This design comes from an exercise in tuning for small area, a short achievable clock period and few clock cycles on the open sky130 flow, not from production work.
Function was checked by simulation only, so behaviour that the tests miss may differ from the original.
Some runs may be left out. An edit can pass the tests and still lose a function that they never use.
Power is estimated from default activity; no workload was simulated.

### flow/config.mk
export PLATFORM = sky130hd
export DESIGN_NAME = cordic_core
export DESIGN_NICKNAME = cordic_core
export VERILOG_FILES = /design/flow/design.v
export SDC_FILE = /design/flow/constraint.sdc
export NUM_CORES = 4
export LEC_CHECK = 0
export CAP_MARGIN = 20
export CORE_MARGIN = 2
export CORE_UTILIZATION = 40
export SLEW_MARGIN = 20
### flow/constraint.sdc
create_clock -name core_clock -period 12.0 [get_ports {clk}]
set_input_delay 2.4000 -clock core_clock [delete_from_list [all_inputs] [get_ports {clk}]]
set_output_delay 2.4000 -clock core_clock [all_outputs]
set_load 0.01 [all_outputs]
### flow/design.v
`timescale 1ns / 1ps
module booth#(parameter n = 32, START_STATE = 2'b00, SHIFT_AND_ADD_STATE = 2'b01, DONE_STATE = 2'b10)(input clk, input st, input [(n-1):0] A, input [(n-1):0] B, output[n*2-1:0] product, output Done, input rst
    );
    reg [(n):0] ACC;
    reg [(n):0] RegB;
    integer count;
    wire K;
    wire [n:0] A_in;
    wire [n:0] addout;
    reg load, sh, sh_addinvert, sh_add;
    reg [1:0] state, nextstate;
    assign Done = (state==DONE_STATE)? 1:0;
    assign A_in = (sh_add)? {A[n-1], A}:((sh_addinvert)? ~{A[n-1],A}+1:0);
    assign K = (count == n)? 1:0;
    assign addout = A_in + ACC;
    assign product = {ACC, RegB[n:1]};
    always@(*)
    begin
        nextstate<=0;
        load <=0;
        sh<=0;
        sh_addinvert <=0;
        sh_add <=0;
        case(state)
            START_STATE:
            begin
                if(st)
                begin
                    load <=1;
                    nextstate<=SHIFT_AND_ADD_STATE;
                end
                else
                    nextstate<=START_STATE;
            end
            SHIFT_AND_ADD_STATE:
            begin 
                if(K)
                    nextstate<=DONE_STATE;
                else
                begin
                    nextstate <= SHIFT_AND_ADD_STATE;
                if(RegB[1:0] == 2'b00 || RegB[1:0] == 2'b11)
                    sh<=1;
                else if(RegB[1:0] == 2'b01)
                    sh_add <=1;
                else if (RegB[1:0] == 2'b10)
                    sh_addinvert<=1;
                end
            end
            DONE_STATE:
            begin
                nextstate<=START_STATE;
            end
        endcase
    end
    always@(posedge clk)
    begin
        if(rst)
            state<=START_STATE;
        else
            state<=nextstate;
        if(load)
        begin
            ACC<=0;
            RegB[n:1] <= B;
            RegB[0] <= 0;
            count <=0;
        end
        if(sh_add || sh_addinvert)
        begin
            ACC <= {addout[n], addout[n:1]};
            RegB  <= {addout[0], RegB[n:1]};
            count <= count +1;
        end
        if(sh)
        begin
            ACC <= {ACC[n], ACC[n:1]};
            RegB <= {ACC[0], RegB[n:1]};
            count <= count + 1;
        end
    end
endmodule
`timescale 1ns / 1ps
module arctan_andmagnitude#(n = 16, START_STATE = 3'b000, ADD_STATE = 3'b001, MULT_STATE = 3'b010, DONE_STATE = 3'b011)(input clk, input st, input[15:0] x, input[15:0] y, input [3:0] func, output [31:0] result, input rst, output done_out
    );
    reg signed [15:0] x_reg[16:0];
    reg signed [15:0] y_reg [16:0];
    reg signed [15:0] z_reg[16:0];
    wire signed [15:0] d;
    integer i;
    wire k;
    wire Mdone;
    wire done;
    reg[2:0] state, nextstate;
    reg load, add, mult;
    wire [63:0] mult_temp;
    wire signed [15:0] arctan;
    wire signed [31:0] magnitude;
    wire [15:0] TANROM[15:0];
    assign TANROM[0] = 16'b0011001001000011;
    assign TANROM[1] = 16'b0001110110101100;
    assign TANROM[2] = 16'b0000111110101101;
    assign TANROM[3] = 16'b0000011111110101;
    assign TANROM[4] = 16'b0000001111111110;
    assign TANROM[5] = 16'b0000000111111111;
    assign TANROM[6] = 16'b0000000011111111;
    assign TANROM[7] = 16'b0000000001111111;
    assign TANROM[8] = 16'b0000000000111111;
    assign TANROM[9] = 16'b0000000000011111;
    assign TANROM[10] =16'b0000000000001111;
    assign TANROM[11] =16'b0000000000000111;
    assign TANROM[12] =16'b0000000000000011;
    assign TANROM[13] =16'b0000000000000001;
    assign TANROM[14] =16'b0000000000000000;
    assign TANROM[15] =16'b0000000000000000;
    always@(*)
    begin
        nextstate<=0;
        load<=0;
        add<=0;
        mult<=0;
        case(state)
            START_STATE:
            begin
                if(~st)
                    nextstate<=0;
                else if(st)
                begin
                    load<=1;
                    nextstate<=ADD_STATE;
                end
            end
            ADD_STATE:
            begin
                if(~k)
                begin
                    add<=1;
                    nextstate<=ADD_STATE;
                end
                else
                begin
                    mult<=1;
                    nextstate<= MULT_STATE;
                end
            end
            MULT_STATE:
            begin
                if(Mdone)
                    nextstate<=DONE_STATE;
                else
                    nextstate<=MULT_STATE;
            end
            DONE_STATE:
            begin
                if(~st)
                begin
                    nextstate<=DONE_STATE;
                end
                else
                begin
                    load<=1;
                    nextstate<=ADD_STATE;
                end
            end
        endcase
    end
    always@(posedge clk)
    begin
        if(rst)
            state<=START_STATE;
        else
            state<=nextstate;
        if(load)
        begin
            x_reg[0] <= x;
            y_reg[0] <= y;
            z_reg[0] <= 16'd0;
            i<=0;
        end
        if(add)
        begin
            x_reg[i+1] <= x_reg[i] - d*(y_reg[i] >>> i);
            y_reg[i+1] <= y_reg[i] + d*(x_reg[i] >>> i);
            z_reg[i+1] <= z_reg[i] - d*TANROM[i];
            i <= i+1;
        end
    end
    assign done = (state == DONE_STATE)? 1:0;
    assign k = (i == 16)? 1:0;
    assign d = (y_reg[i] < 0)? 1:-1;
    assign arctan = z_reg[16];
    assign magnitude = mult_temp[63:32];
    assign result = (func == 0)? {arctan}:((func == 1)? magnitude:32'd0);
    assign done_out = done;
    booth booth_alg (clk,mult,32'b00000000000000001001111000000000,{x_reg[16], 16'd0}, mult_temp, Mdone, rst); 
endmodule
`timescale 1ns / 1ps
module arcsin_andarccos#(parameter n = 16) (input clk, input st, input signed [15:0] arcsin_in, input [3:0] func, output signed [31:0] result, input rst, output done_out
    );
    wire k;
    integer i;
    reg signed [15:0] reg_x[n:0];
    reg signed [15:0] reg_y[n:0];
    reg signed [15:0] reg_z[n:0];
    reg[1:0] state, nextstate;
    reg load, add;
    wire signed [15:0] arcsin, arccos;
    wire done;
    wire [15:0] TANROM[15:0];
    assign TANROM[0] = 16'b0011001001000011;
    assign TANROM[1] = 16'b0001110110101100;
    assign TANROM[2] = 16'b0000111110101101;
    assign TANROM[3] = 16'b0000011111110101;
    assign TANROM[4] = 16'b0000001111111110;
    assign TANROM[5] = 16'b0000000111111111;
    assign TANROM[6] = 16'b0000000011111111;
    assign TANROM[7] = 16'b0000000001111111;
    assign TANROM[8] = 16'b0000000000111111;
    assign TANROM[9] = 16'b0000000000011111;
    assign TANROM[10] =16'b0000000000001111;
    assign TANROM[11] =16'b0000000000000111;
    assign TANROM[12] =16'b0000000000000011;
    assign TANROM[13] =16'b0000000000000001;
    assign TANROM[14] =16'b0000000000000000;
    assign TANROM[15] =16'b0000000000000000;
    always@(*)
    begin
        nextstate<=0;
        load<=0;
        add<=0;
        case(state)
        0:
        begin
            if(~st)
                nextstate<=0;
            else if(st == 1)
            begin
                load<=1;
                nextstate<=1;
            end
        end
        1:
        begin
            if(k)
            begin
                nextstate<=2;
            end
            else
            begin
                add<=1;
                nextstate<=1;
            end
        end
        2:
            begin
                if(~st)
                begin
                    nextstate<=2;
                end
                else
                begin
                    load<=1;
                    nextstate<=1;
                end
            end
        endcase
    end
    always@(posedge clk)
    begin
        if(rst)
            state<=0;
        else
            state<=nextstate;
        if(load)
        begin
            reg_x[0] <= 16'b0010011011011101;
            reg_y[0] <= 16'd0;
            reg_z[0] <= 16'd0;
            i<=0;
        end
        else if(add)
        begin
            i<= i+1;
            if(reg_y[i] < arcsin_in)
            begin
                reg_x[i+1] <= reg_x[i] -(reg_y[i] >>> i);
                reg_y[i+1] <= reg_y[i] + (reg_x[i]>>>i);
                reg_z[i+1] <= reg_z[i] + TANROM[i];
            end
            else
            begin
                reg_x[i+1] <= reg_x[i] +(reg_y[i] >>> i);
                reg_y[i+1] <= reg_y[i] - (reg_x[i]>>>i);
                reg_z[i+1] <= reg_z[i] - TANROM[i];
            end
        end
    end
    assign result = (func == 2)? arccos :((func == 3)?arcsin:32'd0);
    assign done_out = done;
    assign k = (i == n)? 1:0;
    assign done = (state == 2)? 1:0;
    assign arcsin = reg_z[n];
    assign arccos = ~{reg_z[n] - 16'b0110010010000111}+1;
endmodule
`timescale 1ns / 1ps
module sinh_andcosh #(parameter n = 16)(
    input clk, input st, input [15:0] z_0, input [3:0] func, output signed [15:0] sinh, output signed [15:0] cosh, output signed [31:0] result, input rst, output done_out);
    reg signed [15:0] reg_z [n:1];
    reg signed [15:0] reg_x[n:1];
    reg signed [15:0] reg_y [n:1];
    integer i;
    reg sign;
    reg [1:0] state, nextstate;
    reg load, add;
    wire LED_reset;
    wire k;
    wire [15:0] TANHROM [n-1:1];
    assign LED_reset = (state == 2'b00)? 1:0;
    assign TANHROM[1] = 16'b0010001100100111;
    assign TANHROM[2] = 16'b0001000001011000;
    assign TANHROM[3] = 16'b0000100000001010;
    assign TANHROM[4] = 16'b0000010000000001;
    assign TANHROM[5] = 16'b0000001000000000;
    assign TANHROM[6] = 16'b0000000100000000;
    assign TANHROM[7] = 16'b0000000010000000;
    assign TANHROM[8] = 16'b0000000001000000;
    assign TANHROM[9] = 16'b0000000000100000;
    assign TANHROM[10] =16'b0000000000010000;
    assign TANHROM[11] =16'b0000000000001000;
    assign TANHROM[12] =16'b0000000000000100;
    assign TANHROM[13] =16'b0000000000000010;
    assign TANHROM[14] =16'b0000000000000001;
    assign TANHROM[15] =16'b0000000000000000;
    always@(*)
    begin
        nextstate<=0;
        load<=0;
        add<=0;
        case(state)
            0:
            begin
                if(~st)
                    nextstate<=0;
                else if(st == 1)
                begin
                    load<=1;
                    nextstate<=1;
                end
            end
            1:
            begin
                if(k)
                    begin
                        nextstate<=2;
                    end
                else
                    begin
                        add<=1;
                        nextstate<=1;
                    end
            end
            2:
                begin
                if(~st)
                begin
                    nextstate<=2;
                end
                else
                begin
                    load<=1;
                    nextstate<=1;
                end
            end
        endcase
    end
    always@(posedge clk)
    begin
        if(rst)
            state<=0;
        else
            state<=nextstate;
        if(load)
        begin
            i<= 1;
            reg_x[1] <= 16'b0101000000000000;
            reg_y[1] <= 16'd0;
            reg_z[1] <= z_0;
        end
        if(add)
        begin
            i<= i+1;
            if(reg_z[i] < 0)
            begin
                reg_x[i+1] <= reg_x[i] -(reg_y[i] >>> i);
                reg_y[i+1] <= reg_y[i] - (reg_x[i]>>>i);
                reg_z[i+1] <= reg_z[i] + TANHROM[i];
            end
            else
            begin
                reg_x[i+1] <= reg_x[i] + (reg_y[i] >>> i);
                reg_y[i+1] <= reg_y[i] + (reg_x[i]>>>i);
                reg_z[i+1] <= reg_z[i] - TANHROM[i];
            end
        end
    end
    assign k = (i ==16)? 1:0;
    assign sinh = reg_y[n];
    assign cosh = reg_x[n];
    assign result = (func == 4)? cosh : ((func == 5)? sinh:32'd0);
    assign done_out = (state == 2'b10)? 1:0;
endmodule
`timescale 1ns / 1ps
module arctan_h #(parameter n = 16)(
    input clk, input st, input [15:0] x_1, input[15:0] y_1, input[3:0] func, output [15:0] arctanh,
 output [31:0] result, input rst, output done_out);
    wire k;
    reg signed [15:0] reg_z [n:1];
    reg signed [15:0] reg_x[n:1];
    reg signed [15:0] reg_y [n:1];
    integer i;
    reg sign;
    wire [15:0] TANHROM [n-1:1];
    wire LED_reset;
    reg [1:0] state, nextstate;
    reg load, add;
    assign k = (i ==16)? 1:0;
    assign arctanh = reg_z[16];
    assign result = (func == 7)? arctanh:32'd0;
    assign done_out = (state == 2'b10)? 1:0;
    assign LED_reset = (state == 2'b00)? 1:0;
    assign TANHROM[1] = 16'b0010001100100111;
    assign TANHROM[2] = 16'b0001000001011000;
    assign TANHROM[3] = 16'b0000100000001010;
    assign TANHROM[4] = 16'b0000010000000001;
    assign TANHROM[5] = 16'b0000001000000000;
    assign TANHROM[6] = 16'b0000000100000000;
    assign TANHROM[7] = 16'b0000000010000000;
    assign TANHROM[8] = 16'b0000000001000000;
    assign TANHROM[9] = 16'b0000000000100000;
    assign TANHROM[10] =16'b0000000000010000;
    assign TANHROM[11] =16'b0000000000001000;
    assign TANHROM[12] =16'b0000000000000100;
    assign TANHROM[13] =16'b0000000000000010;
    assign TANHROM[14] =16'b0000000000000001;
    assign TANHROM[15] =16'b0000000000000000;
    always@(*)
    begin
        nextstate<=0;
        load<=0;
        add<=0;
        case(state)
            0:
            begin
                if(~st)
                    nextstate<=0;
                else if(st == 1)
                begin
                    load<=1;
                    nextstate<=1;
                end
            end
            1:
            begin
                if(k)
                    begin
                        nextstate<=2;
                    end
                else
                    begin
                        add<=1;
                        nextstate<=1;
                    end
            end
            2:
                begin
                if(~st)
                begin
                    nextstate<=2;
                end
                else
                begin
                    load<=1;
                    nextstate<=1;
                end
            end
        endcase
    end
    always@(posedge clk)
    begin
        if(rst)
            state<=0;
        else
            state<=nextstate;
        if(load)
        begin
            i<= 1;
            reg_x[1] <= x_1;
            reg_y[1] <= y_1;
            reg_z[1] <= 0;
        end
        if(add)
        begin
            i<= i+1;
            if(reg_y[i] > 0)
            begin
                reg_x[i+1] <= reg_x[i] -(reg_y[i] >>> i);
                reg_y[i+1] <= reg_y[i] - (reg_x[i]>>>i);
                reg_z[i+1] <= reg_z[i] + TANHROM[i];
            end
            else
            begin
                reg_x[i+1] <= reg_x[i] + (reg_y[i] >>> i);
                reg_y[i+1] <= reg_y[i] + (reg_x[i]>>>i);
                reg_z[i+1] <= reg_z[i] - TANHROM[i];
            end
        end
    end
endmodule
`timescale 1ns / 1ps
module ex(input clk, input st, input signed [15:0] x, input[3:0] func, output [31:0] result, input rst, output done_out
    );
    wire signed [16:0] ex;
    wire signed [15:0] sinh;
    wire signed [15:0] cosh;
    wire signed [31:0] result_temp;
    sinh_andcosh s(clk, st, x, func,sinh, cosh, result_temp, rst, done_out);
    assign ex = sinh+cosh;
    assign result = (func == 6)? ex: 32'd0;
endmodule
`timescale 1ns / 1ps
module ln_x(
    input clk, input st, input [15:0] x,input[3:0] func, output signed [31:0] result, input rst, output done_out
    );
    wire [16:0] ln;
    wire [15:0] ln_temp;
    wire [31:0] result_temp;
    wire [15:0] x_1, y_1;
    assign x_1 = x+16'b0100000000000000;
    assign y_1 = x-16'b0100000000000000;
    arctan_h atanh (clk, st,x_1, y_1, func, ln_temp, result_temp, rst, done_out);
    assign ln = ln_temp <<< 1;
    assign result = (func == 8)? ln:32'd0;
endmodule
`timescale 1ns / 1ps
module cordic_core(input clk, input rst, input start, input [3:0] func, input [15:0] op1, input [15:0] op2,
    output busy, output done, output [31:0] result);
    reg [3:0] func_r;
    reg signed [15:0] op1_r, op2_r;
    reg clr, go, busy_r, done_r;
    wire [31:0] r_am, r_as, r_sc, r_ath, r_ex, r_ln;
    wire [15:0] sinh, cosh, atanh;
    wire d_am, d_as, d_sc, d_ath, d_ex, d_ln;
    wire unit_rst = rst | clr;
    reg sel_done;
    arctan_andmagnitude atan_mag(clk, go, op1_r, op2_r, func_r, r_am, unit_rst, d_am);
    arcsin_andarccos asin_andacos(clk, go, op1_r, func_r, r_as, unit_rst, d_as);
    sinh_andcosh sh_andch(clk, go, op1_r, func_r, sinh, cosh, r_sc, unit_rst, d_sc);
    arctan_h ath(clk, go, op1_r, op2_r, func_r, atanh, r_ath, unit_rst, d_ath);
    ex e_x(clk, go, op1_r, func_r, r_ex, unit_rst, d_ex);
    ln_x lnx(clk, go, op1_r, func_r, r_ln, unit_rst, d_ln);
    assign result = r_am | r_as | r_sc | r_ath | r_ex | r_ln;
    assign busy = busy_r;
    assign done = done_r;
    always @(*)
    begin
        case(func_r)
            4'd0, 4'd1: sel_done = d_am;
            4'd2, 4'd3: sel_done = d_as;
            4'd4, 4'd5: sel_done = d_sc;
            4'd6: sel_done = d_ex;
            4'd7: sel_done = d_ath;
            4'd8: sel_done = d_ln;
            default: sel_done = 1'b0;
        endcase
    end
    always @(posedge clk)
    begin
        if(rst)
        begin
            clr <= 0;
            go <= 0;
            busy_r <= 0;
            done_r <= 0;
        end
        else
        begin
            clr <= 0;
            go <= clr;
            if(start && !busy_r)
            begin
                func_r <= func;
                op1_r <= op1;
                op2_r <= op2;
                clr <= 1;
                busy_r <= 1;
                done_r <= 0;
            end
            else if(busy_r && !clr && !go && sel_done)
            begin
                busy_r <= 0;
                done_r <= 1;
            end
        end
    end
endmodule
### flow/run.sh
#!/bin/bash
# synth_recipe.tcl (not shown) runs the flow's synth.tcl, then flattens the netlist and writes it again
# the make line also repeats each setting of config.mk as NAME=value (left out here)
make -C /OpenROAD-flow-scripts/flow DESIGN_CONFIG=/design/flow/config.mk WORK_HOME=/design/flow/orfs CLKGATE_MAP_FILE= SYNTH_SCRIPT=/design/flow/synth_recipe.tcl finish
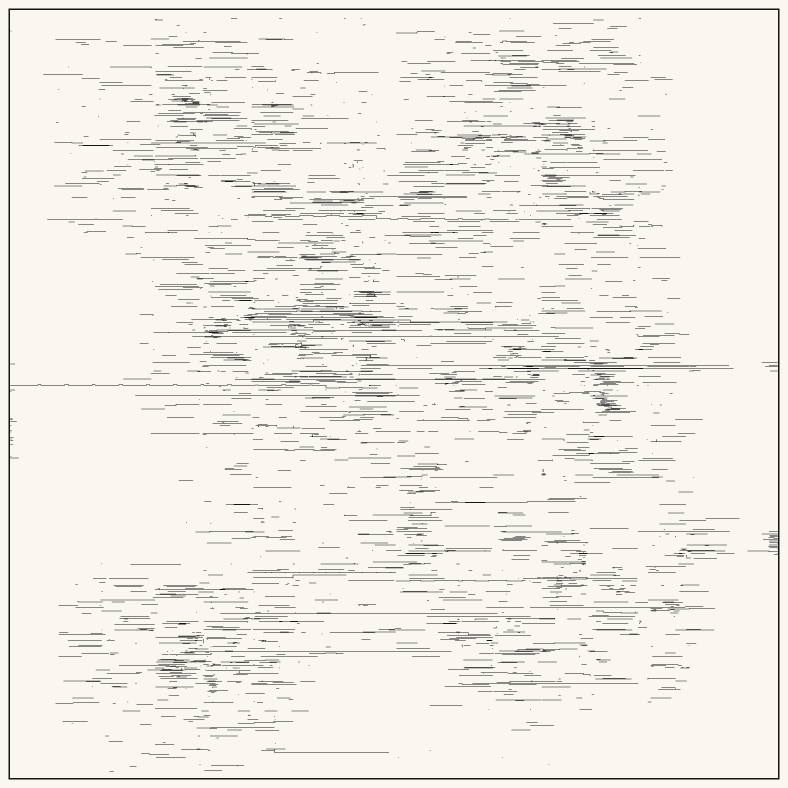
Figure 1: run 1, met3 routing.
Scale: 1 px per um.
- longest straight run: 368 um
- nets with wire on the layer: 1,098
- share of all routed wire: 6.9%
- main direction: horizontal

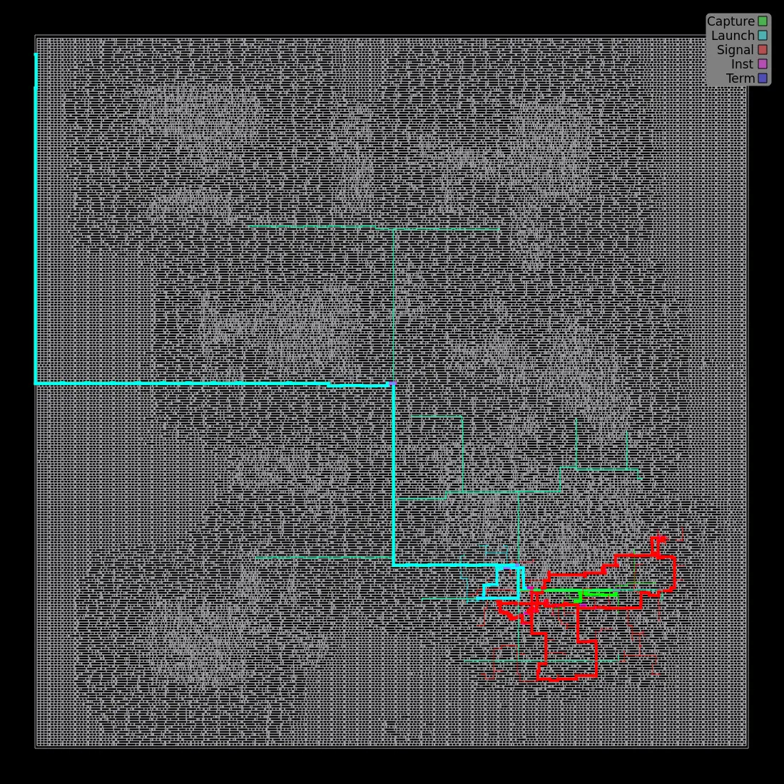
Figure 2: run 1, the worst timing path.
setup ws final: 1534 ps
Layout Cells excl Fill: 22,820

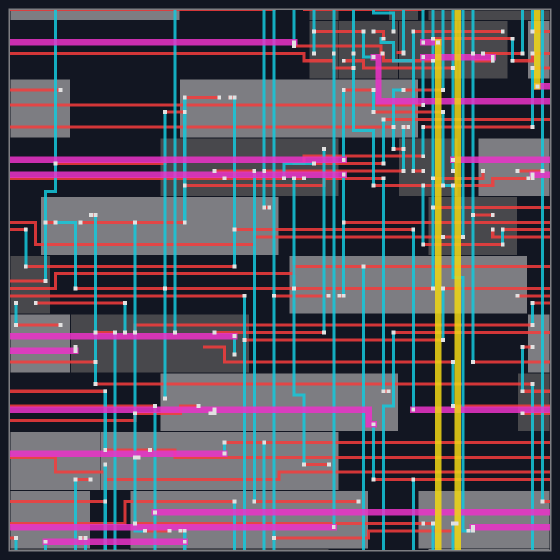
Figure 3: run 1, zoomed window.
Window x 563 to 588, y 563 to 588 um. Cells in grey, sequential cells in the stronger grey; small squares are vias.
- red: metal 1
- cyan: metal 2
- magenta: metal 3
- yellow: metal 4
- netlist names of flops here include: `asin_andacos.reg_y` (7)
- cells with their middle in the window: 15
- sequential cells in the window: 7
- most frequent: edfxtp_1 (7), mux4_2 (2)

==> summary.txt, run 1 <==
Final layout
  – P&R area growth vs syn: 12.54%
  – Fill count: 49,980
  – Net count, final: 15,390
  – Layout cells sized above 1: 19.92%

Critical path
  – Flop-to-flop setup slack: 1530 ps
  – Critical path class: reg2reg
  – R2R Path End: atan_mag.x_reg[4][14]
  – Worst Setup End Kind: flip-flop
  – Buf+Inv Stages, Crit Path: 4
  – Max incr delay on CP: 860 ps
  – Crit-path slowest cell: a2111oi_0
  – CP startpoint kind: flip-flop
  – Crit-path most repeated cell: o21ai_0
  – Critical path required time: 12,820 ps
  – Delay-heaviest family, CP: compound AO/OA/AOI/OAI gates
  – FF-to-FF path depth: 32

STA
  – Endpoints failing setup: 0
  – Clk_skew: 50.38 ps
  – Tightest Pin Transition: 1200 ps
  – Fmax: 95.54 MHz
  – Unrepaired setup endpoints after global routing: no

GRT
  – Number of global-route vias before repair: 129,700
  – First-pass GRT wire length: 912.6 mm
  – Largest net degree at the start of global routing: 113

Synth
  – Synth Net Count: 15,020
  – Sequential share of the synthesized area: 64.95%
  – Synth cell count leaders: edfxtp_1, mux4_2, nand2_1
  – Syn Std Cell Area: 233,400 um2
  – Synthesized flop and latch total: 5,074
  – Cells after synthesis: 14,270
  – Avg Cell Area, Syn: 16.36 um2
  – Async SR Flop Fraction: 0%
  – Most common cell in the synthesized netlist: edfxtp_1
  – Area fraction of the dominant cell type after synthesis: 64.30%
  – Ranking of synthesized cells by area: edfxtp_1, mux4_2, ha_1
  – Netlist cell types: 104
  – Synth Flop Type: edfxtp_1
  – EDFF count, synth: 4,998

Worst hold path
  – Hold path startpoint: done_r
  – Hold Path Depth: 2
  – Hold WC Path Type: reg2reg

Floorplanning
  – Die X: 767.9 um
  – Io pins: 73
  – Die Footprint: 589,600 um2
  – # rows: 280

Flow run
  – Max capacitance violation total: 0

Power
  – Clock Power Share: 30.9%
  – PD cells: 199.4 nW/um2
  – Max IR drop VDD: 0.4823 mV
  – Combinational Power Share: 30.3%
  – P_int: 35.92 mW
  – Switching power: 16.45 mW

Status
  – Status: complete, no violations

Place
  – Port Buffers: 72
  – Post-DP Area: 245,500 um2
  – RePlAce Congestion: 0.9339
  – HPWL Detailed: 383.8 mm

Clock tree
  – Hold Buf Count CTS: 0
  – CTS Sinks: 5,074
  – Post-CTS Setup Repair Bufs: 0
  – Root Driver: clkbuf_16
  – CTS resizes: 0
  – CTS H-tree lvls: 6

Route
  – Vias per cell: 5.747
  – Pre-Repair DR Iteration Count: 6
  – Post-Route WL: 628.0 mm
  – DRT iter0 DRCs: 14,180
Testbench counts for the RTL of run 1, summed over its fixed seeds: cycles 134,776.
[run 1: power groups by stage]
stage          sequential [mW]  combinational, mW  clock (mW)
2_1_floorplan             20.5               11.8           0
3_3_place_gp              20.7               15.6           0
3_5_place_dp              20.7               15.7           0
4_1_cts                   20.3               15.8        16.5
5_1_grt                   20.3               17.8        17.1
6_report                  20.3               15.9        16.2
[run 1: metrics by stage]
stage	worst slack [ps]	utilization [%]	total power [mW]	instances	hold slack (ps)
6_report	1534	45.20	52.37	22820	511.1
5_1_grt	890.0	45.19	55.25	22800	524.4
4_1_cts	1339	45.15	52.61	22790	505.5
3_5_place_dp	1376	42.24	36.36	21850	499.4
3_3_place_gp	1381	42.20	36.31	21840	479.7
2_1_floorplan	2692	-	32.29	14270	458.6
[run 1: per-layer routing]
layer  wire length [um]  share of wire (%)  vias up  GRT usage, %
li1                   -                  -    56620             -
met1             269700                 43    68920         30.00
met2             293000                 47     4732         33.03
met3              43070                6.9      891         2.852
met4              22160                3.5        4         6.683
met5                 25             0.0040        -             0
[run 1: layout make-up]
class                   instances  area (um2)  area share (%)
diodes                         20       50.05         0.01905
clock buffers                 673       14240           5.422
clock inverters               272        2678           1.019
inverters                     650        2441          0.9293
multi-input cells            7826       77260           29.41
flip-flops and latches       5074      151700           57.75
well taps                    7755        9703           3.694
repair buffers                551        4614           1.757
[run 1: logic make-up after synthesis]
group	count (synthesis)	synth area share (%)
AO/OA/AOI/OAI	1828	4.919
XOR/XNOR	679	2.554
adder cells (fa/ha/maj)	718	4.528
buffers and inverters	1369	2.371
flip-flops	5074	64.95
multiplexers	1755	15.21
AND/OR/NAND/NOR	2846	5.467
[run 1: worst register-to-register path: cells and delay by family (launching register included)]
kind                     cells  cell delay (ps)
adder cells (fa/ha/maj)      5             2020
AND/OR/NAND/NOR              4             1180
AO/OA/AOI/OAI               18             4580
buffers and inverters        4             1460
XOR/XNOR                     1              150
flip-flops                   1              810
[run 1: how the worst min path moves through the flow]
stage	to	slack (ps)
floorplan	atan_mag.booth_alg.state[0]	460
global placement	done_r	480
detailed placement	go	500
CTS	go	510
global route	done_r	520
finish	done_r	510
[run 1: cells in the final DEF, fill, tap and decap left out, types with 50 or more instances in the layout]
master / n
edfxtp_1: 4998
mux4_2: 1408
nand2_1: 988
nor2_1: 844
inv_1: 632
clkbuf_16: 549
ha_1: 503
a21oi_1: 502
o21ai_0: 488
buf_4: 457
xnor2_1: 398
xor2_1: 279
mux2i_1: 248
fa_1: 212
nand3_1: 161
nor3_1: 142
clkbuf_1: 120
clkinv_1: 102
nor2b_1: 84
mux2_2: 84
o21bai_1: 77
a31oi_1: 75
and2_1: 74
clkdlybuf4s50_1: 72
a21o_1: 66
clkinv_2: 65
nand4_1: 64
and3_1: 60
a22oi_1: 60
a211oi_1: 59
nor2_4: 57
nor4_1: 55
or3_1: 55
nand2b_1: 55
nor3_2: 54
a21boi_0: 51
o31ai_1: 50
dfxtp_1: 50
Figure 4. Wiring by layer (run 1).
Scale: 1 px per um. Two of the layers only.
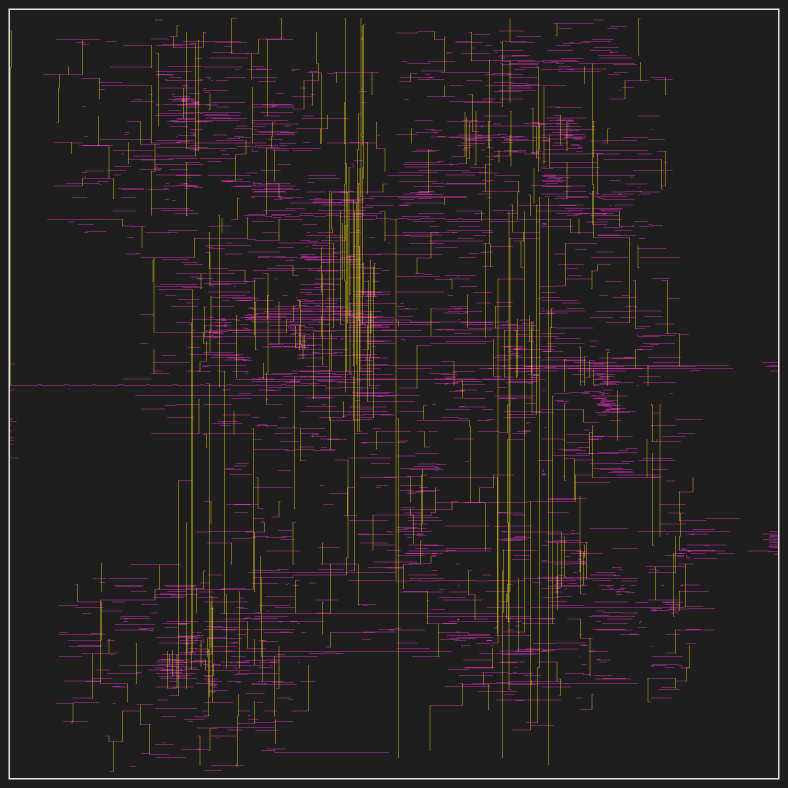

==> inputs of run 2 (changes only) <==
==> flow/design.v (replaced) <==
`timescale 1ns / 1ps
module cordic_core(input clk, input rst, input start, input [3:0] func, input [15:0] op1, input [15:0] op2,
    output busy, output done, output [31:0] result);
    reg busy_r, done_r;
    reg prep, first, post;
    reg [3:0] f;
    reg [3:0] cnt;
    reg signed [15:0] x, y, t, z;
    reg r16, rhi;
    assign busy = busy_r;
    assign done = done_r;
    assign result = {{15{rhi}}, r16, z};
    wire m_circ = (f[3:1] == 3'd0);
    wire m_asin = (f[3:1] == 3'd1);
    wire m_hrot = (f == 4'd4) | (f == 4'd5) | (f == 4'd6);
    wire m_hvec = (f == 4'd7) | f[3];
    wire m_acos = (f == 4'd2);
    wire circular = m_circ | m_asin;
    reg [15:0] rom;
    always @(*)
    begin
        if(circular)
            case(cnt)
                4'd0: rom = 16'b0011001001000011;
                4'd1: rom = 16'b0001110110101100;
                4'd2: rom = 16'b0000111110101101;
                4'd3: rom = 16'b0000011111110101;
                4'd4: rom = 16'b0000001111111110;
                4'd5: rom = 16'b0000000111111111;
                4'd6: rom = 16'b0000000011111111;
                4'd7: rom = 16'b0000000001111111;
                4'd8: rom = 16'b0000000000111111;
                4'd9: rom = 16'b0000000000011111;
                4'd10: rom = 16'b0000000000001111;
                4'd11: rom = 16'b0000000000000111;
                4'd12: rom = 16'b0000000000000011;
                4'd13: rom = 16'b0000000000000001;
                default: rom = 16'd0;
            endcase
        else
            case(cnt)
                4'd1: rom = 16'b0010001100100111;
                4'd2: rom = 16'b0001000001011000;
                4'd3: rom = 16'b0000100000001010;
                4'd4: rom = 16'b0000010000000001;
                4'd5: rom = 16'b0000001000000000;
                4'd6: rom = 16'b0000000100000000;
                4'd7: rom = 16'b0000000010000000;
                4'd8: rom = 16'b0000000001000000;
                4'd9: rom = 16'b0000000000100000;
                4'd10: rom = 16'b0000000000010000;
                4'd11: rom = 16'b0000000000001000;
                4'd12: rom = 16'b0000000000000100;
                4'd13: rom = 16'b0000000000000010;
                4'd14: rom = 16'b0000000000000001;
                default: rom = 16'd0;
            endcase
    end
    wire d0 = ~t[15] & (t != 16'd0);
    reg d;
    always @(*)
    begin
        if(m_circ)
            d = y[15];
        else if(m_asin)
            d = first ? d0 : (y < t);
        else if(m_hrot)
            d = first ? t[15] : z[15];
        else
            d = ~y[15] & (y != 16'd0);
    end
    wire sub_x = d;
    wire sub_y = circular ? ~d : d;
    wire sub_z = (m_circ | m_acos) ? d : ~d;
    wire signed [15:0] xs = x >>> cnt;
    wire signed [15:0] ys = y >>> cnt;
    wire signed [15:0] zs = first ? (m_hrot ? t : (m_acos ? 16'h6487 : 16'h0000)) : z;
    wire [15:0] xn = sub_x ? x - ys : x + ys;
    wire [15:0] yn = sub_y ? y - xs : y + xs;
    wire [15:0] zn = sub_z ? zs - rom : zs + rom;
    wire last = (f == 4'd0 || m_asin) ? (cnt == 4'd13) :
                (m_hvec ? (cnt == 4'd14) : (cnt == 4'd15));
    wire need_post = (f == 4'd1) | (f == 4'd6);
    wire signed [22:0] mag_full = x * 23'sd79;
    wire [15:0] mag = mag_full[22:7];
    wire [16:0] esum = {x[15], x} + {y[15], y};
    always @(posedge clk)
    begin
        if(rst)
        begin
            busy_r <= 0;
            done_r <= 0;
            prep <= 0;
            first <= 0;
            post <= 0;
        end
        else if(!busy_r)
        begin
            x <= op1;
            y <= op2;
            t <= op1;
            f <= func;
            cnt <= {3'd0, func[3] | func[2]};
            if(start)
            begin
                busy_r <= 1;
                done_r <= 0;
                prep <= func[3];
                first <= 1;
                post <= 0;
            end
        end
        else if(prep)
        begin
            x <= {x[15:14] + 2'b01, x[13:0]};
            y <= {x[15:14] - 2'b01, x[13:0]};
            prep <= 0;
        end
        else if(post)
        begin
            post <= 0;
            busy_r <= 0;
            done_r <= 1;
            if(f == 4'd1)
            begin
                z <= mag;
                r16 <= x[15];
                rhi <= x[15];
            end
            else
            begin
                z <= esum[15:0];
                r16 <= esum[16];
                rhi <= 0;
            end
        end
        else
        begin
            first <= 0;
            cnt <= cnt + 4'd1;
            if(first && m_asin)
            begin
                x <= 16'h26DD;
                y <= d0 ? 16'h26DD : -16'sh26DD;
            end
            else if(first && m_hrot)
            begin
                x <= 16'h5000;
                y <= t[15] ? -16'sh2800 : 16'sh2800;
            end
            else
            begin
                x <= xn;
                y <= yn;
            end
            z <= zn;
            r16 <= 0;
            rhi <= 0;
            if(last)
            begin
                if(need_post)
                    post <= 1;
                else
                begin
                    busy_r <= 0;
                    done_r <= 1;
                end
                if(f == 4'd4)
                    z <= xn;
                else if(f == 4'd5)
                    z <= yn;
                else if(f == 4'd8)
                begin
                    z <= {zn[14:0], 1'b0};
                    r16 <= zn[15];
                end
            end
        end
    end
endmodule
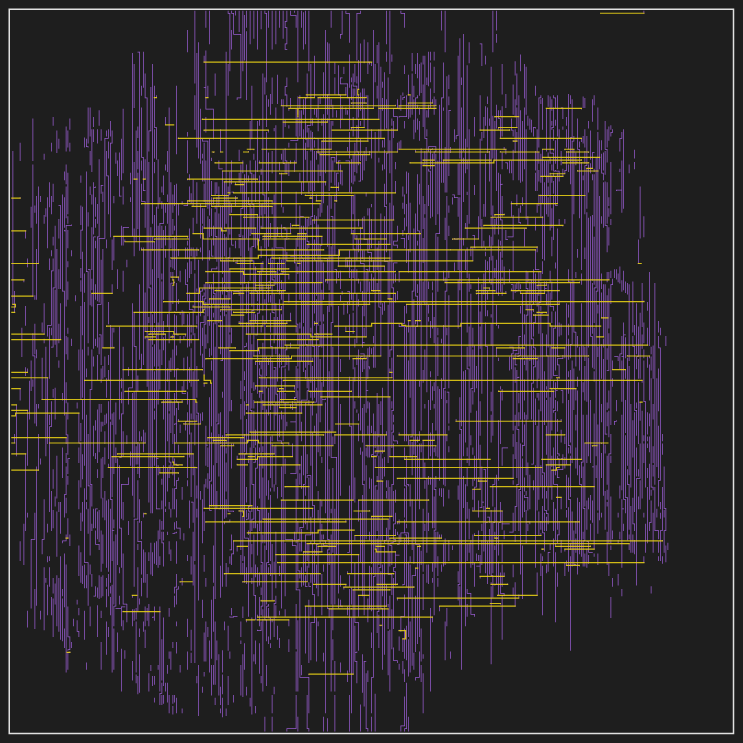
Figure 5: run 2, wiring by layer.
Scale: 4 px per um. Two of the layers only.
- yellow: metal 3 (wire length 4,330 um)
- purple: metal 2 (wire length 21.3 mm)
Post-Route WL: 47.14 mm
GRT Total Usage: 28.55%

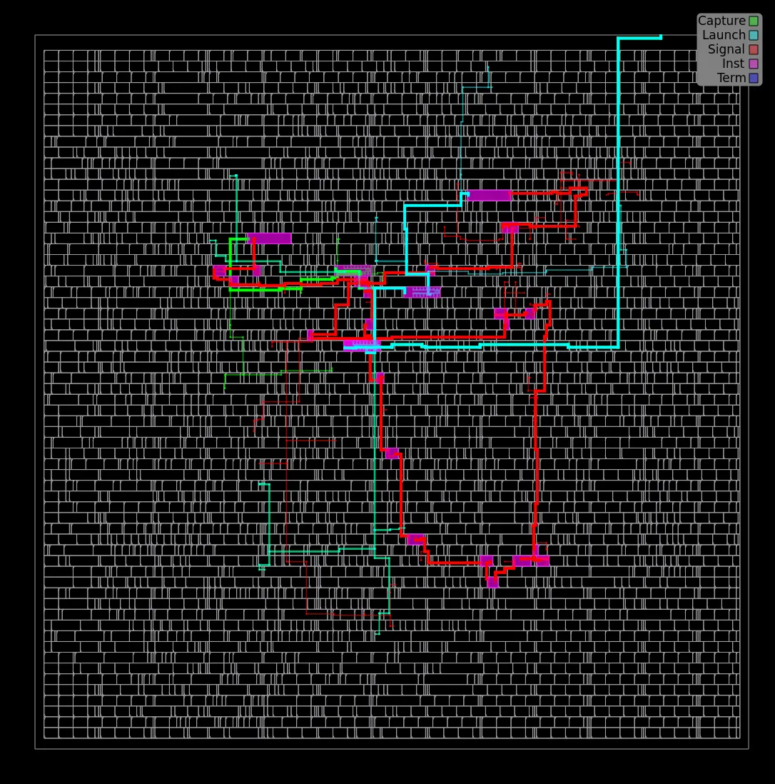
Figure 6: run 2, the worst timing path.
setup ws final: 5629 ps
Final Critical Period: 6371 ps
Final Core Density: 45.01%

==> run 2 against run 1 <==
  * Critical path depth is 11 lower
  * Count of clock-buffer cells in the layout fell by 664
  * Synthesized area fell by 95%
  * Worst setup slack better by 4100 ps
  * Core utilization is 0.19 points lower
  * Clock skew decreased by 33 ps
  * Cell area is 95% lower
  * Sequential cell count decreased by 4995
  * Synthesized cell count is 90% lower
  * Wire length down 92%
  * Die area decreased by 94%
  * Worst hold slack better by 56 ps
==> summary.txt, run 2 <==
GRT
  – First-pass GRT wire length: 70.74 mm
  – Largest net degree at the start of global routing: 65
  – Number of global-route vias before repair: 11,580

Synth
  – Most common cell in the synthesized netlist: ha_1
  – Sequential share of the synthesized area: 18.60%
  – Async SR Flop Fraction: 0%
  – Area fraction of the dominant cell type after synthesis: 17.80%
  – Netlist cell types: 83
  – Syn Std Cell Area: 12,490 um2
  – EDFF count, synth: 74
  – Synthesized flop and latch total: 79
  – Cells after synthesis: 1,494
  – Avg Cell Area, Syn: 8.357 um2
  – Synth cell count leaders: ha_1, nand2_1, a21oi_1

Critical path
  – Buf+Inv Stages, Crit Path: 2
  – CP startpoint kind: flip-flop
  – Critical path required time: 12,110 ps
  – Max incr delay on CP: 730 ps
  – Worst Setup End Kind: flip-flop
  – Critical path class: reg2reg

Final layout
  – Commonest non-fill, non-tap cell in the layout: ha_1
  – Net count, final: 1,742
  – Area occupied by multi-input gates: 9345 um2
  – P&R area growth vs syn: 10.56%
  – Most frequent cells in the layout: ha_1, nand2_1, a21oi_1, nor2_1, o21ai_0
  – Fill count: 2,984
  – ANT cells: 0
  – Sequential cell area: 2323 um2

STA
  – Fmax: 157.0 MHz
  – Unrepaired setup endpoints after global routing: no
  – Tightest Pin Transition: 946.1 ps
  – Endpoints failing setup: 0

Place
  – # placed instances: 1,901
  – HPWL Detailed: 36.96 mm

Flow run
  – Max capacitance violation total: 0

Clock tree
  – CTS H-tree lvls: 3
  – CTS Sinks: 79
  – CTS resizes: 0
  – Hold Buf Count CTS: 0

Power
  – Max IR drop VDD: 0.3452 mV
  – Clock Power Share: 9.2%
  – Switching power: 1.893 mW
  – Total power: 3.620 mW
  – Combinational Power Share: 77.9%
  – PD cells: 262.2 nW/um2

Status
  – Status: complete, no violations

Worst hold path
  – Hold WC Path Type: reg2reg

Floorplanning
  – Die X: 180.7 um
  – # rows: 64
  – Die Footprint: 32,640 um2

Route
  – Vias per cell: 6.212
  – DRT iter0 DRCs: 1,264
  – Pre-Repair DR Iteration Count: 6
Testbench counts for the RTL of run 2, summed over its fixed seeds: cycles 76,328.
run 2: cell count changes after synthesis, sizes merged, moves of 361 or more:
cell and delta:
edfxtp -4924, mux4 -1399, clkbuf -401, nor2 -808, ha -361, a21oi -389
nand2 -866, inv -534, o21ai -421
run 2: kinds of logic after synthesis:
logic type	count (synthesis)	share of synthesized area, %
buffers and inverters	194	6.694
AO/OA/AOI/OAI	432	22.00
adder cells (fa/ha/maj)	187	21.44
multiplexers	56	6.945
AND/OR/NAND/NOR	440	16.89
XOR/XNOR	106	7.436
flip-flops	79	18.60
run 2: path summary, 6_finish.rpt:
check	startpoint	cells past startpoint	slack [ps]	endpoint
setup / recovery	f[2]	21	5630	z[15]
hold / removal	first	2	570	first
setup reg to reg	f[2]	21	5630	z[15]
hold reg to reg	first	2	570	first
run 2: through the flow:
| step | hold slack, ps | setup WS, ps |
|---|---|---|
| final | 567.2 | 5629 |
| after global routing | 605.6 | 5105 |
| after CTS | 560.7 | 5741 |
| after detailed placement | 548.1 | 5782 |
| after global placement | 548.2 | 5767 |
| after floorplan | 574.1 | 6703 |
run 2: power groups by stage:
stage | logic (mW) | clock network (mW) | registers [mW]
after global routing | 3.11 | 0.339 | 0.473
after floorplan | 2.04 | 0 | 0.425
after global placement | 2.73 | 0 | 0.469
after detailed placement | 2.75 | 0 | 0.471
after CTS | 2.78 | 0.331 | 0.465
final | 2.82 | 0.332 | 0.468
run 2: layout make-up:
class | instances | share of cell area [%]
Clock inverter | 7 | 0.7885
Timing Repair Buffer | 95 | 6.471
Sequential cell | 79 | 16.83
Multi-Input combinational cell | 1221 | 67.70
Tap cell | 396 | 3.589
Inverter | 110 | 2.991
Clock buffer | 9 | 1.631
run 2: worst register-to-register path, cell delays in order, from the launching register on:
cell and delay, ps:
edfxtp_1 590, nor2_1 160, buf_4 230, and3_1 580, nand2_1 370, inv_1 120, a211o_1 160, and2_1 440
nor2_1 100, xor2_1 160, ha_1 330, o21a_1 190, o31a_1 130, o41a_1 360, a2111oi_0 730, a21oi_1 230
a31oi_1 290, o21ai_0 160, xnor2_1 340, nor4_1 90, a221oi_1 250, nand3_1 110
run 2: layer usage:
| metal | global-route usage, % | up-vias | part of all wire, % |
|---|---|---|---|
| met4 | 12.55 | 0 | 4.4 |
| met5 | 0 | - | 0 |
| li1 | - | 5499 | - |
| met1 | 37.77 | 5720 | 41 |
| met2 | 45.67 | 588 | 45 |
| met3 | 5.032 | 102 | 9.2 |
==> run 3: a larger rewrite; changed files in full <==
removed: flow/run.sh
==> flow/design.v <==
`timescale 1ns / 1ps
module cordic_core(input clk, input rst, input start, input [3:0] func, input [15:0] op1, input [15:0] op2,
    output busy, output done, output [31:0] result);
    reg busy_r, done_r;
    reg prep, first;
    reg [1:0] pst;
    reg [3:0] f;
    reg [3:0] cnt;
    reg signed [15:0] x, y, t;
    reg [15:0] z;
    reg r16, rhi;
    reg lt;
    assign busy = busy_r;
    assign done = done_r;
    assign result = {{15{rhi}}, r16, z};
    wire m_circ = (f[3:1] == 3'd0);
    wire m_asin = (f[3:1] == 3'd1);
    wire m_hrot = (f == 4'd4) | (f == 4'd5) | (f == 4'd6);
    wire m_acos = (f == 4'd2);
    wire m_ln = f[3];
    wire circular = m_circ | m_asin;
    reg [15:0] rom;
    always @(*)
    begin
        if(circular)
            case(cnt)
                4'd0: rom = 16'b0011001001000011;
                4'd1: rom = 16'b0001110110101100;
                4'd2: rom = 16'b0000111110101101;
                4'd3: rom = 16'b0000011111110101;
                4'd4: rom = 16'b0000001111111110;
                4'd5: rom = 16'b0000000111111111;
                4'd6: rom = 16'b0000000011111111;
                4'd7: rom = 16'b0000000001111111;
                4'd8: rom = 16'b0000000000111111;
                4'd9: rom = 16'b0000000000011111;
                4'd10: rom = 16'b0000000000001111;
                4'd11: rom = 16'b0000000000000111;
                4'd12: rom = 16'b0000000000000011;
                4'd13: rom = 16'b0000000000000001;
                default: rom = 16'd0;
            endcase
        else if(m_ln)
            case(cnt)
                4'd1: rom = 16'b0100011001001110;
                4'd2: rom = 16'b0010000010110000;
                4'd3: rom = 16'b0001000000010100;
                4'd4: rom = 16'b0000100000000010;
                4'd5: rom = 16'b0000010000000000;
                4'd6: rom = 16'b0000001000000000;
                4'd7: rom = 16'b0000000100000000;
                4'd8: rom = 16'b0000000010000000;
                4'd9: rom = 16'b0000000001000000;
                4'd10: rom = 16'b0000000000100000;
                4'd11: rom = 16'b0000000000010000;
                4'd12: rom = 16'b0000000000001000;
                4'd13: rom = 16'b0000000000000100;
                4'd14: rom = 16'b0000000000000010;
                default: rom = 16'd0;
            endcase
        else
            case(cnt)
                4'd1: rom = 16'b0010001100100111;
                4'd2: rom = 16'b0001000001011000;
                4'd3: rom = 16'b0000100000001010;
                4'd4: rom = 16'b0000010000000001;
                4'd5: rom = 16'b0000001000000000;
                4'd6: rom = 16'b0000000100000000;
                4'd7: rom = 16'b0000000010000000;
                4'd8: rom = 16'b0000000001000000;
                4'd9: rom = 16'b0000000000100000;
                4'd10: rom = 16'b0000000000010000;
                4'd11: rom = 16'b0000000000001000;
                4'd12: rom = 16'b0000000000000100;
                4'd13: rom = 16'b0000000000000010;
                4'd14: rom = 16'b0000000000000001;
                default: rom = 16'd0;
            endcase
    end
    wire d0 = ~t[15] & (t != 16'd0);
    reg d;
    always @(*)
    begin
        if(m_circ)
            d = y[15];
        else if(m_asin)
            d = first ? d0 : lt;
        else if(m_hrot)
            d = first ? t[15] : z[15];
        else
            d = ~y[15] & (y != 16'd0);
    end
    wire mc = ({x[1:0], 4'd0} < x[5:0]);
    wire sub_x = pst[1] ? ~pst[0] : d;
    wire cin_x = pst[1] ? (~pst[0] & ~mc) : d;
    wire sub_y = circular ? ~d : d;
    wire sub_z = (m_circ | m_acos) ? d : ~d;
    wire signed [15:0] xs = x >>> cnt;
    wire signed [15:0] ys = y >>> cnt;
    wire [16:0] zs = first ? {1'b0, (m_hrot ? t : (m_acos ? 16'h6487 : 16'h0000))} : {r16, z};
    wire [16:0] xn = {x[15], x} + ({ys[15], ys} ^ {17{sub_x}}) + {16'd0, cin_x};
    wire [15:0] yn = y + (xs ^ {16{sub_y}}) + {15'd0, sub_y};
    wire [16:0] zn = zs + ({1'b0, rom} ^ {17{sub_z}}) + {16'd0, sub_z};
    wire [16:0] ca = {y[15], y};
    wire [16:0] cb = {xs[15], xs} ^ {17{sub_y}};
    wire [16:0] cc = ~{t[15], t};
    wire [16:0] cs_s = ca ^ cb ^ cc;
    wire [16:0] cs_c = (ca & cb) | (ca & cc) | (cb & cc);
    wire [17:0] cs_v = {cs_s, 1'b1} + {cs_c[15:0], 1'b1, sub_y};
    wire lt_next = cs_v[17];
    wire lt_first = d0 ? (t > 16'sh26DD) : (t > -16'sh26DD);
    wire last = (f == 4'd0 || m_asin) ? (cnt == 4'd13) :
                ((f == 4'd7 || m_ln) ? (cnt == 4'd14) : (cnt == 4'd15));
    always @(posedge clk)
    begin
        if(rst)
        begin
            busy_r <= 0;
            done_r <= 0;
            prep <= 0;
            first <= 0;
            pst <= 0;
        end
        else if(!busy_r)
        begin
            x <= op1;
            y <= op2;
            t <= op1;
            f <= func;
            cnt <= {3'd0, func[3] | func[2]};
            if(start)
            begin
                busy_r <= 1;
                done_r <= 0;
                prep <= func[3];
                first <= 1;
                pst <= 0;
            end
        end
        else if(prep)
        begin
            x <= {x[15:14] + 2'b01, x[13:0]};
            y <= {x[15:14] - 2'b01, x[13:0]};
            prep <= 0;
        end
        else if(pst == 2'd1)
        begin
            y <= x;
            cnt <= 4'd6;
            pst <= 2'd2;
        end
        else if(pst == 2'd2)
        begin
            x <= xn[15:0];
            cnt <= 4'd2;
            pst <= 2'd3;
        end
        else if(pst == 2'd3)
        begin
            pst <= 0;
            busy_r <= 0;
            done_r <= 1;
            r16 <= xn[16];
            if(f == 4'd1)
            begin
                z <= xn[16:1];
                rhi <= xn[16];
            end
            else
            begin
                z <= xn[15:0];
                rhi <= 0;
            end
        end
        else
        begin
            first <= 0;
            cnt <= cnt + 4'd1;
            if(first && m_asin)
            begin
                x <= 16'h26DD;
                y <= d0 ? 16'h26DD : -16'sh26DD;
            end
            else if(first && m_hrot)
            begin
                if(f == 4'd5)
                begin
                    x <= t[15] ? -16'sh2800 : 16'sh2800;
                    y <= 16'h5000;
                end
                else
                begin
                    x <= 16'h5000;
                    y <= t[15] ? -16'sh2800 : 16'sh2800;
                end
            end
            else
            begin
                x <= xn[15:0];
                y <= yn;
            end
            lt <= first ? lt_first : lt_next;
            z <= zn[15:0];
            r16 <= m_ln & zn[16];
            rhi <= 0;
            if(last)
            begin
                if(f == 4'd1)
                    pst <= 2'd1;
                else if(f == 4'd6)
                    pst <= 2'd3;
                else
                begin
                    busy_r <= 0;
                    done_r <= 1;
                end
                if(f == 4'd4 || f == 4'd5)
                    z <= xn[15:0];
            end
        end
    end
endmodule
==> flow/flow/run.sh <==
#!/bin/bash
# Standard synthesis, then the standard layout with repair_timing aiming for a larger setup margin.
set -euo pipefail
bash standard.sh synth > flow_synth.log 2>&1
bash standard.sh SETUP_SLACK_MARGIN=9 finish > flow_layout.log 2>&1
==> flow/standard.sh <==
#!/bin/bash
# synth_recipe.tcl (not shown) runs the flow's synth.tcl, then flattens the netlist and writes it again
# the make line also repeats each setting of config.mk as NAME=value (left out here)
make -C /OpenROAD-flow-scripts/flow DESIGN_CONFIG=/design/flow/config.mk WORK_HOME=/design/flow/orfs CLKGATE_MAP_FILE= SYNTH_SCRIPT=/design/flow/synth_recipe.tcl "${@:-finish}"
==> flow/config.mk <==
export PLATFORM = sky130hd
export DESIGN_NAME = cordic_core
export DESIGN_NICKNAME = cordic_core
export VERILOG_FILES = /design/flow/design.v
export SDC_FILE = /design/flow/constraint.sdc
export NUM_CORES = 4
export LEC_CHECK = 0
export ABC_AREA = 1
export CAP_MARGIN = 20
export CORE_MARGIN = 2
export CORE_UTILIZATION = 40
export SLEW_MARGIN = 20
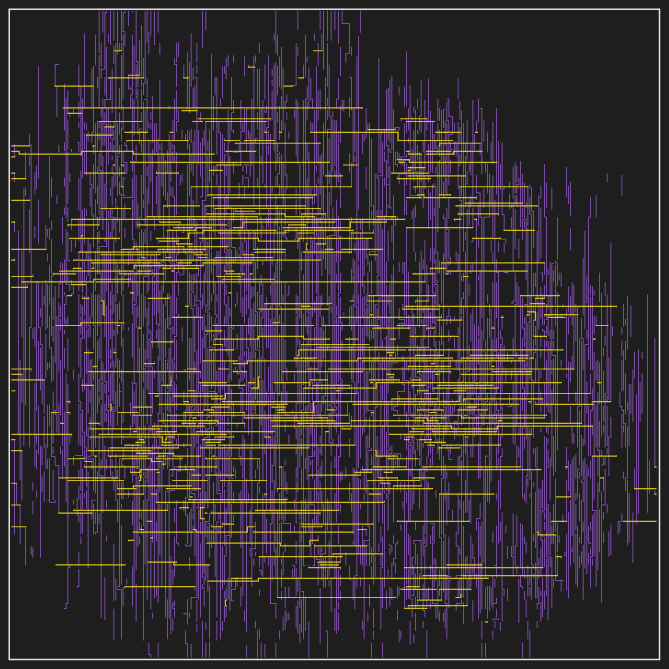
Figure 7: run 3, wiring by layer.
Scale: 4 px per um. Two of the layers only.
- purple: metal 2 (wire length 20.8 mm)
- yellow: metal 3 (wire length 4,880 um)

==> run 3 against run 2 <==
  * Total power fell by 7.7%
  * First-iteration DRC count is 13% higher
  * Worst setup slack gained 2200 ps
  * Synthesized area down 20%
  * Fmax increased by 54%
  * Critical endpoint is now z[10]
  * Largest power group unchanged
==> summary.txt, run 3 <==
Critical path
  – Critical path class: reg2reg
  – Reg2reg start: first
  – R2R Path End: z[10]

Place
  – HPWL Detailed: 30.60 mm
  – # placed instances: 1,763
  – Worst Setup Slack post-DPL: 7329 ps

Floorplanning
  – Die Footprint: 26,300 um2
  – Die X: 162.2 um
  – # rows: 57

Power
  – Max IR drop VDD: 0.1253 mV
  – Switching power: 1.679 mW
  – P_int: 1.661 mW
  – PD cells: 218.0 nW/um2
  – Combinational Power Share: 77.5%
  – Clock Power Share: 9.3%

Final layout
  – P&R area growth vs syn: 53.11%
  – Layout cells sized above 1: 38.09%
  – Net count, final: 1,807
  – ANT cells: 0

STA
  – Unrepaired setup endpoints after global routing: yes
  – Fmax: 242.2 MHz
  – Hold_ws: 512.3 ps
  – Endpoints failing setup: 0
  – Tightest Pin Transition: 1002 ps

GRT
  – Met2 Usage GRT: 53.44%
  – Global Route met3 Usage: 6.614%
  – Number of global-route vias before repair: 11,380
  – Busiest grt layer: met2
  – Met1 global-route usage: 44.52%
  – Largest net degree at the start of global routing: 43
  – First-pass GRT wire length: 67.32 mm

Route
  – DRT iter0 DRCs: 1,432
  – Post-Route WL: 46.80 mm
  – Pre-Repair DR Iteration Count: 6

Synth
  – Synthesized flop and latch total: 81
  – Netlist cell types: 62
  – Synth cell count leaders: nand2_1, inv_1, o21ai_0
  – Most common cell in the synthesized netlist: nand2_1
  – Synth Net Count: 1,563
  – Ranking of synthesized cells by area: edfxtp_1, nand2_1, ha_1
  – Async SR Flop Fraction: 0%
  – Sequential share of the synthesized area: 23.71%
  – Synth Flop Type: edfxtp_1
  – Syn Std Cell Area: 10,010 um2
  – Avg Cell Area, Syn: 7.018 um2

Worst hold path
  – Hold WC Path Type: reg2reg
  – Hold Path Depth: 1

Status
  – Status: complete, no violations

Clock tree
  – CTS Sinks: 81
  – Hold Buf Count CTS: 0

Flow run
  – Max capacitance violation total: 0
Testbench counts for the RTL of run 3, summed over its fixed seeds: cycles 77,452.
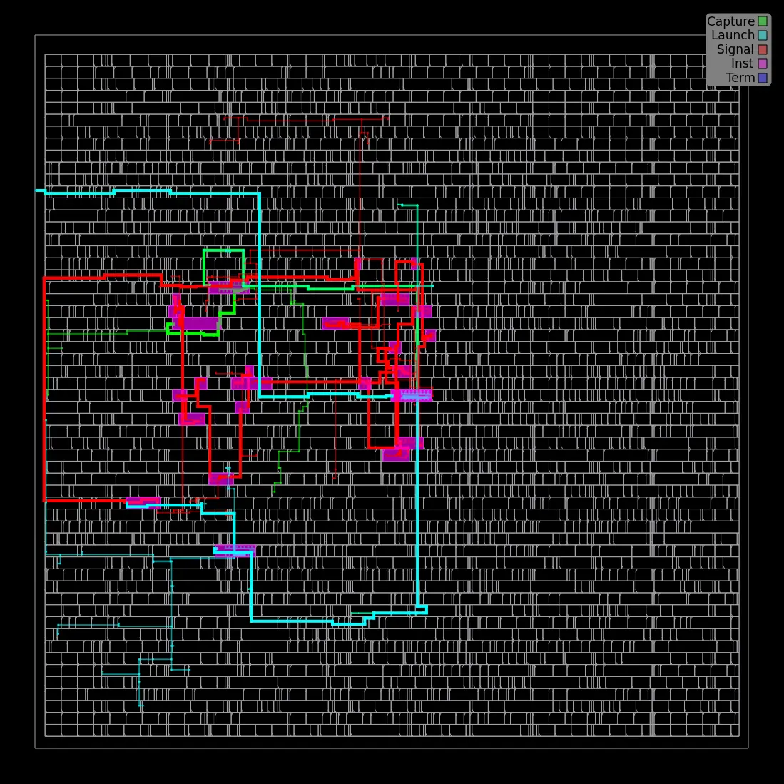
Figure 8: run 3, the worst timing path.
Final Critical Period: 4128 ps
Layout Cells excl Fill: 1,999
setup ws final: 7872 ps

## run 3: cell count changes in the layout (fill, tap and decap cells not counted), sizes merged, moves of 28 or more
cell	change
clkdlybuf4s50	-38
ha	-64
nand3	+43
o21ai	+50
nand2	+216
buf	+232
nor2b	-28
xnor2	-44
inv	+54
## run 3: timing repair
item,CTS,global route
cloned,10,3
endpoints found under the setup margin,167,134
resized for setup,498,177
pin swaps,89,104
setup buffers,149,58
## run 3: power by group through the flow
stage,Clock (mW),Sequential [mW],Combinational (mW)
global route,0.316,0.441,2.75
floorplan,0,0.412,1.08
detailed placement,0,0.446,1.47
global placement,0,0.447,1.47
CTS,0.308,0.434,2.09
finish,0.310,0.442,2.59
## run 3: worst max-delay path, stage by stage, from the launching register on
cell and delay [ps]:
dfxtp_2 530, inv_2 280, nor2_4 220, nand3_4 100, nand2_2 90, inv_2 70
nand3_4 80, o21ai_4 80, buf_4 160, buf_6 130, buf_4 160, xnor2_2 240
ha_4 270, a21oi_1 170, o21ai_2 110, a21o_4 220, a21o_1 170, a21oi_2 170
xor2_2 300, a21oi_1 110, o21ai_1 100, o21ai_1 70
## run 3: worst max path at each step
stage          startpoint  endpoint  cells past startpoint
3_5_place_dp         f[3]     z[10]                     20
4_1_cts              y[1]     z[10]                     22
5_1_grt             t[12]     x[13]                     28
2_1_floorplan        f[3]     x[10]                     21
6_report            first     z[10]                     21
3_3_place_gp       cnt[2]     x[13]                     23
## run 3: per-layer routing
metal	vias to the layer above	wire length [um]
met3	216	4877
li1	5339	-
met5	-	0
met2	748	20800
met1	5613	18110
met4	0	3011
## run 3: kinds of logic (layout without fill, tap and decap cells)
| group | count (synthesis) | after routing | share of synthesized area, % |
|---|---|---|---|
| and+or+nand+nor | 557 | 560 | 23.92 |
| AOI/OAI and AO/OA | 385 | 385 | 22.42 |
| buffers and inverters | 233 | 479 | 9.865 |
| adders and majority gates | 98 | 98 | 13.75 |
| DFF | 81 | 81 | 23.71 |
| xor gates and xnor gates | 69 | 69 | 6.039 |
| muxes | 3 | 3 | 0.3001 |
## run 3: area by class of cell
class / count / area [um2]
Tap cell: 324 / 405.4
Timing Repair inverter: 2 / 16.27
Sequential cell: 81 / 2376
Inverter: 166 / 670.6
Timing Repair Buffer: 295 / 2887
Fill cell: 2032 / 9140
Clock buffer: 9 / 225.2
Multi-Input combinational cell: 1115 / 8661
Clock inverter: 7 / 81.33
## run 3: through the flow
step / area [um2] / utilization, % / total power [mW]
6_report: 15320 / 62.64 / 3.340
5_1_grt: 15320 / 62.64 / 3.508
4_1_cts: 14010 / 57.27 / 2.830
3_5_place_dp: 10980 / 44.90 / 1.921
3_3_place_gp: 10980 / 44.90 / 1.916
2_1_floorplan: 10280 / - / 1.494
==> inputs of run 4 (changes only) <==
==> flow/run.sh (new file) <==
#!/bin/bash
# synth_recipe.tcl (not shown) runs the flow's synth.tcl, then flattens the netlist and writes it again
# the make line also repeats each setting of config.mk as NAME=value (left out here)
make -C /OpenROAD-flow-scripts/flow DESIGN_CONFIG=/design/flow/config.mk WORK_HOME=/design/flow/orfs CLKGATE_MAP_FILE= SYNTH_SCRIPT=/design/flow/synth_recipe.tcl finish
removed: flow/flow/run.sh
removed: flow/standard.sh
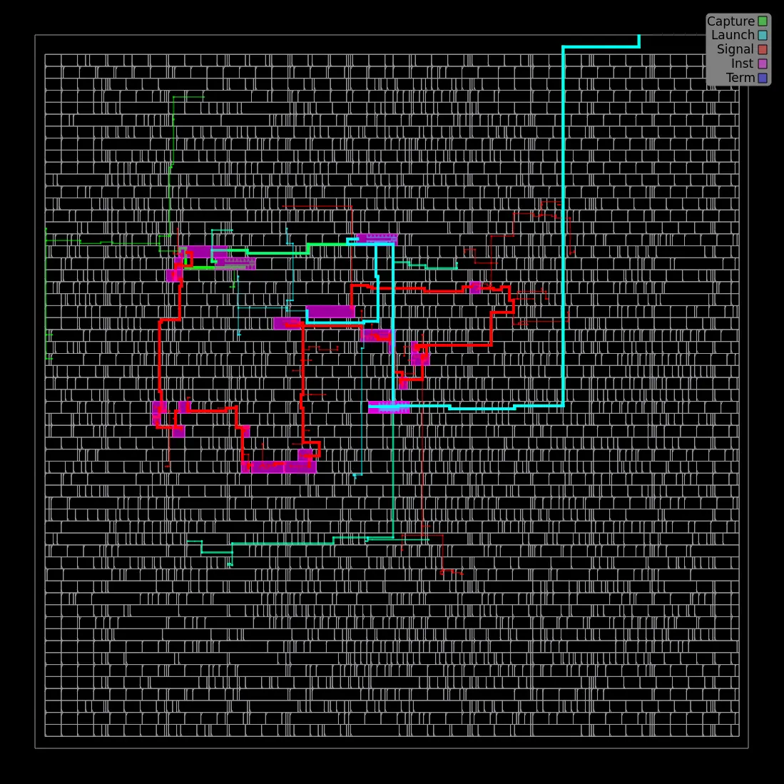
Figure 9: run 4, the worst timing path.
Final Critical Period: 4924 ps
setup ws final: 7076 ps
Layout Cells excl Fill: 1,783
Fin Setup TNS: 0 ps

==> run 4 against run 3 <==
  * Largest power group unchanged
  * Critical endpoint unchanged
  * Non-clock buffer count is 211 lower
  * Synthesized cell count stayed put
  * Core utilization is 17 points lower
  * Via count is 14% lower
  * Cell area is 27% lower
  * Clock skew is 5.0 ps higher
  * Worst setup slack worse by 800 ps
  * Sequential cell count stayed put
  * Wire length is 15% lower
==> summary.txt, run 4 <==
Synth
  – EDFF count, synth: 75
  – Cells after synthesis: 1,426
  – Synth Flop Type: edfxtp_1
  – Avg Cell Area, Syn: 7.018 um2
  – Syn Std Cell Area: 10,010 um2
  – Synth Net Count: 1,563
  – Synth cell count leaders: nand2_1, inv_1, o21ai_0
  – Netlist cell types: 62
  – Yosys warnings: 1
  – Sequential share of the synthesized area: 23.71%
  – Most common cell in the synthesized netlist: nand2_1
  – Ranking of synthesized cells by area: edfxtp_1, nand2_1, ha_1
  – Synthesized flop and latch total: 81
  – Async SR Flop Fraction: 0%
  – Cell taking the most area after synthesis: edfxtp_1
  – Area fraction of the dominant cell type after synthesis: 22.51%

GRT
  – Number of global-route vias before repair: 9,763
  – GRT overflow: 0
  – Largest net degree at the start of global routing: 53
  – GRT Total Usage: 30.41%
  – First-pass GRT wire length: 59.15 mm
  – Initial antenna violation count: 0

Clock tree
  – Post-CTS Setup Repair Bufs: 0
  – CTS resizes: 0
  – Num CTS Buffers: 9
  – Worst-path clk slew: 80 ps
  – CTS Sinks: 81
  – CTS tree: yes
  – Max clock buf depth: 2
  – CTS H-tree lvls: 3
  – Hold Buf Count CTS: 0
  – Root Driver: clkbuf_16
  – Clock Latency Late Sink: 370 ps

Final layout
  – Net count, final: 1,591
  – Layout cells sized above 1: 6.237%
  – ANT cells: 0
  – P&R area growth vs syn: 11.70%
  – Commonest non-fill, non-tap cell in the layout: nand2_1
  – Fill count: 2,610
  – Most frequent cells in the layout: nand2_1, inv_1, o21ai_0, a21oi_1, nor2_1

Power
  – Max IR drop VDD: 0.09301 mV
  – Leakage: 4.976 nW
  – Switching portion of total power: 53.75%
  – PD cells: 200.4 nW/um2
  – Switching power: 1.204 mW
  – P_int: 1.036 mW
  – Combinational Power Share: 66.7%
  – Clock Power Share: 13.3%
  – Sequential Power Share: 20.0%

Place
  – Port Buffers: 72
  – RePlAce Congestion: 0.9954
  – HPWL Detailed: 31.32 mm

STA
  – Endpoints failing setup: 0
  – Final Hold Viols: 0
  – Fmax: 203.1 MHz
  – Clk_skew: 18.67 ps
  – Hold_ws: 473.7 ps
  – Unrepaired setup endpoints after global routing: no
  – Tcrit/Tclk final: 41.04%
  – Slew Viols, Final: 0
  – Tightest Pin Transition: 1031 ps
  – Slew headroom: 31.03%

Floorplanning
  – Die height: 162.2 um
  – # rows: 57
  – Core area: 24,460 um2
  – Starting density of the core: 40.91%
  – Die Footprint: 26,300 um2
  – Die X: 162.2 um
  – Io pins: 73

Worst hold path
  – Hold WC Path Type: reg2reg

Critical path
  – Worst Setup End Kind: flip-flop
  – Critical path required time: 12,070 ps
  – Flop-to-flop setup slack: 7080 ps
  – CP arrival: 5000 ps
  – Critical path class: reg2reg
  – Crit-path max FO: 17
  – CP startpoint kind: flip-flop

Route
  – DRT iter0 DRCs: 1,099
  – Vias: 10,260
  – Drt drc: 0
  – Wire length per cell: 22.25 um
  – Vias per cell: 5.755
  – Post-Route WL: 39.68 mm
  – Pre-Repair DR Iteration Count: 7
  – Routed Antenna Nets: 0

Status
  – Status: complete, no violations

Flow run
  – Max capacitance violation total: 0
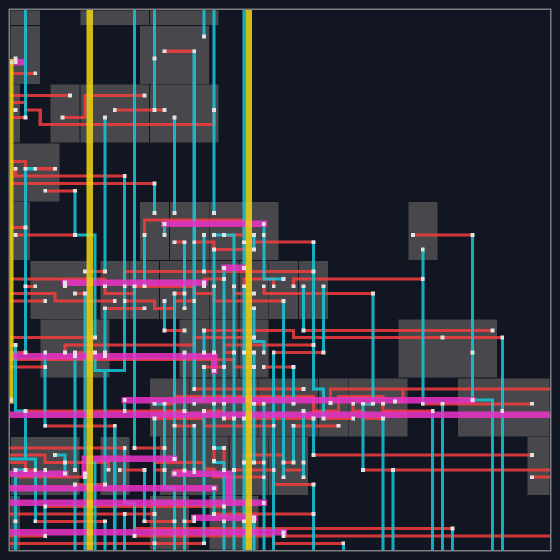
Figure 10: run 4, zoomed window.
Window x 109 to 134, y 109 to 134 um. Cells in grey, sequential cells in the stronger grey; small squares are vias.
- magenta: metal 3
- red: metal 1
- cyan: metal 2
- yellow: metal 4
- cells with their middle in the window: 36
- most frequent: nand2_1 (8), o221ai_1 (5)
- sequential cells in the window: 0

==> run 4: changes by cell type in the layout (fill, tap and decap cells not counted), moves of 38 or more <==
cell | previous run | this run
o21ai_0 | 64 | 143
buf_4 | 141 | 12
clkdlybuf4s50_1 | 34 | 72
buf_6 | 77 | 0
nand2_1 | 274 | 322
o21ai_1 | 61 | 16
a21oi_1 | 82 | 122
==> run 4: worst max-delay path, stage by stage, from the launching register on <==
cell and delay (ps):
edfxtp_1 610, nor2_2 500, nand2_1 190, nor2_4 230
nand3_1 160, nand2_1 110, inv_2 60, nand3_4 90
o21ai_4 180, xor2_1 220, fa_1 460, fa_1 410
nand3_1 90, nand2_1 120, a21o_1 200, a21o_1 160
a21oi_1 150, xor2_1 390, a21oi_1 100, o21ai_0 90
o21ai_0 100
==> run 4: area by class of cell <==
| cell class | count | area, um2 | share of cell area, % |
|---|---|---|---|
| clock buffer | 9 | 225.2 | 2.015 |
| timing repair buffer | 84 | 810.8 | 7.253 |
| inverter | 166 | 625.6 | 5.597 |
| multi-input combinational | 1112 | 6658 | 59.56 |
| tap | 324 | 405.4 | 3.627 |
| sequential | 81 | 2372 | 21.22 |
| clock inverter | 7 | 81.33 | 0.7276 |
==> run 4: path summary, 6_finish.rpt <==
check,start,to,depth (start not counted)
worst min-delay path,done_r,done_r,1
worst max register to register,f[3],z[10],20
worst max-delay path,f[3],z[10],20
worst min register to register,done_r,done_r,1
==> run 4: stage by stage <==
stage | cells | util (%) | setup slack (ps) | area [um2] | power (mW)
finish | 1783 | 45.70 | 7076 | 11180 | 2.240
global route | 1783 | 45.70 | 6713 | 11180 | 2.420
CTS | 1783 | 45.70 | 7172 | 11180 | 2.204
detailed placement | 1767 | 44.44 | 7182 | 10870 | 1.902
global placement | 1767 | 44.44 | 7273 | 10870 | 1.905
floorplan | 1426 | - | 7569 | 10010 | 1.453
==> run 4: cell families after synthesis <==
kind of cell / count (synthesis) / share of synthesized area, %
fa+ha+maj: 98 / 13.75
mux: 3 / 0.3001
xor+xnor: 69 / 6.039
buf+inv: 233 / 9.865
flops: 81 / 23.71
compound gates: 385 / 22.42
simple gates: 557 / 23.92
==> run 4: power groups by stage <==
stage	logic [mW]	clock network [mW]	registers, mW
after floorplan	1.04	0	0.411
after global placement	1.46	0	0.448
after detailed placement	1.45	0	0.448
after CTS	1.46	0.299	0.442
after global routing	1.66	0.312	0.446
final	1.49	0.299	0.447
==> run 4: layer usage <==
metal  GRT usage [%]  up-vias  part of all wire, %
met5               0        -                    0
met4           13.07        0                  4.5
met3           6.307       87                   11
met2           45.96      516                   43
met1           42.08     4755                   42
li1                -     4904                    -
--- run 5 (changed files replaced; the others as in run 4) ---
removed: flow/run.sh
==> flow/design.v <==
`timescale 1ns / 1ps
module cordic_core(input clk, input rst, input start, input [3:0] func, input [15:0] op1, input [15:0] op2,
    output busy, output done, output [31:0] result);
    reg busy_r, done_r;
    reg prep, first;
    reg [1:0] pst;
    reg [3:0] f;
    reg m_cir, m_asn, m_acs, m_hro, m_hve;
    reg [3:0] cnt;
    reg signed [15:0] x, y, t;
    reg [15:0] z;
    reg r16, rhi;
    reg lt, zsg, ypos;
    assign busy = busy_r;
    assign done = done_r;
    assign result = {{15{rhi}}, r16, z};
    wire circular = (f[3:1] == 3'd0) | (f[3:1] == 3'd1);
    wire m_ln = f[3];
    wire m_hrot = (f == 4'd4) | (f == 4'd5) | (f == 4'd6);
    reg [15:0] rom;
    always @(*)
    begin
        if(circular)
            case(cnt)
                4'd0: rom = 16'b0011001001000011;
                4'd1: rom = 16'b0001110110101100;
                4'd2: rom = 16'b0000111110101101;
                4'd3: rom = 16'b0000011111110101;
                4'd4: rom = 16'b0000001111111110;
                4'd5: rom = 16'b0000000111111111;
                4'd6: rom = 16'b0000000011111111;
                4'd7: rom = 16'b0000000001111111;
                4'd8: rom = 16'b0000000000111111;
                4'd9: rom = 16'b0000000000011111;
                4'd10: rom = 16'b0000000000001111;
                4'd11: rom = 16'b0000000000000111;
                4'd12: rom = 16'b0000000000000011;
                4'd13: rom = 16'b0000000000000001;
                default: rom = 16'd0;
            endcase
        else if(m_ln)
            case(cnt)
                4'd1: rom = 16'b0100011001001110;
                4'd2: rom = 16'b0010000010110000;
                4'd3: rom = 16'b0001000000010100;
                4'd4: rom = 16'b0000100000000010;
                4'd5: rom = 16'b0000010000000000;
                4'd6: rom = 16'b0000001000000000;
                4'd7: rom = 16'b0000000100000000;
                4'd8: rom = 16'b0000000010000000;
                4'd9: rom = 16'b0000000001000000;
                4'd10: rom = 16'b0000000000100000;
                4'd11: rom = 16'b0000000000010000;
                4'd12: rom = 16'b0000000000001000;
                4'd13: rom = 16'b0000000000000100;
                4'd14: rom = 16'b0000000000000010;
                default: rom = 16'd0;
            endcase
        else
            case(cnt)
                4'd1: rom = 16'b0010001100100111;
                4'd2: rom = 16'b0001000001011000;
                4'd3: rom = 16'b0000100000001010;
                4'd4: rom = 16'b0000010000000001;
                4'd5: rom = 16'b0000001000000000;
                4'd6: rom = 16'b0000000100000000;
                4'd7: rom = 16'b0000000010000000;
                4'd8: rom = 16'b0000000001000000;
                4'd9: rom = 16'b0000000000100000;
                4'd10: rom = 16'b0000000000010000;
                4'd11: rom = 16'b0000000000001000;
                4'd12: rom = 16'b0000000000000100;
                4'd13: rom = 16'b0000000000000010;
                4'd14: rom = 16'b0000000000000001;
                default: rom = 16'd0;
            endcase
    end
    wire d0 = ~t[15] & (t != 16'd0);
    wire mc = ({x[1:0], 4'd0} < x[5:0]);
    wire pp1 = (pst == 2'd2);
    wire sub_x = (m_cir & y[15]) | (m_asn & lt) | (m_acs & lt) | (m_hro & zsg) | (m_hve & ypos) | pp1;
    wire sub_y = (m_cir & ~y[15]) | (m_asn & ~lt) | (m_acs & ~lt) | (m_hro & zsg) | (m_hve & ypos);
    wire sub_z = (m_cir & y[15]) | (m_asn & ~lt) | (m_acs & lt) | (m_hro & ~zsg) | (m_hve & ~ypos);
    wire cin_x = pp1 ? ~mc : sub_x;
    wire signed [15:0] xs = x >>> cnt;
    wire signed [15:0] ys = y >>> cnt;
    wire [16:0] zs = first ? {1'b0, (m_hrot ? t : 16'h0000)} : {r16, z};
    wire [15:0] yb = xs ^ {16{sub_y}};
    wire [16:0] xn = {x[15], x} + ({ys[15], ys} ^ {17{sub_x}}) + {16'd0, cin_x};
    wire [15:0] yn = y + yb + {15'd0, sub_y};
    wire [16:0] zn = zs + ({1'b0, rom} ^ {17{sub_z}}) + {16'd0, sub_z};
    wire [15:0] zk = {y[14:0] | yb[14:0], sub_y};
    wire yn_zero = &(~(y ^ yb ^ zk));
    wire ypos_next = ~yn[15] & ~yn_zero;
    wire [16:0] ca = {y[15], y};
    wire [16:0] cb = {xs[15], xs} ^ {17{~lt}};
    wire [16:0] cc = ~{t[15], t};
    wire [16:0] cs_s = ca ^ cb ^ cc;
    wire [16:0] cs_c = (ca & cb) | (ca & cc) | (cb & cc);
    wire [17:0] cs_v = {cs_s, 1'b1} + {cs_c[15:0], 1'b1, ~lt};
    wire lt_next = cs_v[17];
    wire lt_first = d0 ? (t > 16'sh26DD) : (t > -16'sh26DD);
    wire [15:0] yprep = {x[15:14] - 2'b01, x[13:0]};
    wire last = (f == 4'd0 || f[3:1] == 3'd1) ? (cnt == 4'd13) :
                ((f == 4'd7 || m_ln) ? (cnt == 4'd14) : (cnt == 4'd15));
    always @(posedge clk)
    begin
        if(rst)
        begin
            busy_r <= 0;
            done_r <= 0;
            prep <= 0;
            first <= 0;
            pst <= 0;
        end
        else if(!busy_r)
        begin
            x <= op1;
            y <= op2;
            t <= op1;
            f <= func;
            m_cir <= (func[3:1] == 3'd0);
            m_acs <= (func[3:1] == 3'd1) & ~func[0];
            m_asn <= (func[3:1] == 3'd1) & func[0];
            m_hro <= (func[3:1] == 3'd2) | (func[3:0] == 4'd6);
            m_hve <= (func[3:0] == 4'd7) | func[3];
            zsg <= op1[15];
            ypos <= ~op2[15] & (op2 != 16'd0);
            cnt <= {3'd0, func[3] | func[2]};
            if(start)
            begin
                busy_r <= 1;
                done_r <= 0;
                prep <= func[3];
                first <= 1;
                pst <= 0;
            end
        end
        else if(prep)
        begin
            x <= {x[15:14] + 2'b01, x[13:0]};
            y <= yprep;
            ypos <= ~yprep[15] & (yprep != 16'd0);
            prep <= 0;
        end
        else if(pst == 2'd1)
        begin
            y <= x;
            cnt <= 4'd6;
            pst <= 2'd2;
        end
        else if(pst == 2'd2)
        begin
            x <= xn[15:0];
            cnt <= 4'd2;
            pst <= 2'd3;
        end
        else if(pst == 2'd3)
        begin
            pst <= 0;
            busy_r <= 0;
            done_r <= 1;
            r16 <= xn[16];
            if(f == 4'd1)
            begin
                z <= xn[16:1];
                rhi <= xn[16];
            end
            else
            begin
                z <= xn[15:0];
                rhi <= 0;
            end
        end
        else
        begin
            first <= 0;
            cnt <= cnt + 4'd1;
            lt <= first ? lt_first : lt_next;
            zsg <= zn[15];
            ypos <= ypos_next;
            r16 <= m_ln & zn[16];
            rhi <= 0;
            if(first && (m_asn || m_acs))
            begin
                x <= 16'h26DD;
                y <= d0 ? 16'h26DD : -16'sh26DD;
                if(m_acs)
                    z <= d0 ? 16'h6487 - 16'h3243 : 16'h6487 + 16'h3243;
                else
                    z <= d0 ? 16'h3243 : -16'sh3243;
            end
            else
            begin
                if(first && m_hro)
                begin
                    if(f == 4'd5)
                    begin
                        x <= zsg ? -16'sh2800 : 16'sh2800;
                        y <= 16'h5000;
                    end
                    else
                    begin
                        x <= 16'h5000;
                        y <= zsg ? -16'sh2800 : 16'sh2800;
                    end
                end
                else
                begin
                    x <= xn[15:0];
                    y <= yn;
                end
                z <= zn[15:0];
            end
            if(last)
            begin
                if(f == 4'd1 || f == 4'd6)
                begin
                    m_cir <= 0;
                    m_hro <= 0;
                    pst <= (f == 4'd1) ? 2'd1 : 2'd3;
                end
                else
                begin
                    busy_r <= 0;
                    done_r <= 1;
                end
                if(f == 4'd4 || f == 4'd5)
                    z <= xn[15:0];
            end
        end
    end
endmodule
==> flow/flow/run.sh <==
#!/bin/bash
# Standard synthesis, then the standard layout with repair_timing aiming for a larger setup margin.
set -euo pipefail
bash standard.sh synth > flow_synth.log 2>&1
bash standard.sh SETUP_SLACK_MARGIN=8.5 TNS_END_PERCENT=0 finish > flow_layout.log 2>&1
==> flow/standard.sh <==
#!/bin/bash
# synth_recipe.tcl (not shown) runs the flow's synth.tcl, then flattens the netlist and writes it again
# the make line also repeats each setting of config.mk as NAME=value (left out here)
make -C /OpenROAD-flow-scripts/flow DESIGN_CONFIG=/design/flow/config.mk WORK_HOME=/design/flow/orfs CLKGATE_MAP_FILE= SYNTH_SCRIPT=/design/flow/synth_recipe.tcl "${@:-finish}"
==> run 5 against run 4 <==
  * Critical path depth grew 1
  * Fmax is 23% higher
  * Sequential cell count is 7 higher
  * Sequential power rose by 12%
  * Sequential share of layout area fell by 1.2 points
  * Critical path type unchanged
  * Critical endpoint is now z[12]
==> summary.txt, run 5 <==
Floorplanning
  – Core area: 26,950 um2
  – Die X: 169.8 um
  – Die height: 169.8 um
  – Starting density of the core: 40.81%
  – Io pins: 73
  – Die Footprint: 28,840 um2
  – # rows: 60

Clock tree
  – CTS tree: yes
  – CTS Sinks: 88
  – Max clock buf depth: 2
  – Worst-path clk slew: 70 ps
  – Root Driver: clkbuf_16
  – CTS H-tree lvls: 3
  – Hold Buf Count CTS: 0
  – Clock Latency Late Sink: 370 ps
  – Num CTS Buffers: 9

STA
  – Endpoints failing setup: 0
  – Clk_skew: 8.514 ps
  – Slew Viols, Final: 0
  – Final Hold Viols: 0
  – Tcrit/Tclk final: 33.38%
  – Fin Setup TNS: 0 ps
  – Final Critical Period: 4006 ps
  – Unrepaired setup endpoints after global routing: yes
  – Fmax: 249.7 MHz
  – Slew headroom: 34.67%
  – Tightest Pin Transition: 976.4 ps

Place
  – RePlAce Congestion: 0.9458
  – HPWL Detailed: 35.96 mm
  – Port Buffers: 72

Route
  – Pre-Repair DR Iteration Count: 6
  – Routed Antenna Nets: 0
  – Vias per cell: 5.842
  – Post-Route WL: 45.17 mm
  – Met2 wire len: 19.85 mm
  – DRT iter0 DRCs: 1,344
  – Met3 wire len: 3.941 mm
  – Wire length per cell: 23.14 um
  – DR top layer: met4
  – Met1 wire length: 19.59 mm
  – Drt drc: 0
  – Vias: 11,400

Critical path
  – Reg2reg start: cnt[2]
  – Crit path from: cnt[2]
  – CP startpoint kind: flip-flop
  – Crit-path max FO: 25
  – Critical path class: reg2reg
  – Critical path required time: 12,240 ps
  – CP arrival: 4250 ps
  – FF-to-FF path depth: 21
  – R2R Path End: z[12]
  – Flop-to-flop setup slack: 7990 ps
  – Worst Setup End Kind: flip-flop

Final layout
  – Commonest non-fill, non-tap cell in the layout: nand2_1
  – Layout cells sized above 1: 10.92%
  – P&R area growth vs syn: 17.30%
  – Fill count: 2,756
  – Net count, final: 1,759
  – ANT cells: 0
  – Most frequent cells in the layout: nand2_1, inv_1, a21oi_1, nor2_1, o21ai_0

Synth
  – Yosys warnings: 1
  – Netlist cell types: 59
  – Most common cell in the synthesized netlist: nand2_1
  – Synth Flop Type: edfxtp_1
  – Synth Net Count: 1,705
  – Cells after synthesis: 1,552
  – Async SR Flop Fraction: 0%
  – Synthesized flop and latch total: 88
  – EDFF count, synth: 82
  – Synth cell count leaders: nand2_1, inv_1, o21ai_0
  – Avg Cell Area, Syn: 7.087 um2
  – Ranking of synthesized cells by area: edfxtp_1, nand2_1, ha_1
  – Syn Std Cell Area: 11,000 um2
  – Area fraction of the dominant cell type after synthesis: 22.39%
  – Cell taking the most area after synthesis: edfxtp_1
  – Sequential share of the synthesized area: 23.48%

Power
  – Leakage: 5.852 nW
  – PD cells: 230.2 nW/um2
  – Max IR drop VDD: 0.1416 mV

GRT
  – GRT Total Usage: 31.26%
  – Largest net degree at the start of global routing: 46
  – GRT overflow: 0
  – First-pass GRT wire length: 66.24 mm
  – Number of global-route vias before repair: 10,550
  – Initial antenna violation count: 0

Worst hold path
  – Hold Path Sink: done_r
  – Hold WC Path Type: reg2reg
  – Hold path startpoint: done_r
  – Hold Path Depth: 2

Flow run
  – Max capacitance violation total: 0

Status
  – Status: complete, no violations
Testbench counts for the RTL of run 5, summed over its fixed seeds: cycles 77,452.
-- run 5: where the power goes --
group	internal, mW	switching, mW
Combinational	0.767	1.37
Sequential	0.412	0.0890
Clock	0.187	0.141
Total	1.37	1.60
-- run 5: worst max path at each step --
stage / end / slack (ps)
6_report: z[12] / 7990
5_1_grt: z[14] / 7790
4_1_cts: z[14] / 8080
3_5_place_dp: z[14] / 7300
3_3_place_gp: z[11] / 7370
2_1_floorplan: z[14] / 8310
-- run 5: stage by stage --
step / power, mW / setup WS (ps) / instance area, um2 / cells / hold slack, ps
floorplan: 1.844 / 8308 / 11090 / 1552 / 524.9
global placement: 2.455 / 7368 / 11900 / 1904 / 527.0
detailed placement: 2.459 / 7303 / 11900 / 1904 / 511.3
CTS: 2.901 / 8080 / 12790 / 1944 / 532.7
global route: 3.191 / 7795 / 12900 / 1952 / 595.1
finish: 2.970 / 7994 / 12900 / 1952 / 545.5
-- run 5: per-layer routing --
layer | GRT usage (%) | up-vias
met5 | 0 | -
met3 | 4.419 | 86
met4 | 12.93 | 0
met2 | 47.95 | 596
li1 | - | 5361
met1 | 44.16 | 5360
-- run 5: cell families after synthesis --
| kind of cell | synth area share [%] |
|---|---|
| flip-flops | 23.48 |
| XOR/XNOR | 7.326 |
| buffers and inverters | 10.25 |
| multiplexers | 0.2730 |
| adder cells (fa/ha/maj) | 14.33 |
| AO/OA/AOI/OAI | 20.49 |
| AND/OR/NAND/NOR | 23.85 |
-- run 5: critical path, stage by stage, from the launching register on --
cell and delay, ps:
edfxtp_1 420, buf_12 190, inv_6 190, nand2_4 150, inv_2 240, a22oi_1 130, inv_1 110, o221ai_1 150
xor2_1 210, fa_1 430, nand3b_1 200, a21oi_1 160, nor2_1 70, o21ai_1 160, nand2_1 110, nand2_1 90
a21oi_2 70, o21ai_0 240, o21ai_0 130, o21ai_0 270, nand2_1 80, nand2_1 60
-- run 5: area by class of cell --
class,instances,area (um2),area share [%]
multi-input cells,1196,7594,58.85
flip-flops and latches,88,2585,20.03
repair buffers,115,1217,9.436
inverters,196,753.2,5.838
well taps,341,426.7,3.307
clock buffers,10,229.0,1.775
clock inverters,6,97.59,0.7564
-- run 5: what timing repair did --
item / 4_1_cts / 5_1_grt
endpoints found under the setup margin: 169 / 139
buffers inserted: 20 / 8
gates cloned: 4 / 0
resized for setup: 83 / 17
pin swaps: 15 / 10
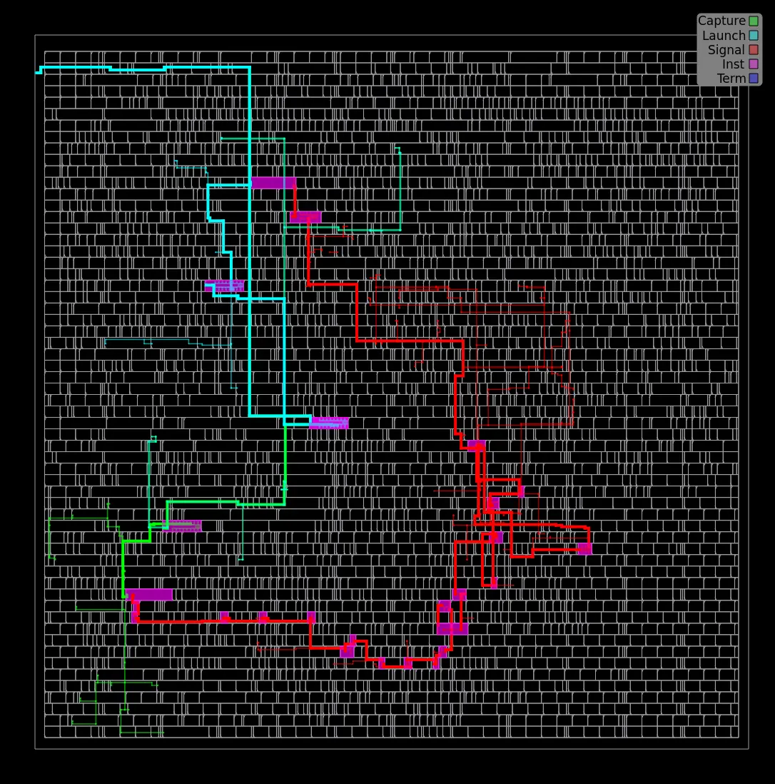
Figure 11: run 5, the worst timing path.
Layout Cells excl Fill: 1,952
Final Core Density: 47.87%

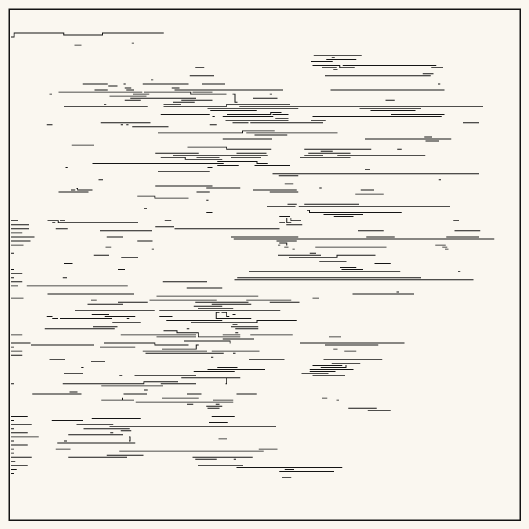
Figure 12: run 5, met3 routing.
Scale: 3 px per um.
- share of all routed wire: 8.7%
- wire length on this layer: 3,940 um
- longest straight run: 86.5 um

==> inputs of run 6 (changes only) <==
==> flow/run.sh (new file) <==
#!/bin/bash
# synth_recipe.tcl (not shown) runs the flow's synth.tcl, then flattens the netlist and writes it again
# the make line also repeats each setting of config.mk as NAME=value (left out here)
make -C /OpenROAD-flow-scripts/flow DESIGN_CONFIG=/design/flow/config.mk WORK_HOME=/design/flow/orfs CLKGATE_MAP_FILE= SYNTH_SCRIPT=/design/flow/synth_recipe.tcl finish
removed: flow/flow/run.sh
removed: flow/standard.sh
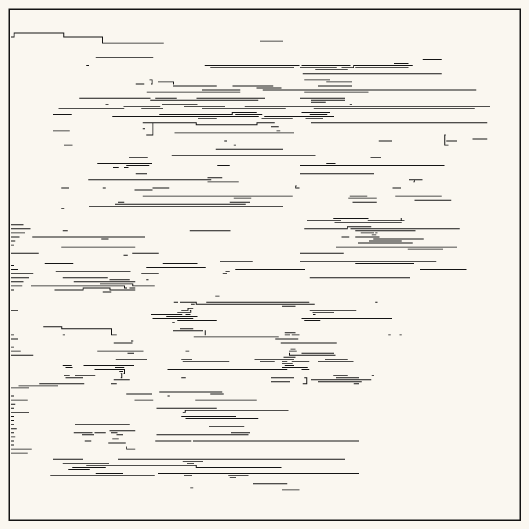
Figure 13: run 6, met3 routing.
Scale: 3 px per um.
- longest straight run: 81.4 um
- wire length on this layer: 3,760 um
- share of all routed wire: 8.7%
- main direction: horizontal
- nets with wire on the layer: 230

==> run 6 against run 5 <==
  * Clock skew increased by 3.4 ps
  * Combinational power decreased by 6%
  * First-iteration DRC count increased by 1.0%
  * Non-clock buffer count decreased by 33
  * Core utilization decreased by 2.8 points
  * Critical path depth increased by 3
  * Wire length decreased by 4.5%
  * Register-to-register slack got worse by 910 ps
  * Synthesized cell count unchanged
  * Total power decreased by 5.5%
==> summary.txt, run 6 <==
Status
  – Status: complete, no violations

Critical path
  – Buf+Inv Stages, Crit Path: 3
  – Worst Setup End Kind: flip-flop
  – Crit-path max FO: 51
  – Max incr delay on CP: 910 ps
  – Crit-path slowest cell: a2111oi_0

Route
  – DR top layer: met4
  – Met2 wire len: 18.82 mm

Synth
  – Cells after synthesis: 1,552
  – Area fraction of the dominant cell type after synthesis: 22.39%
  – Avg Cell Area, Syn: 7.087 um2
  – Yosys warnings: 1
  – Most common cell in the synthesized netlist: nand2_1

Clock tree
  – CTS Sinks: 88
  – Num CTS Buffers: 9
  – CTS H-tree lvls: 3
  – Post-CTS Setup Repair Bufs: 0
  – Hold Buf Count CTS: 0
  – Worst-path clk slew: 70 ps

Floorplanning
  – Starting density of the core: 40.81%
  – Io pins: 73

Place
  – HPWL Detailed: 35.35 mm
  – Worst Setup Slack post-DPL: 7196 ps
  – Post-DP Area: 11,840 um2
  – # placed instances: 1,903

STA
  – Tcrit/Tclk final: 40.94%
  – Final Critical Period: 4913 ps
  – Final Hold Viols: 0
  – Setup ws final: 7087 ps

Power
  – PD cells: 230.8 nW/um2
  – Sequential Power Share: 17.6%
  – Clock Power Share: 10.8%
  – Switching portion of total power: 55.41%

Worst hold path
  – Hold WC Path Type: reg2reg
  – Hold Path Depth: 2

Final layout
  – Layout Cells excl Fill: 1,919
  – Net count, final: 1,726
  – Most frequent cells in the layout: nand2_1, inv_1, o21ai_0, a21oi_1, nor2_1
  – Layout cells sized above 1: 5.640%

GRT
  – Initial antenna violation count: 0
  – Largest net degree at the start of global routing: 52
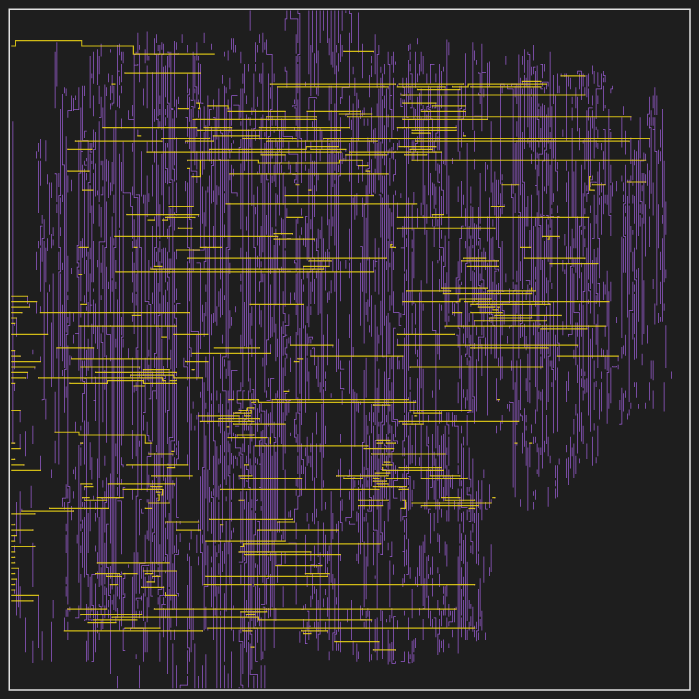
Figure 14: run 6, wiring by layer.
Scale: 4 px per um. Two of the layers only.
- purple: metal 2 (wire length 18,800 um)
- yellow: metal 3 (wire length 3,760 um)
Vias: 11,160
wire length per cell: 22.48 um
Post-Route WL: 43.15 mm
GRT Total Usage: 29.95%

==> run 6: cell count changes in the layout (fill, tap and decap cells not counted), moves of 4 or more <==
| cell | delta |
|---|---|
| nand3_1 | +4 |
| a21oi_1 | +6 |
| o21ai_2 | -9 |
| ha_1 | +6 |
| ha_2 | -5 |
| o21ai_1 | -18 |
| inv_6 | -6 |
| buf_12 | -6 |
| buf_4 | -20 |
| o21ai_0 | +30 |
| clkinv_4 | +4 |
| a21oi_2 | -4 |
==> run 6: path summary, 6_finish.rpt <==
path                              from     end  slack [ps]
worst max-delay path            cnt[0]   y[15]        7090
worst min-delay path            done_r  done_r         520
worst max register to register  cnt[0]   y[15]        7090
worst min register to register  done_r  done_r         520
==> run 6: cell type report <==
type | count | area (um2)
repair buffers | 82 | 795.8
inverters | 196 | 740.7
well taps | 341 | 426.7
clock buffers | 9 | 225.2
clock inverters | 7 | 81.33
multi-input cells | 1196 | 7303
flip-flops and latches | 88 | 2582
fillers | 2800 | 14800
==> run 6: tightest hold or removal path, cell delays in order, from the launching register on <==
cell and delay (ps):
dfxtp_1 320, a21oi_1 110, nor3_1 50
==> run 6: layer usage <==
layer | GRT usage [%] | vias to the layer above
met5 | 0 | -
li1 | - | 5287
met3 | 4.977 | 73
met4 | 9.253 | 0
met2 | 46.53 | 551
met1 | 42.56 | 5244
==> run 6: power groups by stage <==
stage | clock network, mW | logic, mW | registers [mW]
4_1_cts | 0.300 | 1.97 | 0.491
3_5_place_dp | 0 | 1.96 | 0.498
5_1_grt | 0.312 | 2.22 | 0.496
2_1_floorplan | 0 | 1.37 | 0.455
6_report | 0.302 | 2.01 | 0.495
3_3_place_gp | 0 | 1.95 | 0.499
==> run 6: logic make-up (layout without fill, tap and decap cells) <==
kind of cell	count (synthesis)	count (layout)	synth area share, %
fa+ha+maj	114	114	14.33
simple gates	608	608	23.85
mux	3	3	0.2730
xor+xnor	92	92	7.326
buf+inv	268	294	10.25
flops	88	88	23.48
compound gates	379	379	20.49
==> run 6: through the flow <==
step | hold slack [ps] | total power, mW
finish | 521.5 | 2.806
global route | 561.3 | 3.024
CTS | 518.6 | 2.761
detailed placement | 501.0 | 2.454
global placement | 505.4 | 2.445
floorplan | 524.9 | 1.830
Figure 15. Sequential cells grouped by signal name (run 6).
Scale: 3 px per um.
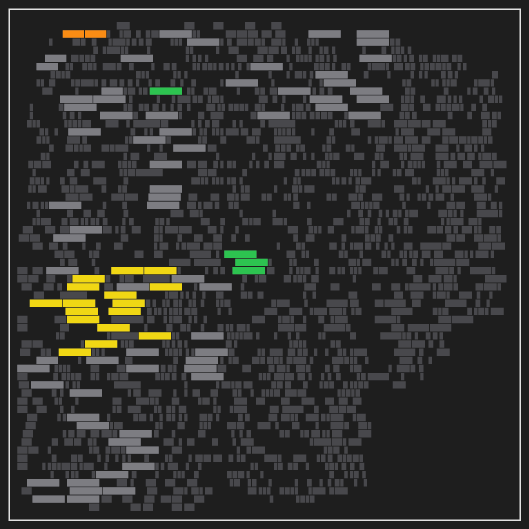

==> inputs of run 7 (changes only) <==
--- a/flow/design.v
+++ b/flow/design.v
@@ -12,3 +12,3 @@
     reg r16, rhi;
-    reg lt, zsg, ypos;
+    reg zsg;
     assign busy = busy_r;
@@ -78,2 +78,4 @@
     wire d0 = ~t[15] & (t != 16'd0);
+    wire lt = (y < t);
+    wire ypos = ~y[15] & (y != 16'd0);
     wire mc = ({x[1:0], 4'd0} < x[5:0]);
@@ -91,13 +93,2 @@
     wire [16:0] zn = zs + ({1'b0, rom} ^ {17{sub_z}}) + {16'd0, sub_z};
-    wire [15:0] zk = {y[14:0] | yb[14:0], sub_y};
-    wire yn_zero = &(~(y ^ yb ^ zk));
-    wire ypos_next = ~yn[15] & ~yn_zero;
-    wire [16:0] ca = {y[15], y};
-    wire [16:0] cb = {xs[15], xs} ^ {17{~lt}};
-    wire [16:0] cc = ~{t[15], t};
-    wire [16:0] cs_s = ca ^ cb ^ cc;
-    wire [16:0] cs_c = (ca & cb) | (ca & cc) | (cb & cc);
-    wire [17:0] cs_v = {cs_s, 1'b1} + {cs_c[15:0], 1'b1, ~lt};
-    wire lt_next = cs_v[17];
-    wire lt_first = d0 ? (t > 16'sh26DD) : (t > -16'sh26DD);
     wire [15:0] yprep = {x[15:14] - 2'b01, x[13:0]};
@@ -127,3 +118,2 @@
             zsg <= op1[15];
-            ypos <= ~op2[15] & (op2 != 16'd0);
             cnt <= {3'd0, func[3] | func[2]};
@@ -142,3 +132,2 @@
             y <= yprep;
-            ypos <= ~yprep[15] & (yprep != 16'd0);
             prep <= 0;
@@ -178,5 +167,3 @@
             cnt <= cnt + 4'd1;
-            lt <= first ? lt_first : lt_next;
             zsg <= zn[15];
-            ypos <= ypos_next;
             r16 <= m_ln & zn[16];
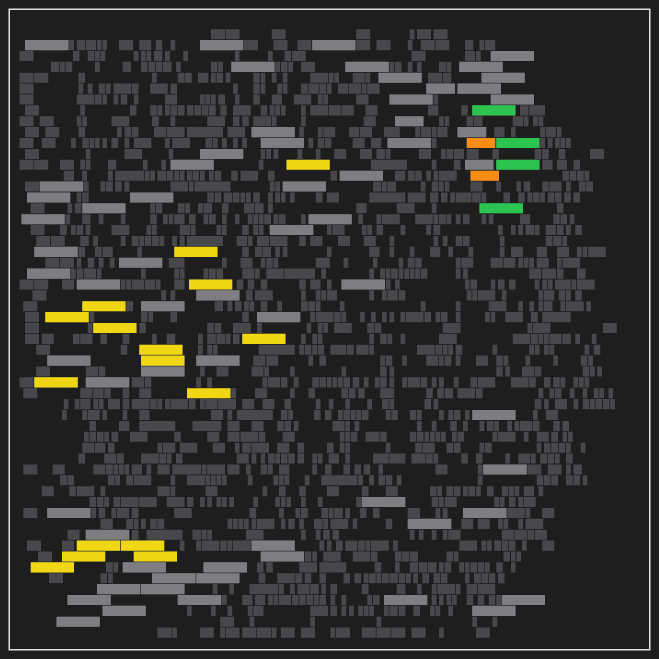
Figure 16: run 7, sequential cells grouped by signal name.
Scale: 4 px per um.
- yellow: `t` (sequential cells 16)
- orange: `pst` (sequential cells 2)
- green: `cnt` (sequential cells 4; where upper right)
- not coloured: 64

==> run 7 against run 6 <==
  * Still clean
  * Non-clock buffer count is 3 higher
  * Sequential power is 8.5% lower
  * Synthesized area is 12% lower
  * Worst hold slack worse by 42 ps
  * Worst setup slack worse by 440 ps
  * Core utilization is 0.93 points higher
  * Critical endpoint is now z[15]
  * Clock power is 2% lower
  * Critical path type unchanged
  * Clock skew is 1.4 ps lower
  * Total power is 24% lower
  * Synthesized cell count is 9.7% lower
==> summary.txt, run 7 <==
Status
  – Status: complete, no violations

GRT
  – Global Route met3 Usage: 2.701%
  – GRT Total Usage: 29.50%
  – Number of global-route vias before repair: 9,464
  – First-pass GRT wire length: 57.53 mm
  – Busiest grt layer: met2
  – Initial antenna violation count: 0
  – Largest net degree at the start of global routing: 50

Synth
  – Synth cell count leaders: nand2_1, o21ai_0, inv_1
  – Sequential share of the synthesized area: 26.00%
  – Yosys warnings: 1
  – Area fraction of the dominant cell type after synthesis: 24.76%
  – Avg Cell Area, Syn: 6.920 um2
  – Synth Net Count: 1,523
  – Netlist cell types: 60
  – Async SR Flop Fraction: 0%

Final layout
  – Commonest non-fill, non-tap cell in the layout: nand2_1
  – ANT cells: 0
  – Net count, final: 1,556

Clock tree
  – Clock Latency Late Sink: 360 ps
  – Post-CTS Setup Repair Bufs: 0
  – CTS tree: yes
  – Num CTS Buffers: 9
  – Worst-path clk slew: 80 ps
  – Max clock buf depth: 2

Route
  – Routed Antenna Nets: 0
  – DRT iter0 DRCs: 1,087
  – Wire length per cell: 21.80 um
  – Vias: 10,180
  – Vias per cell: 5.788
  – Pre-Repair DR Iteration Count: 8

Power
  – Max IR drop VDD: 0.08319 mV
  – Total power: 2.139 mW
  – Leakage: 4.828 nW

Place
  – HPWL Detailed: 30.43 mm
  – Worst Setup Slack post-DPL: 6768 ps

Worst hold path
  – Hold WC Path Type: reg2reg
  – Hold path startpoint: done_r

STA
  – Fin Setup TNS: 0 ps
  – Tightest Pin Transition: 1026 ps
  – Clk_skew: 10.51 ps
  – Fmax: 186.9 MHz

Critical path
  – Crit-path most repeated cell: nand2_1
  – Max incr delay on CP: 570 ps
  – Crit-path max FO: 16
  – CP startpoint kind: flip-flop
  – Reg2reg start: y[15]

Floorplanning
  – Starting density of the core: 41.09%
  – Die Footprint: 25,520 um2
  – Die height: 159.7 um
  – Die X: 159.7 um
  – Io pins: 73
Testbench counts for the RTL of run 7, summed over its fixed seeds: cycles 77,452.
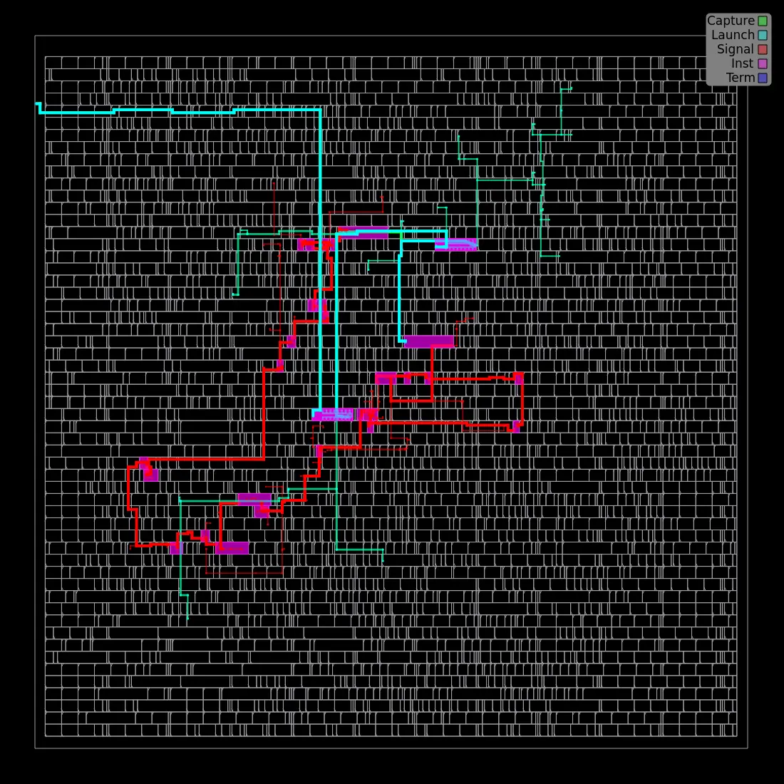
Figure 17: run 7, the worst timing path.
setup ws final: 6648 ps
Layout Cells excl Fill: 1,759
Final Critical Period: 5352 ps
Final Core Density: 46.04%

## run 7: cell count changes in the layout (fill, tap and decap cells not counted), sizes merged, moves of 6 or more
cell / before / now
o31ai: 17 / 1
nor3: 17 / 10
ha: 94 / 78
nand3: 78 / 84
inv: 194 / 155
o21ai: 137 / 163
fa: 20 / 4
o211ai: 24 / 14
xor2: 62 / 36
nand2: 384 / 364
o22ai: 14 / 6
## run 7: metal layers
metal,up-vias,wire [um],part of all wire (%)
met4,0,1054,2.7
met2,489,17050,44
met1,4776,17220,45
met3,66,3020,7.9
met5,-,0,0
li1,4850,-,-
## run 7: area by class of cell
type / count / area [um2] / share of cell area [%]
sequential: 86 / 2522 / 23.20
inverter: 158 / 598.1 / 5.502
multi-input combinational: 1095 / 6238 / 57.39
tap: 319 / 399.1 / 3.672
clock buffer: 11 / 254.0 / 2.337
timing repair buffer: 85 / 818.3 / 7.528
clock inverter: 5 / 40.04 / 0.3683
## run 7: worst reg2reg max path, cell delays in order, from the launching register on
cell,delay (ps)
edfxtp_1,570
ha_1,430
nand2_1,70
inv_1,80
nand3_1,90
nor2_1,190
nand2_1,100
nand3_1,110
nand2_1,90
nand2_1,100
nand2_1,470
xnor2_1,380
fa_1,270
fa_1,230
a21oi_1,80
o21bai_1,330
nand3_1,120
o2111ai_1,180
nand2_1,210
o21ai_0,330
nand3_1,110
nand4_1,80
o21ai_0,180
nand2_1,150
o21ai_0,90
inv_1,60
nand2_1,50
## run 7: report_power, final
group | switching [mW] | internal, mW
Sequential | 0.0611 | 0.391
Combinational | 0.913 | 0.478
Clock | 0.140 | 0.155
Total | 1.11 | 1.02
## run 7: worst paths after layout
path	to	cells past startpoint	slack, ps
worst min-delay path	done_r	2	480
worst max-delay path	z[15]	26	6650
worst min register to register	done_r	2	480
worst max register to register	z[15]	26	6650
## run 7: cells by family (layout without fill, tap and decap cells)
group,count (synthesis),count (layout),synth area share (%)
AOI/OAI and AO/OA,361,361,21.43
buffers and inverters,221,259,9.724
adders and majority gates,82,82,10.88
DFF,86,86,26.00
xor gates and xnor gates,67,67,6.048
muxes,4,4,0.4127
and+or+nand+nor,581,581,25.50
## run 7: stage by stage
stage               hold slack, ps  util (%)
finish                       479.8     46.04
global route                 498.5     46.04
CTS                          481.9     46.04
detailed placement           468.4     44.79
global placement             471.7     44.79
floorplan                    475.7         -
==> inputs of run 8 (changes only) <==
==> flow/flow/run.sh (new file) <==
#!/bin/bash
# Standard synthesis, then the standard layout with repair_timing aiming for a larger setup margin.
set -euo pipefail
bash standard.sh synth > flow_synth.log 2>&1
bash standard.sh SETUP_SLACK_MARGIN=8.5 TNS_END_PERCENT=0 finish > flow_layout.log 2>&1
==> flow/standard.sh (new file) <==
#!/bin/bash
# synth_recipe.tcl (not shown) runs the flow's synth.tcl, then flattens the netlist and writes it again
# the make line also repeats each setting of config.mk as NAME=value (left out here)
make -C /OpenROAD-flow-scripts/flow DESIGN_CONFIG=/design/flow/config.mk WORK_HOME=/design/flow/orfs CLKGATE_MAP_FILE= SYNTH_SCRIPT=/design/flow/synth_recipe.tcl "${@:-finish}"
removed: flow/run.sh
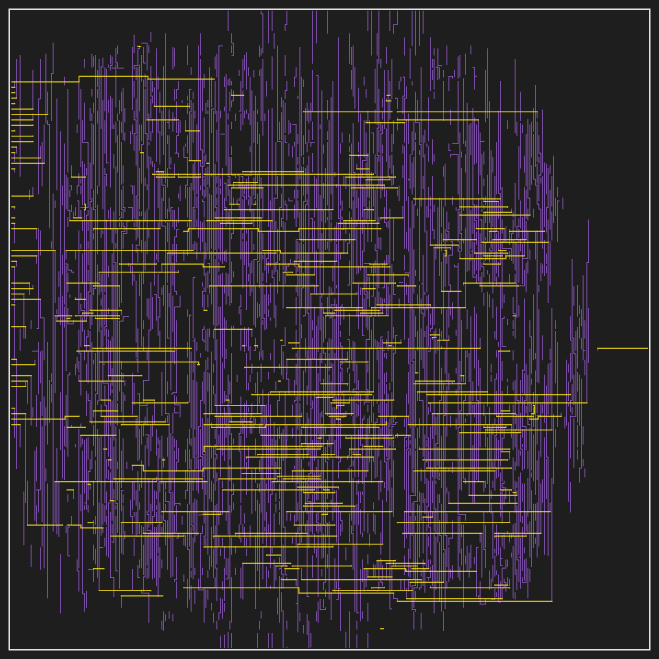
Figure 18: run 8, wiring by layer.
Scale: 4 px per um. Two of the layers only.
- yellow: metal 3 (wire length 3,280 um)
- purple: metal 2 (wire length 18,000 um)
GRT Total Usage: 29.86%
Post-Route WL: 39.07 mm
Vias: 10,600

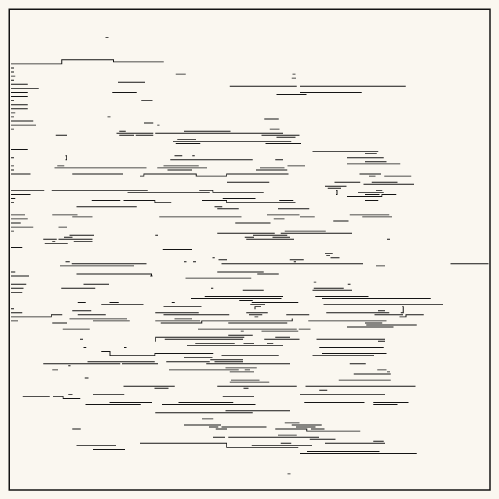
Figure 19: run 8, met3 routing.
Scale: 3 px per um.
- wire length on this layer: 3,280 um
- nets with wire on the layer: 219
- share of all routed wire: 8.4%
Global Route met3 Usage: 2.649%

==> run 8 against run 7 <==
  * Still clean on timing, DRC and antenna
  * Synthesized area unchanged
  * Clock skew shrank 1.7 ps
  * Register-to-register slack better by 1000 ps
  * Worst setup slack improved by 1000 ps
==> summary.txt, run 8 <==
Route
  – Drt drc: 0
  – Wire length per cell: 21.49 um
  – DRT iter0 DRCs: 1,115
  – Routed Antenna Nets: 0

Clock tree
  – CTS H-tree lvls: 3
  – Hold Buf Count CTS: 0
  – Root Driver: clkbuf_16
  – Num CTS Buffers: 9

Critical path
  – Buf+Inv Stages, Crit Path: 4
  – Critical path required time: 12,100 ps
  – Critical path class: reg2reg
  – CP arrival: 4420 ps
  – CP startpoint kind: flip-flop
  – Max incr delay on CP: 390 ps

Place
  – RePlAce Congestion: 0.9754
  – Worst Setup Slack post-DPL: 7200 ps
  – Post-DP Area: 10,600 um2

Floorplanning
  – Die Footprint: 25,520 um2
  – Die X: 159.7 um
  – Core area: 23,610 um2
  – Io pins: 73
  – # rows: 56

STA
  – Fmax: 231.3 MHz
  – Fin Setup TNS: 0 ps
  – Final Hold Viols: 0
  – Setup ws final: 7676 ps
  – Final Critical Period: 4324 ps
  – Unrepaired setup endpoints after global routing: yes
  – Slew headroom: 48.63%
  – Slew Viols, Final: 0

Power
  – PD cells: 206.6 nW/um2
  – Max IR drop VDD: 0.1297 mV
  – Total power: 2.478 mW

Synth
  – Area fraction of the dominant cell type after synthesis: 24.76%
  – Ranking of synthesized cells by area: edfxtp_1, nand2_1, ha_1
  – Synth Net Count: 1,523
  – Yosys warnings: 1
  – Synth cell count leaders: nand2_1, o21ai_0, inv_1
  – Syn Std Cell Area: 9702 um2
  – Avg Cell Area, Syn: 6.920 um2
  – Cells after synthesis: 1,402
  – Most common cell in the synthesized netlist: nand2_1

Final layout
  – Final Core Density: 50.80%
  – Layout cells sized above 1: 14.54%
  – P&R area growth vs syn: 23.64%
  – Commonest non-fill, non-tap cell in the layout: nand2_1
  – Net count, final: 1,615

Status
  – Status: complete, no violations

Worst hold path
  – Hold WC Path Type: reg2reg

GRT
  – Initial antenna violation count: 0
==> run 8: kinds of logic (layout without fill, tap and decap cells) <==
logic type	count (synthesis)	after routing	synth area share, %
AO/OA/AOI/OAI	361	361	21.43
flip-flops	86	86	26.00
AND/OR/NAND/NOR	581	582	25.50
buffers and inverters	221	317	9.724
adder cells (fa/ha/maj)	82	82	10.88
multiplexers	4	4	0.4127
XOR/XNOR	67	67	6.048
==> run 8: timing repair <==
action                     CTS  global route
setup endpoints to repair  154           155
resized for setup           50            73
gates cloned                 1             0
pin swaps                   22            35
buffers inserted            39            18
==> run 8: area by class of cell <==
cell class,instances,area [um2]
clock buffer,11,252.7
tap,319,399.1
fill,2340,11620
inverter,158,605.6
clock inverter,5,41.29
timing repair buffer,143,1281
sequential,86,2522
multi-input combinational,1096,6893
==> run 8: path summary, 6_finish.rpt <==
check | from | end | slack, ps | cells past startpoint
worst max-delay path | y[9] | z[8] | 7680 | 20
worst min-delay path | done_r | done_r | 470 | 2
worst max register to register | y[9] | z[8] | 7680 | 20
worst min register to register | done_r | done_r | 470 | 2
==> run 8: layer usage <==
metal / up-vias / wire (um) / global-route usage [%]
met1: 5040 / 16630 / 42.28
met3: 65 / 3275 / 2.649
met4: 0 / 1134 / 9.008
met5: - / 0 / 0
li1: 4946 / - / -
met2: 547 / 18030 / 48.35
==> run 8: per-stage QoR <==
step                      hold slack [ps]  cells
after floorplan                     475.7   1402
after global placement              454.8   1744
after detailed placement            465.6   1744
after CTS                           477.0   1800
after global routing                485.7   1818
final                               468.5   1818
==> run 8: worst register-to-register path: stages, from the launching register on <==
cell	delay [ps]
edfxtp_1	390
buf_4	150
buf_4	150
nor4_2	310
nand3_1	190
nand3_1	110
nand2_1	120
nor2_4	280
nand2_8	110
xnor2_4	170
fa_2	370
fa_2	380
a21oi_2	150
o21bai_2	120
a21o_1	190
buf_4	130
buf_4	130
xor2_2	330
o21ai_0	140
nand2_1	70
o21ai_0	80
==> run 8: report_power, final <==
part / internal [mW] / switching [mW]
logic: 0.671 / 1.07
clock network: 0.154 / 0.141
registers: 0.391 / 0.0537
total: 1.22 / 1.26
==> inputs of run 9 (changes only) <==
==> flow/flow/run.sh (replaced) <==
#!/bin/bash
# Standard synthesis, then the standard layout with buf_4 port buffers and repair_timing
# aiming for a larger setup margin.
set -euo pipefail
bash standard.sh synth > flow_synth.log 2>&1
bash standard.sh SETUP_SLACK_MARGIN=8.5 TNS_END_PERCENT=0 "BUFFER_PORTS_ARGS=-buffer_cell sky130_fd_sc_hd__buf_4" finish > flow_layout.log 2>&1
==> run 9 against run 8 <==
  * Clock skew grew 1.5 ps
  * Sequential share of layout area decreased by 0.13 points
  * Sequential cell count stayed put
  * Count of clock-buffer cells in the layout shrank 1
  * First-iteration DRC count is 5.2% higher
  * Clock power shrank 5%
  * Cell area grew 0.63%
  * Synthesized area is the same
  * Die area unchanged
  * Sequential power barely moved
  * Synthesized cell count stayed put
  * Critical endpoint is now z[10]
  * Largest cell class unchanged
==> summary.txt, run 9 <==
Final layout
  – Layout Cells excl Fill: 1,833
  – ANT cells: 0
  – Layout cells sized above 1: 21.93%
  – Commonest non-fill, non-tap cell in the layout: nand2_1
  – Fill count: 2,346
  – Most frequent cells in the layout: nand2_1, buf_4, inv_1, o21ai_0, a21oi_1
  – Final Cell Area: 12,070 um2
  – Area occupied by multi-input gates: 6990 um2
  – P&R area growth vs syn: 24.41%

GRT
  – Initial antenna violation count: 0
  – First-pass GRT wire length: 57.54 mm
  – GRT Total Usage: 29.37%
  – GRT overflow: 0
  – Largest net degree at the start of global routing: 50

Synth
  – Synth Flop Type: edfxtp_1
  – EDFF count, synth: 80
  – Area fraction in compound gates after synthesis: 21.43%
  – Ranking of synthesized cells by area: edfxtp_1, nand2_1, ha_1
  – Simple-Gate Fraction of Synth Area: 25.50%
  – Most common cell in the synthesized netlist: nand2_1
  – Avg Cell Area, Syn: 6.920 um2
  – Synth cell count leaders: nand2_1, o21ai_0, inv_1
  – Cells after synthesis: 1,402
  – Xor and xnor area share after synthesis: 6.048%
  – Yosys warnings: 1
  – Post-synthesis mux area share: 0.4127%
  – Async SR Flop Fraction: 0%
  – Sequential share of the synthesized area: 26.00%
  – Area fraction of the dominant cell type after synthesis: 24.76%
  – Synthesized flop and latch total: 86
  – Post-Synth Adder-Cell Area: 10.88%

Power
  – Max IR drop VDD: 0.1277 mV
  – Leakage: 5.457 nW
  – PD cells: 202.0 nW/um2

Place
  – Post-DP Area: 10,400 um2
  – RePlAce Congestion: 0.9797
  – HPWL Detailed: 29.61 mm

Critical path
  – Flop-to-flop setup slack: 7670 ps
  – Crit-path slowest cell: edfxtp_1
  – Buf+Inv Stages, Crit Path: 2
  – Max incr delay on CP: 530 ps
  – CP cell instances: ha_4, nand2_1, inv_1, o21ai_0, nand2_1, nor2_4, nand2_4, nand2_4, nand2_4, nand2_8, nand2_8, xnor2_2, fa_2, fa_2, a21oi_4, o21bai_4, a21o_1, nand2_1, nand2_1, a21oi_2, xor2_2, inv_2, a21oi_2, o22ai_1
  – CP arrival: 4430 ps
  – Crit path from: y[13]
  – R2R Path End: z[10]
  – Reg2reg start: y[13]
  – CP startpoint kind: flip-flop
  – Delay-heaviest family, CP: adder cells
  – Crit-path max FO: 7
  – Critical path class: reg2reg

Route
  – Wire length per cell: 21.72 um
  – Pre-Repair DR Iteration Count: 8
  – DRT iter0 DRCs: 1,173
  – Vias per cell: 5.774

Clock tree
  – Clock Latency Late Sink: 360 ps
  – Worst-path clk slew: 70 ps
  – Max clock buf depth: 2
  – Root Driver: clkbuf_16
  – Hold Buf Count CTS: 0
  – CTS H-tree lvls: 3
  – CTS Sinks: 86
  – CTS tree: yes
  – Num CTS Buffers: 9

Floorplanning
  – Die height: 159.7 um
  – Core area: 23,610 um2
  – Starting density of the core: 41.09%
  – Io pins: 73
  – # rows: 56
  – Die X: 159.7 um

STA
  – Tightest Pin Transition: 863.1 ps
  – Tcrit/Tclk final: 36.11%
  – Fin Setup TNS: 0 ps
  – Setup ws final: 7667 ps
  – Final Hold Viols: 0
  – Final Critical Period: 4333 ps
  – Slew Viols, Final: 0
  – Clk_skew: 10.31 ps
  – Unrepaired setup endpoints after global routing: yes
  – Fmax: 230.8 MHz
  – Slew headroom: 42.38%
  – Hold_ws: 482.5 ps
  – Endpoints failing setup: 0

Status
  – Status: complete, no violations

Worst hold path
  – Hold path startpoint: done_r
  – Hold Path Sink: done_r
  – Hold WC Path Type: reg2reg
==> run 9: per-layer routing <==
metal / GRT usage, % / wire (um) / vias up
met4: 9.215 / 1273 / 0
met3: 4.104 / 3489 / 79
li1: - / - / 4983
met1: 40.38 / 16830 / 4955
met2: 47.78 / 18230 / 566
met5: 0 / 0 / -
==> run 9: how the worst max path moves through the flow <==
stage,to,depth (start not counted)
6_report,z[10],24
5_1_grt,z[10],24
4_1_cts,z[10],24
3_5_place_dp,z[15],27
3_3_place_gp,y[14],29
2_1_floorplan,z[10],25
==> run 9: timing repair <==
item,in CTS,in global routing
setup buffers,25,46
gates cloned,2,2
hold endpoints to repair,0,0
endpoints found under the setup margin,64,65
gates resized for setup,44,131
pin swaps,17,57
==> run 9: logic make-up after synthesis <==
logic type | count (synthesis)
and+or+nand+nor | 581
AOI/OAI and AO/OA | 361
buffers and inverters | 221
DFF | 86
adders and majority gates | 82
xor gates and xnor gates | 67
muxes | 4
==> run 9: cell type report <==
type | instances | share of cell area (%)
well taps | 319 | 3.307
flip-flops and latches | 86 | 20.90
clock buffers | 10 | 1.897
clock inverters | 6 | 0.3835
multi-input cells | 1097 | 57.91
repair buffers | 157 | 10.49
inverters | 158 | 5.110
==> run 9: tightest hold or removal path, cell delays in order, from the launching register on <==
cell and delay (ps):
dfxtp_1 320, inv_1 50, a211oi_1 70
==> run 9: report_power, final <==
group	internal [mW]	total [mW]	switching [mW]	leakage (nW)
logic	0.651	1.71	1.06	4.51
registers	0.391	0.447	0.0556	0.817
clock network	0.142	0.281	0.139	0.129
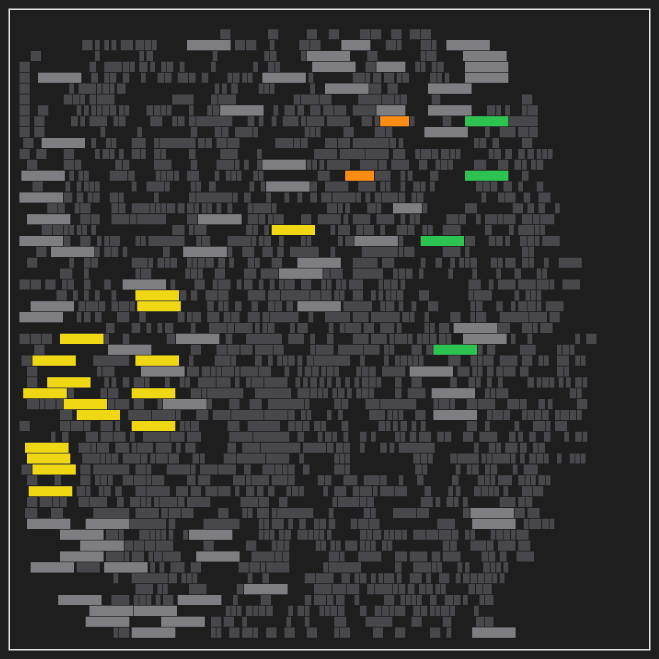
Figure 20: run 9, sequential cells grouped by signal name.
Scale: 4 px per um.
- yellow: `t` (sequential cells 16; where middle left)
- green: `cnt` (sequential cells 4)
- orange: `pst` (sequential cells 2)
- not coloured: 64
Seq group: 0.447 mW
register share of the cell area: 20.90%
Final Core Density: 51.12%
Sequential cell area: 2522 um2

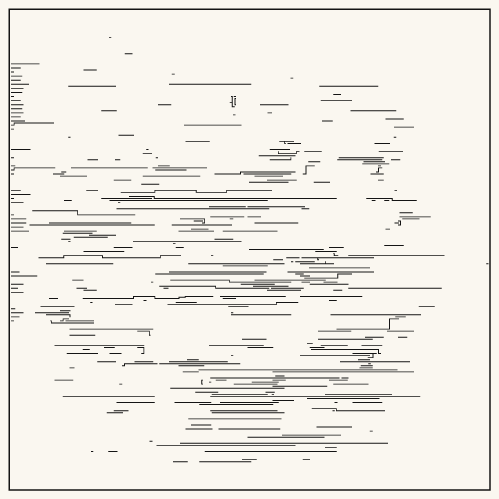
Figure 21: run 9, met3 routing.
Scale: 3 px per um.
- nets with wire on the layer: 222
- main direction: horizontal
- wire length on this layer: 3,490 um
- longest straight run: 69.7 um
- share of all routed wire: 8.8%
Post-Route WL: 39.82 mm
Global Route met3 Usage: 4.104%
Vias: 10,580


==> layout pictures side by side <==
Met3 routing.
picture 1
Scale: 3 px per um.
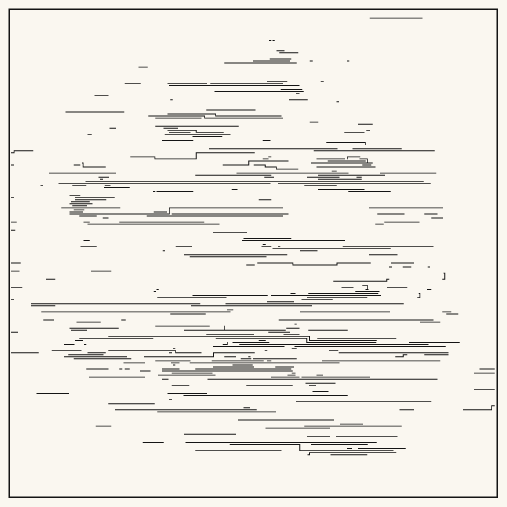
picture 2
Scale: 2 px per um.
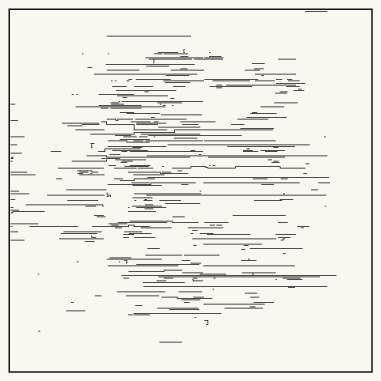
picture 3
Scale: 3 px per um.
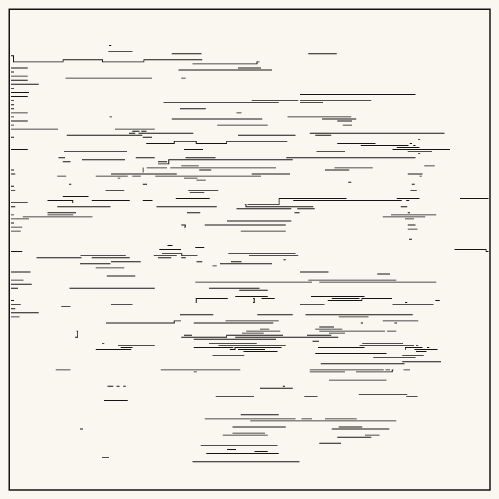
picture 4
Scale: 3 px per um.
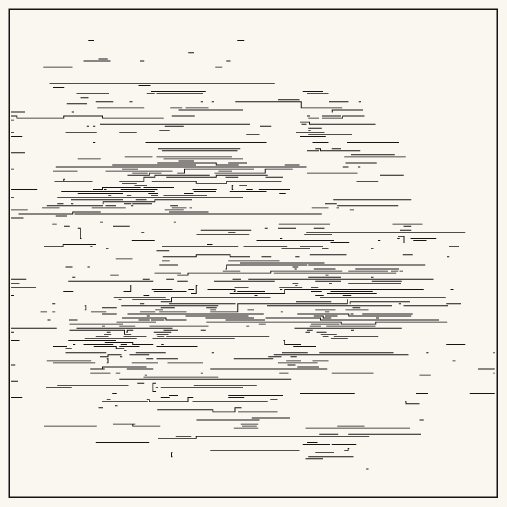
| picture | from |
|---|---|
| picture 2 | run 2 |
| picture 4 | run 3 |
| picture 3 | run 7 |
| picture 1 | run 4 |

Key to picture 3:
- share of all routed wire: 7.9%
- wire length on this layer: 3,020 um
- main direction: horizontal
- longest straight run: 48.3 um
- nets with wire on the layer: 205

port drivers added, routing unchanged:
Ports are ideal in the flow. The routed layouts listed here were re-timed in OpenROAD.
Step 1: set_driving_cell puts a clkbuf_16 on clk and a buf_2 on each other input, an assumption about the parent block.
Step 2 also shifts input and output timing later by t, the mid clock arrival at the registers, as if the neighbouring blocks saw the same clock.
Slacks: no drivers / after step 1 / after step 2; pairs: no drivers / after step 1.
run	shift t [ns]	setup slack, ns	hold WS [ns]
run 1	1.189	1.534 / 1.534 / 1.534	0.511 / 0.511 / 0.511
run 2	0.413	5.629 / 5.629 / 5.629	0.567 / 0.567 / 0.567
run 3	0.416	7.872 / 7.872 / 7.872	0.512 / 0.512 / 0.512
run 4	0.405	7.076 / 7.076 / 7.076	0.474 / 0.474 / 0.474
run 5	0.411	7.994 / 7.994 / 7.894	0.545 / 0.545 / 0.545
run 6	0.402	7.087 / 7.087 / 7.087	0.522 / 0.522 / 0.522
run 7	0.401	6.648 / 6.648 / 6.648	0.480 / 0.480 / 0.480
run 8	0.406	7.676 / 7.676 / 7.676	0.469 / 0.469 / 0.469
run 9	0.401	7.667 / 7.667 / 7.667	0.482 / 0.482 / 0.482
After both steps every run listed still meets setup and hold. The setup slack of run 5, which loses most, moves by 0.000 ns with the drivers and by -0.100 ns with both steps.
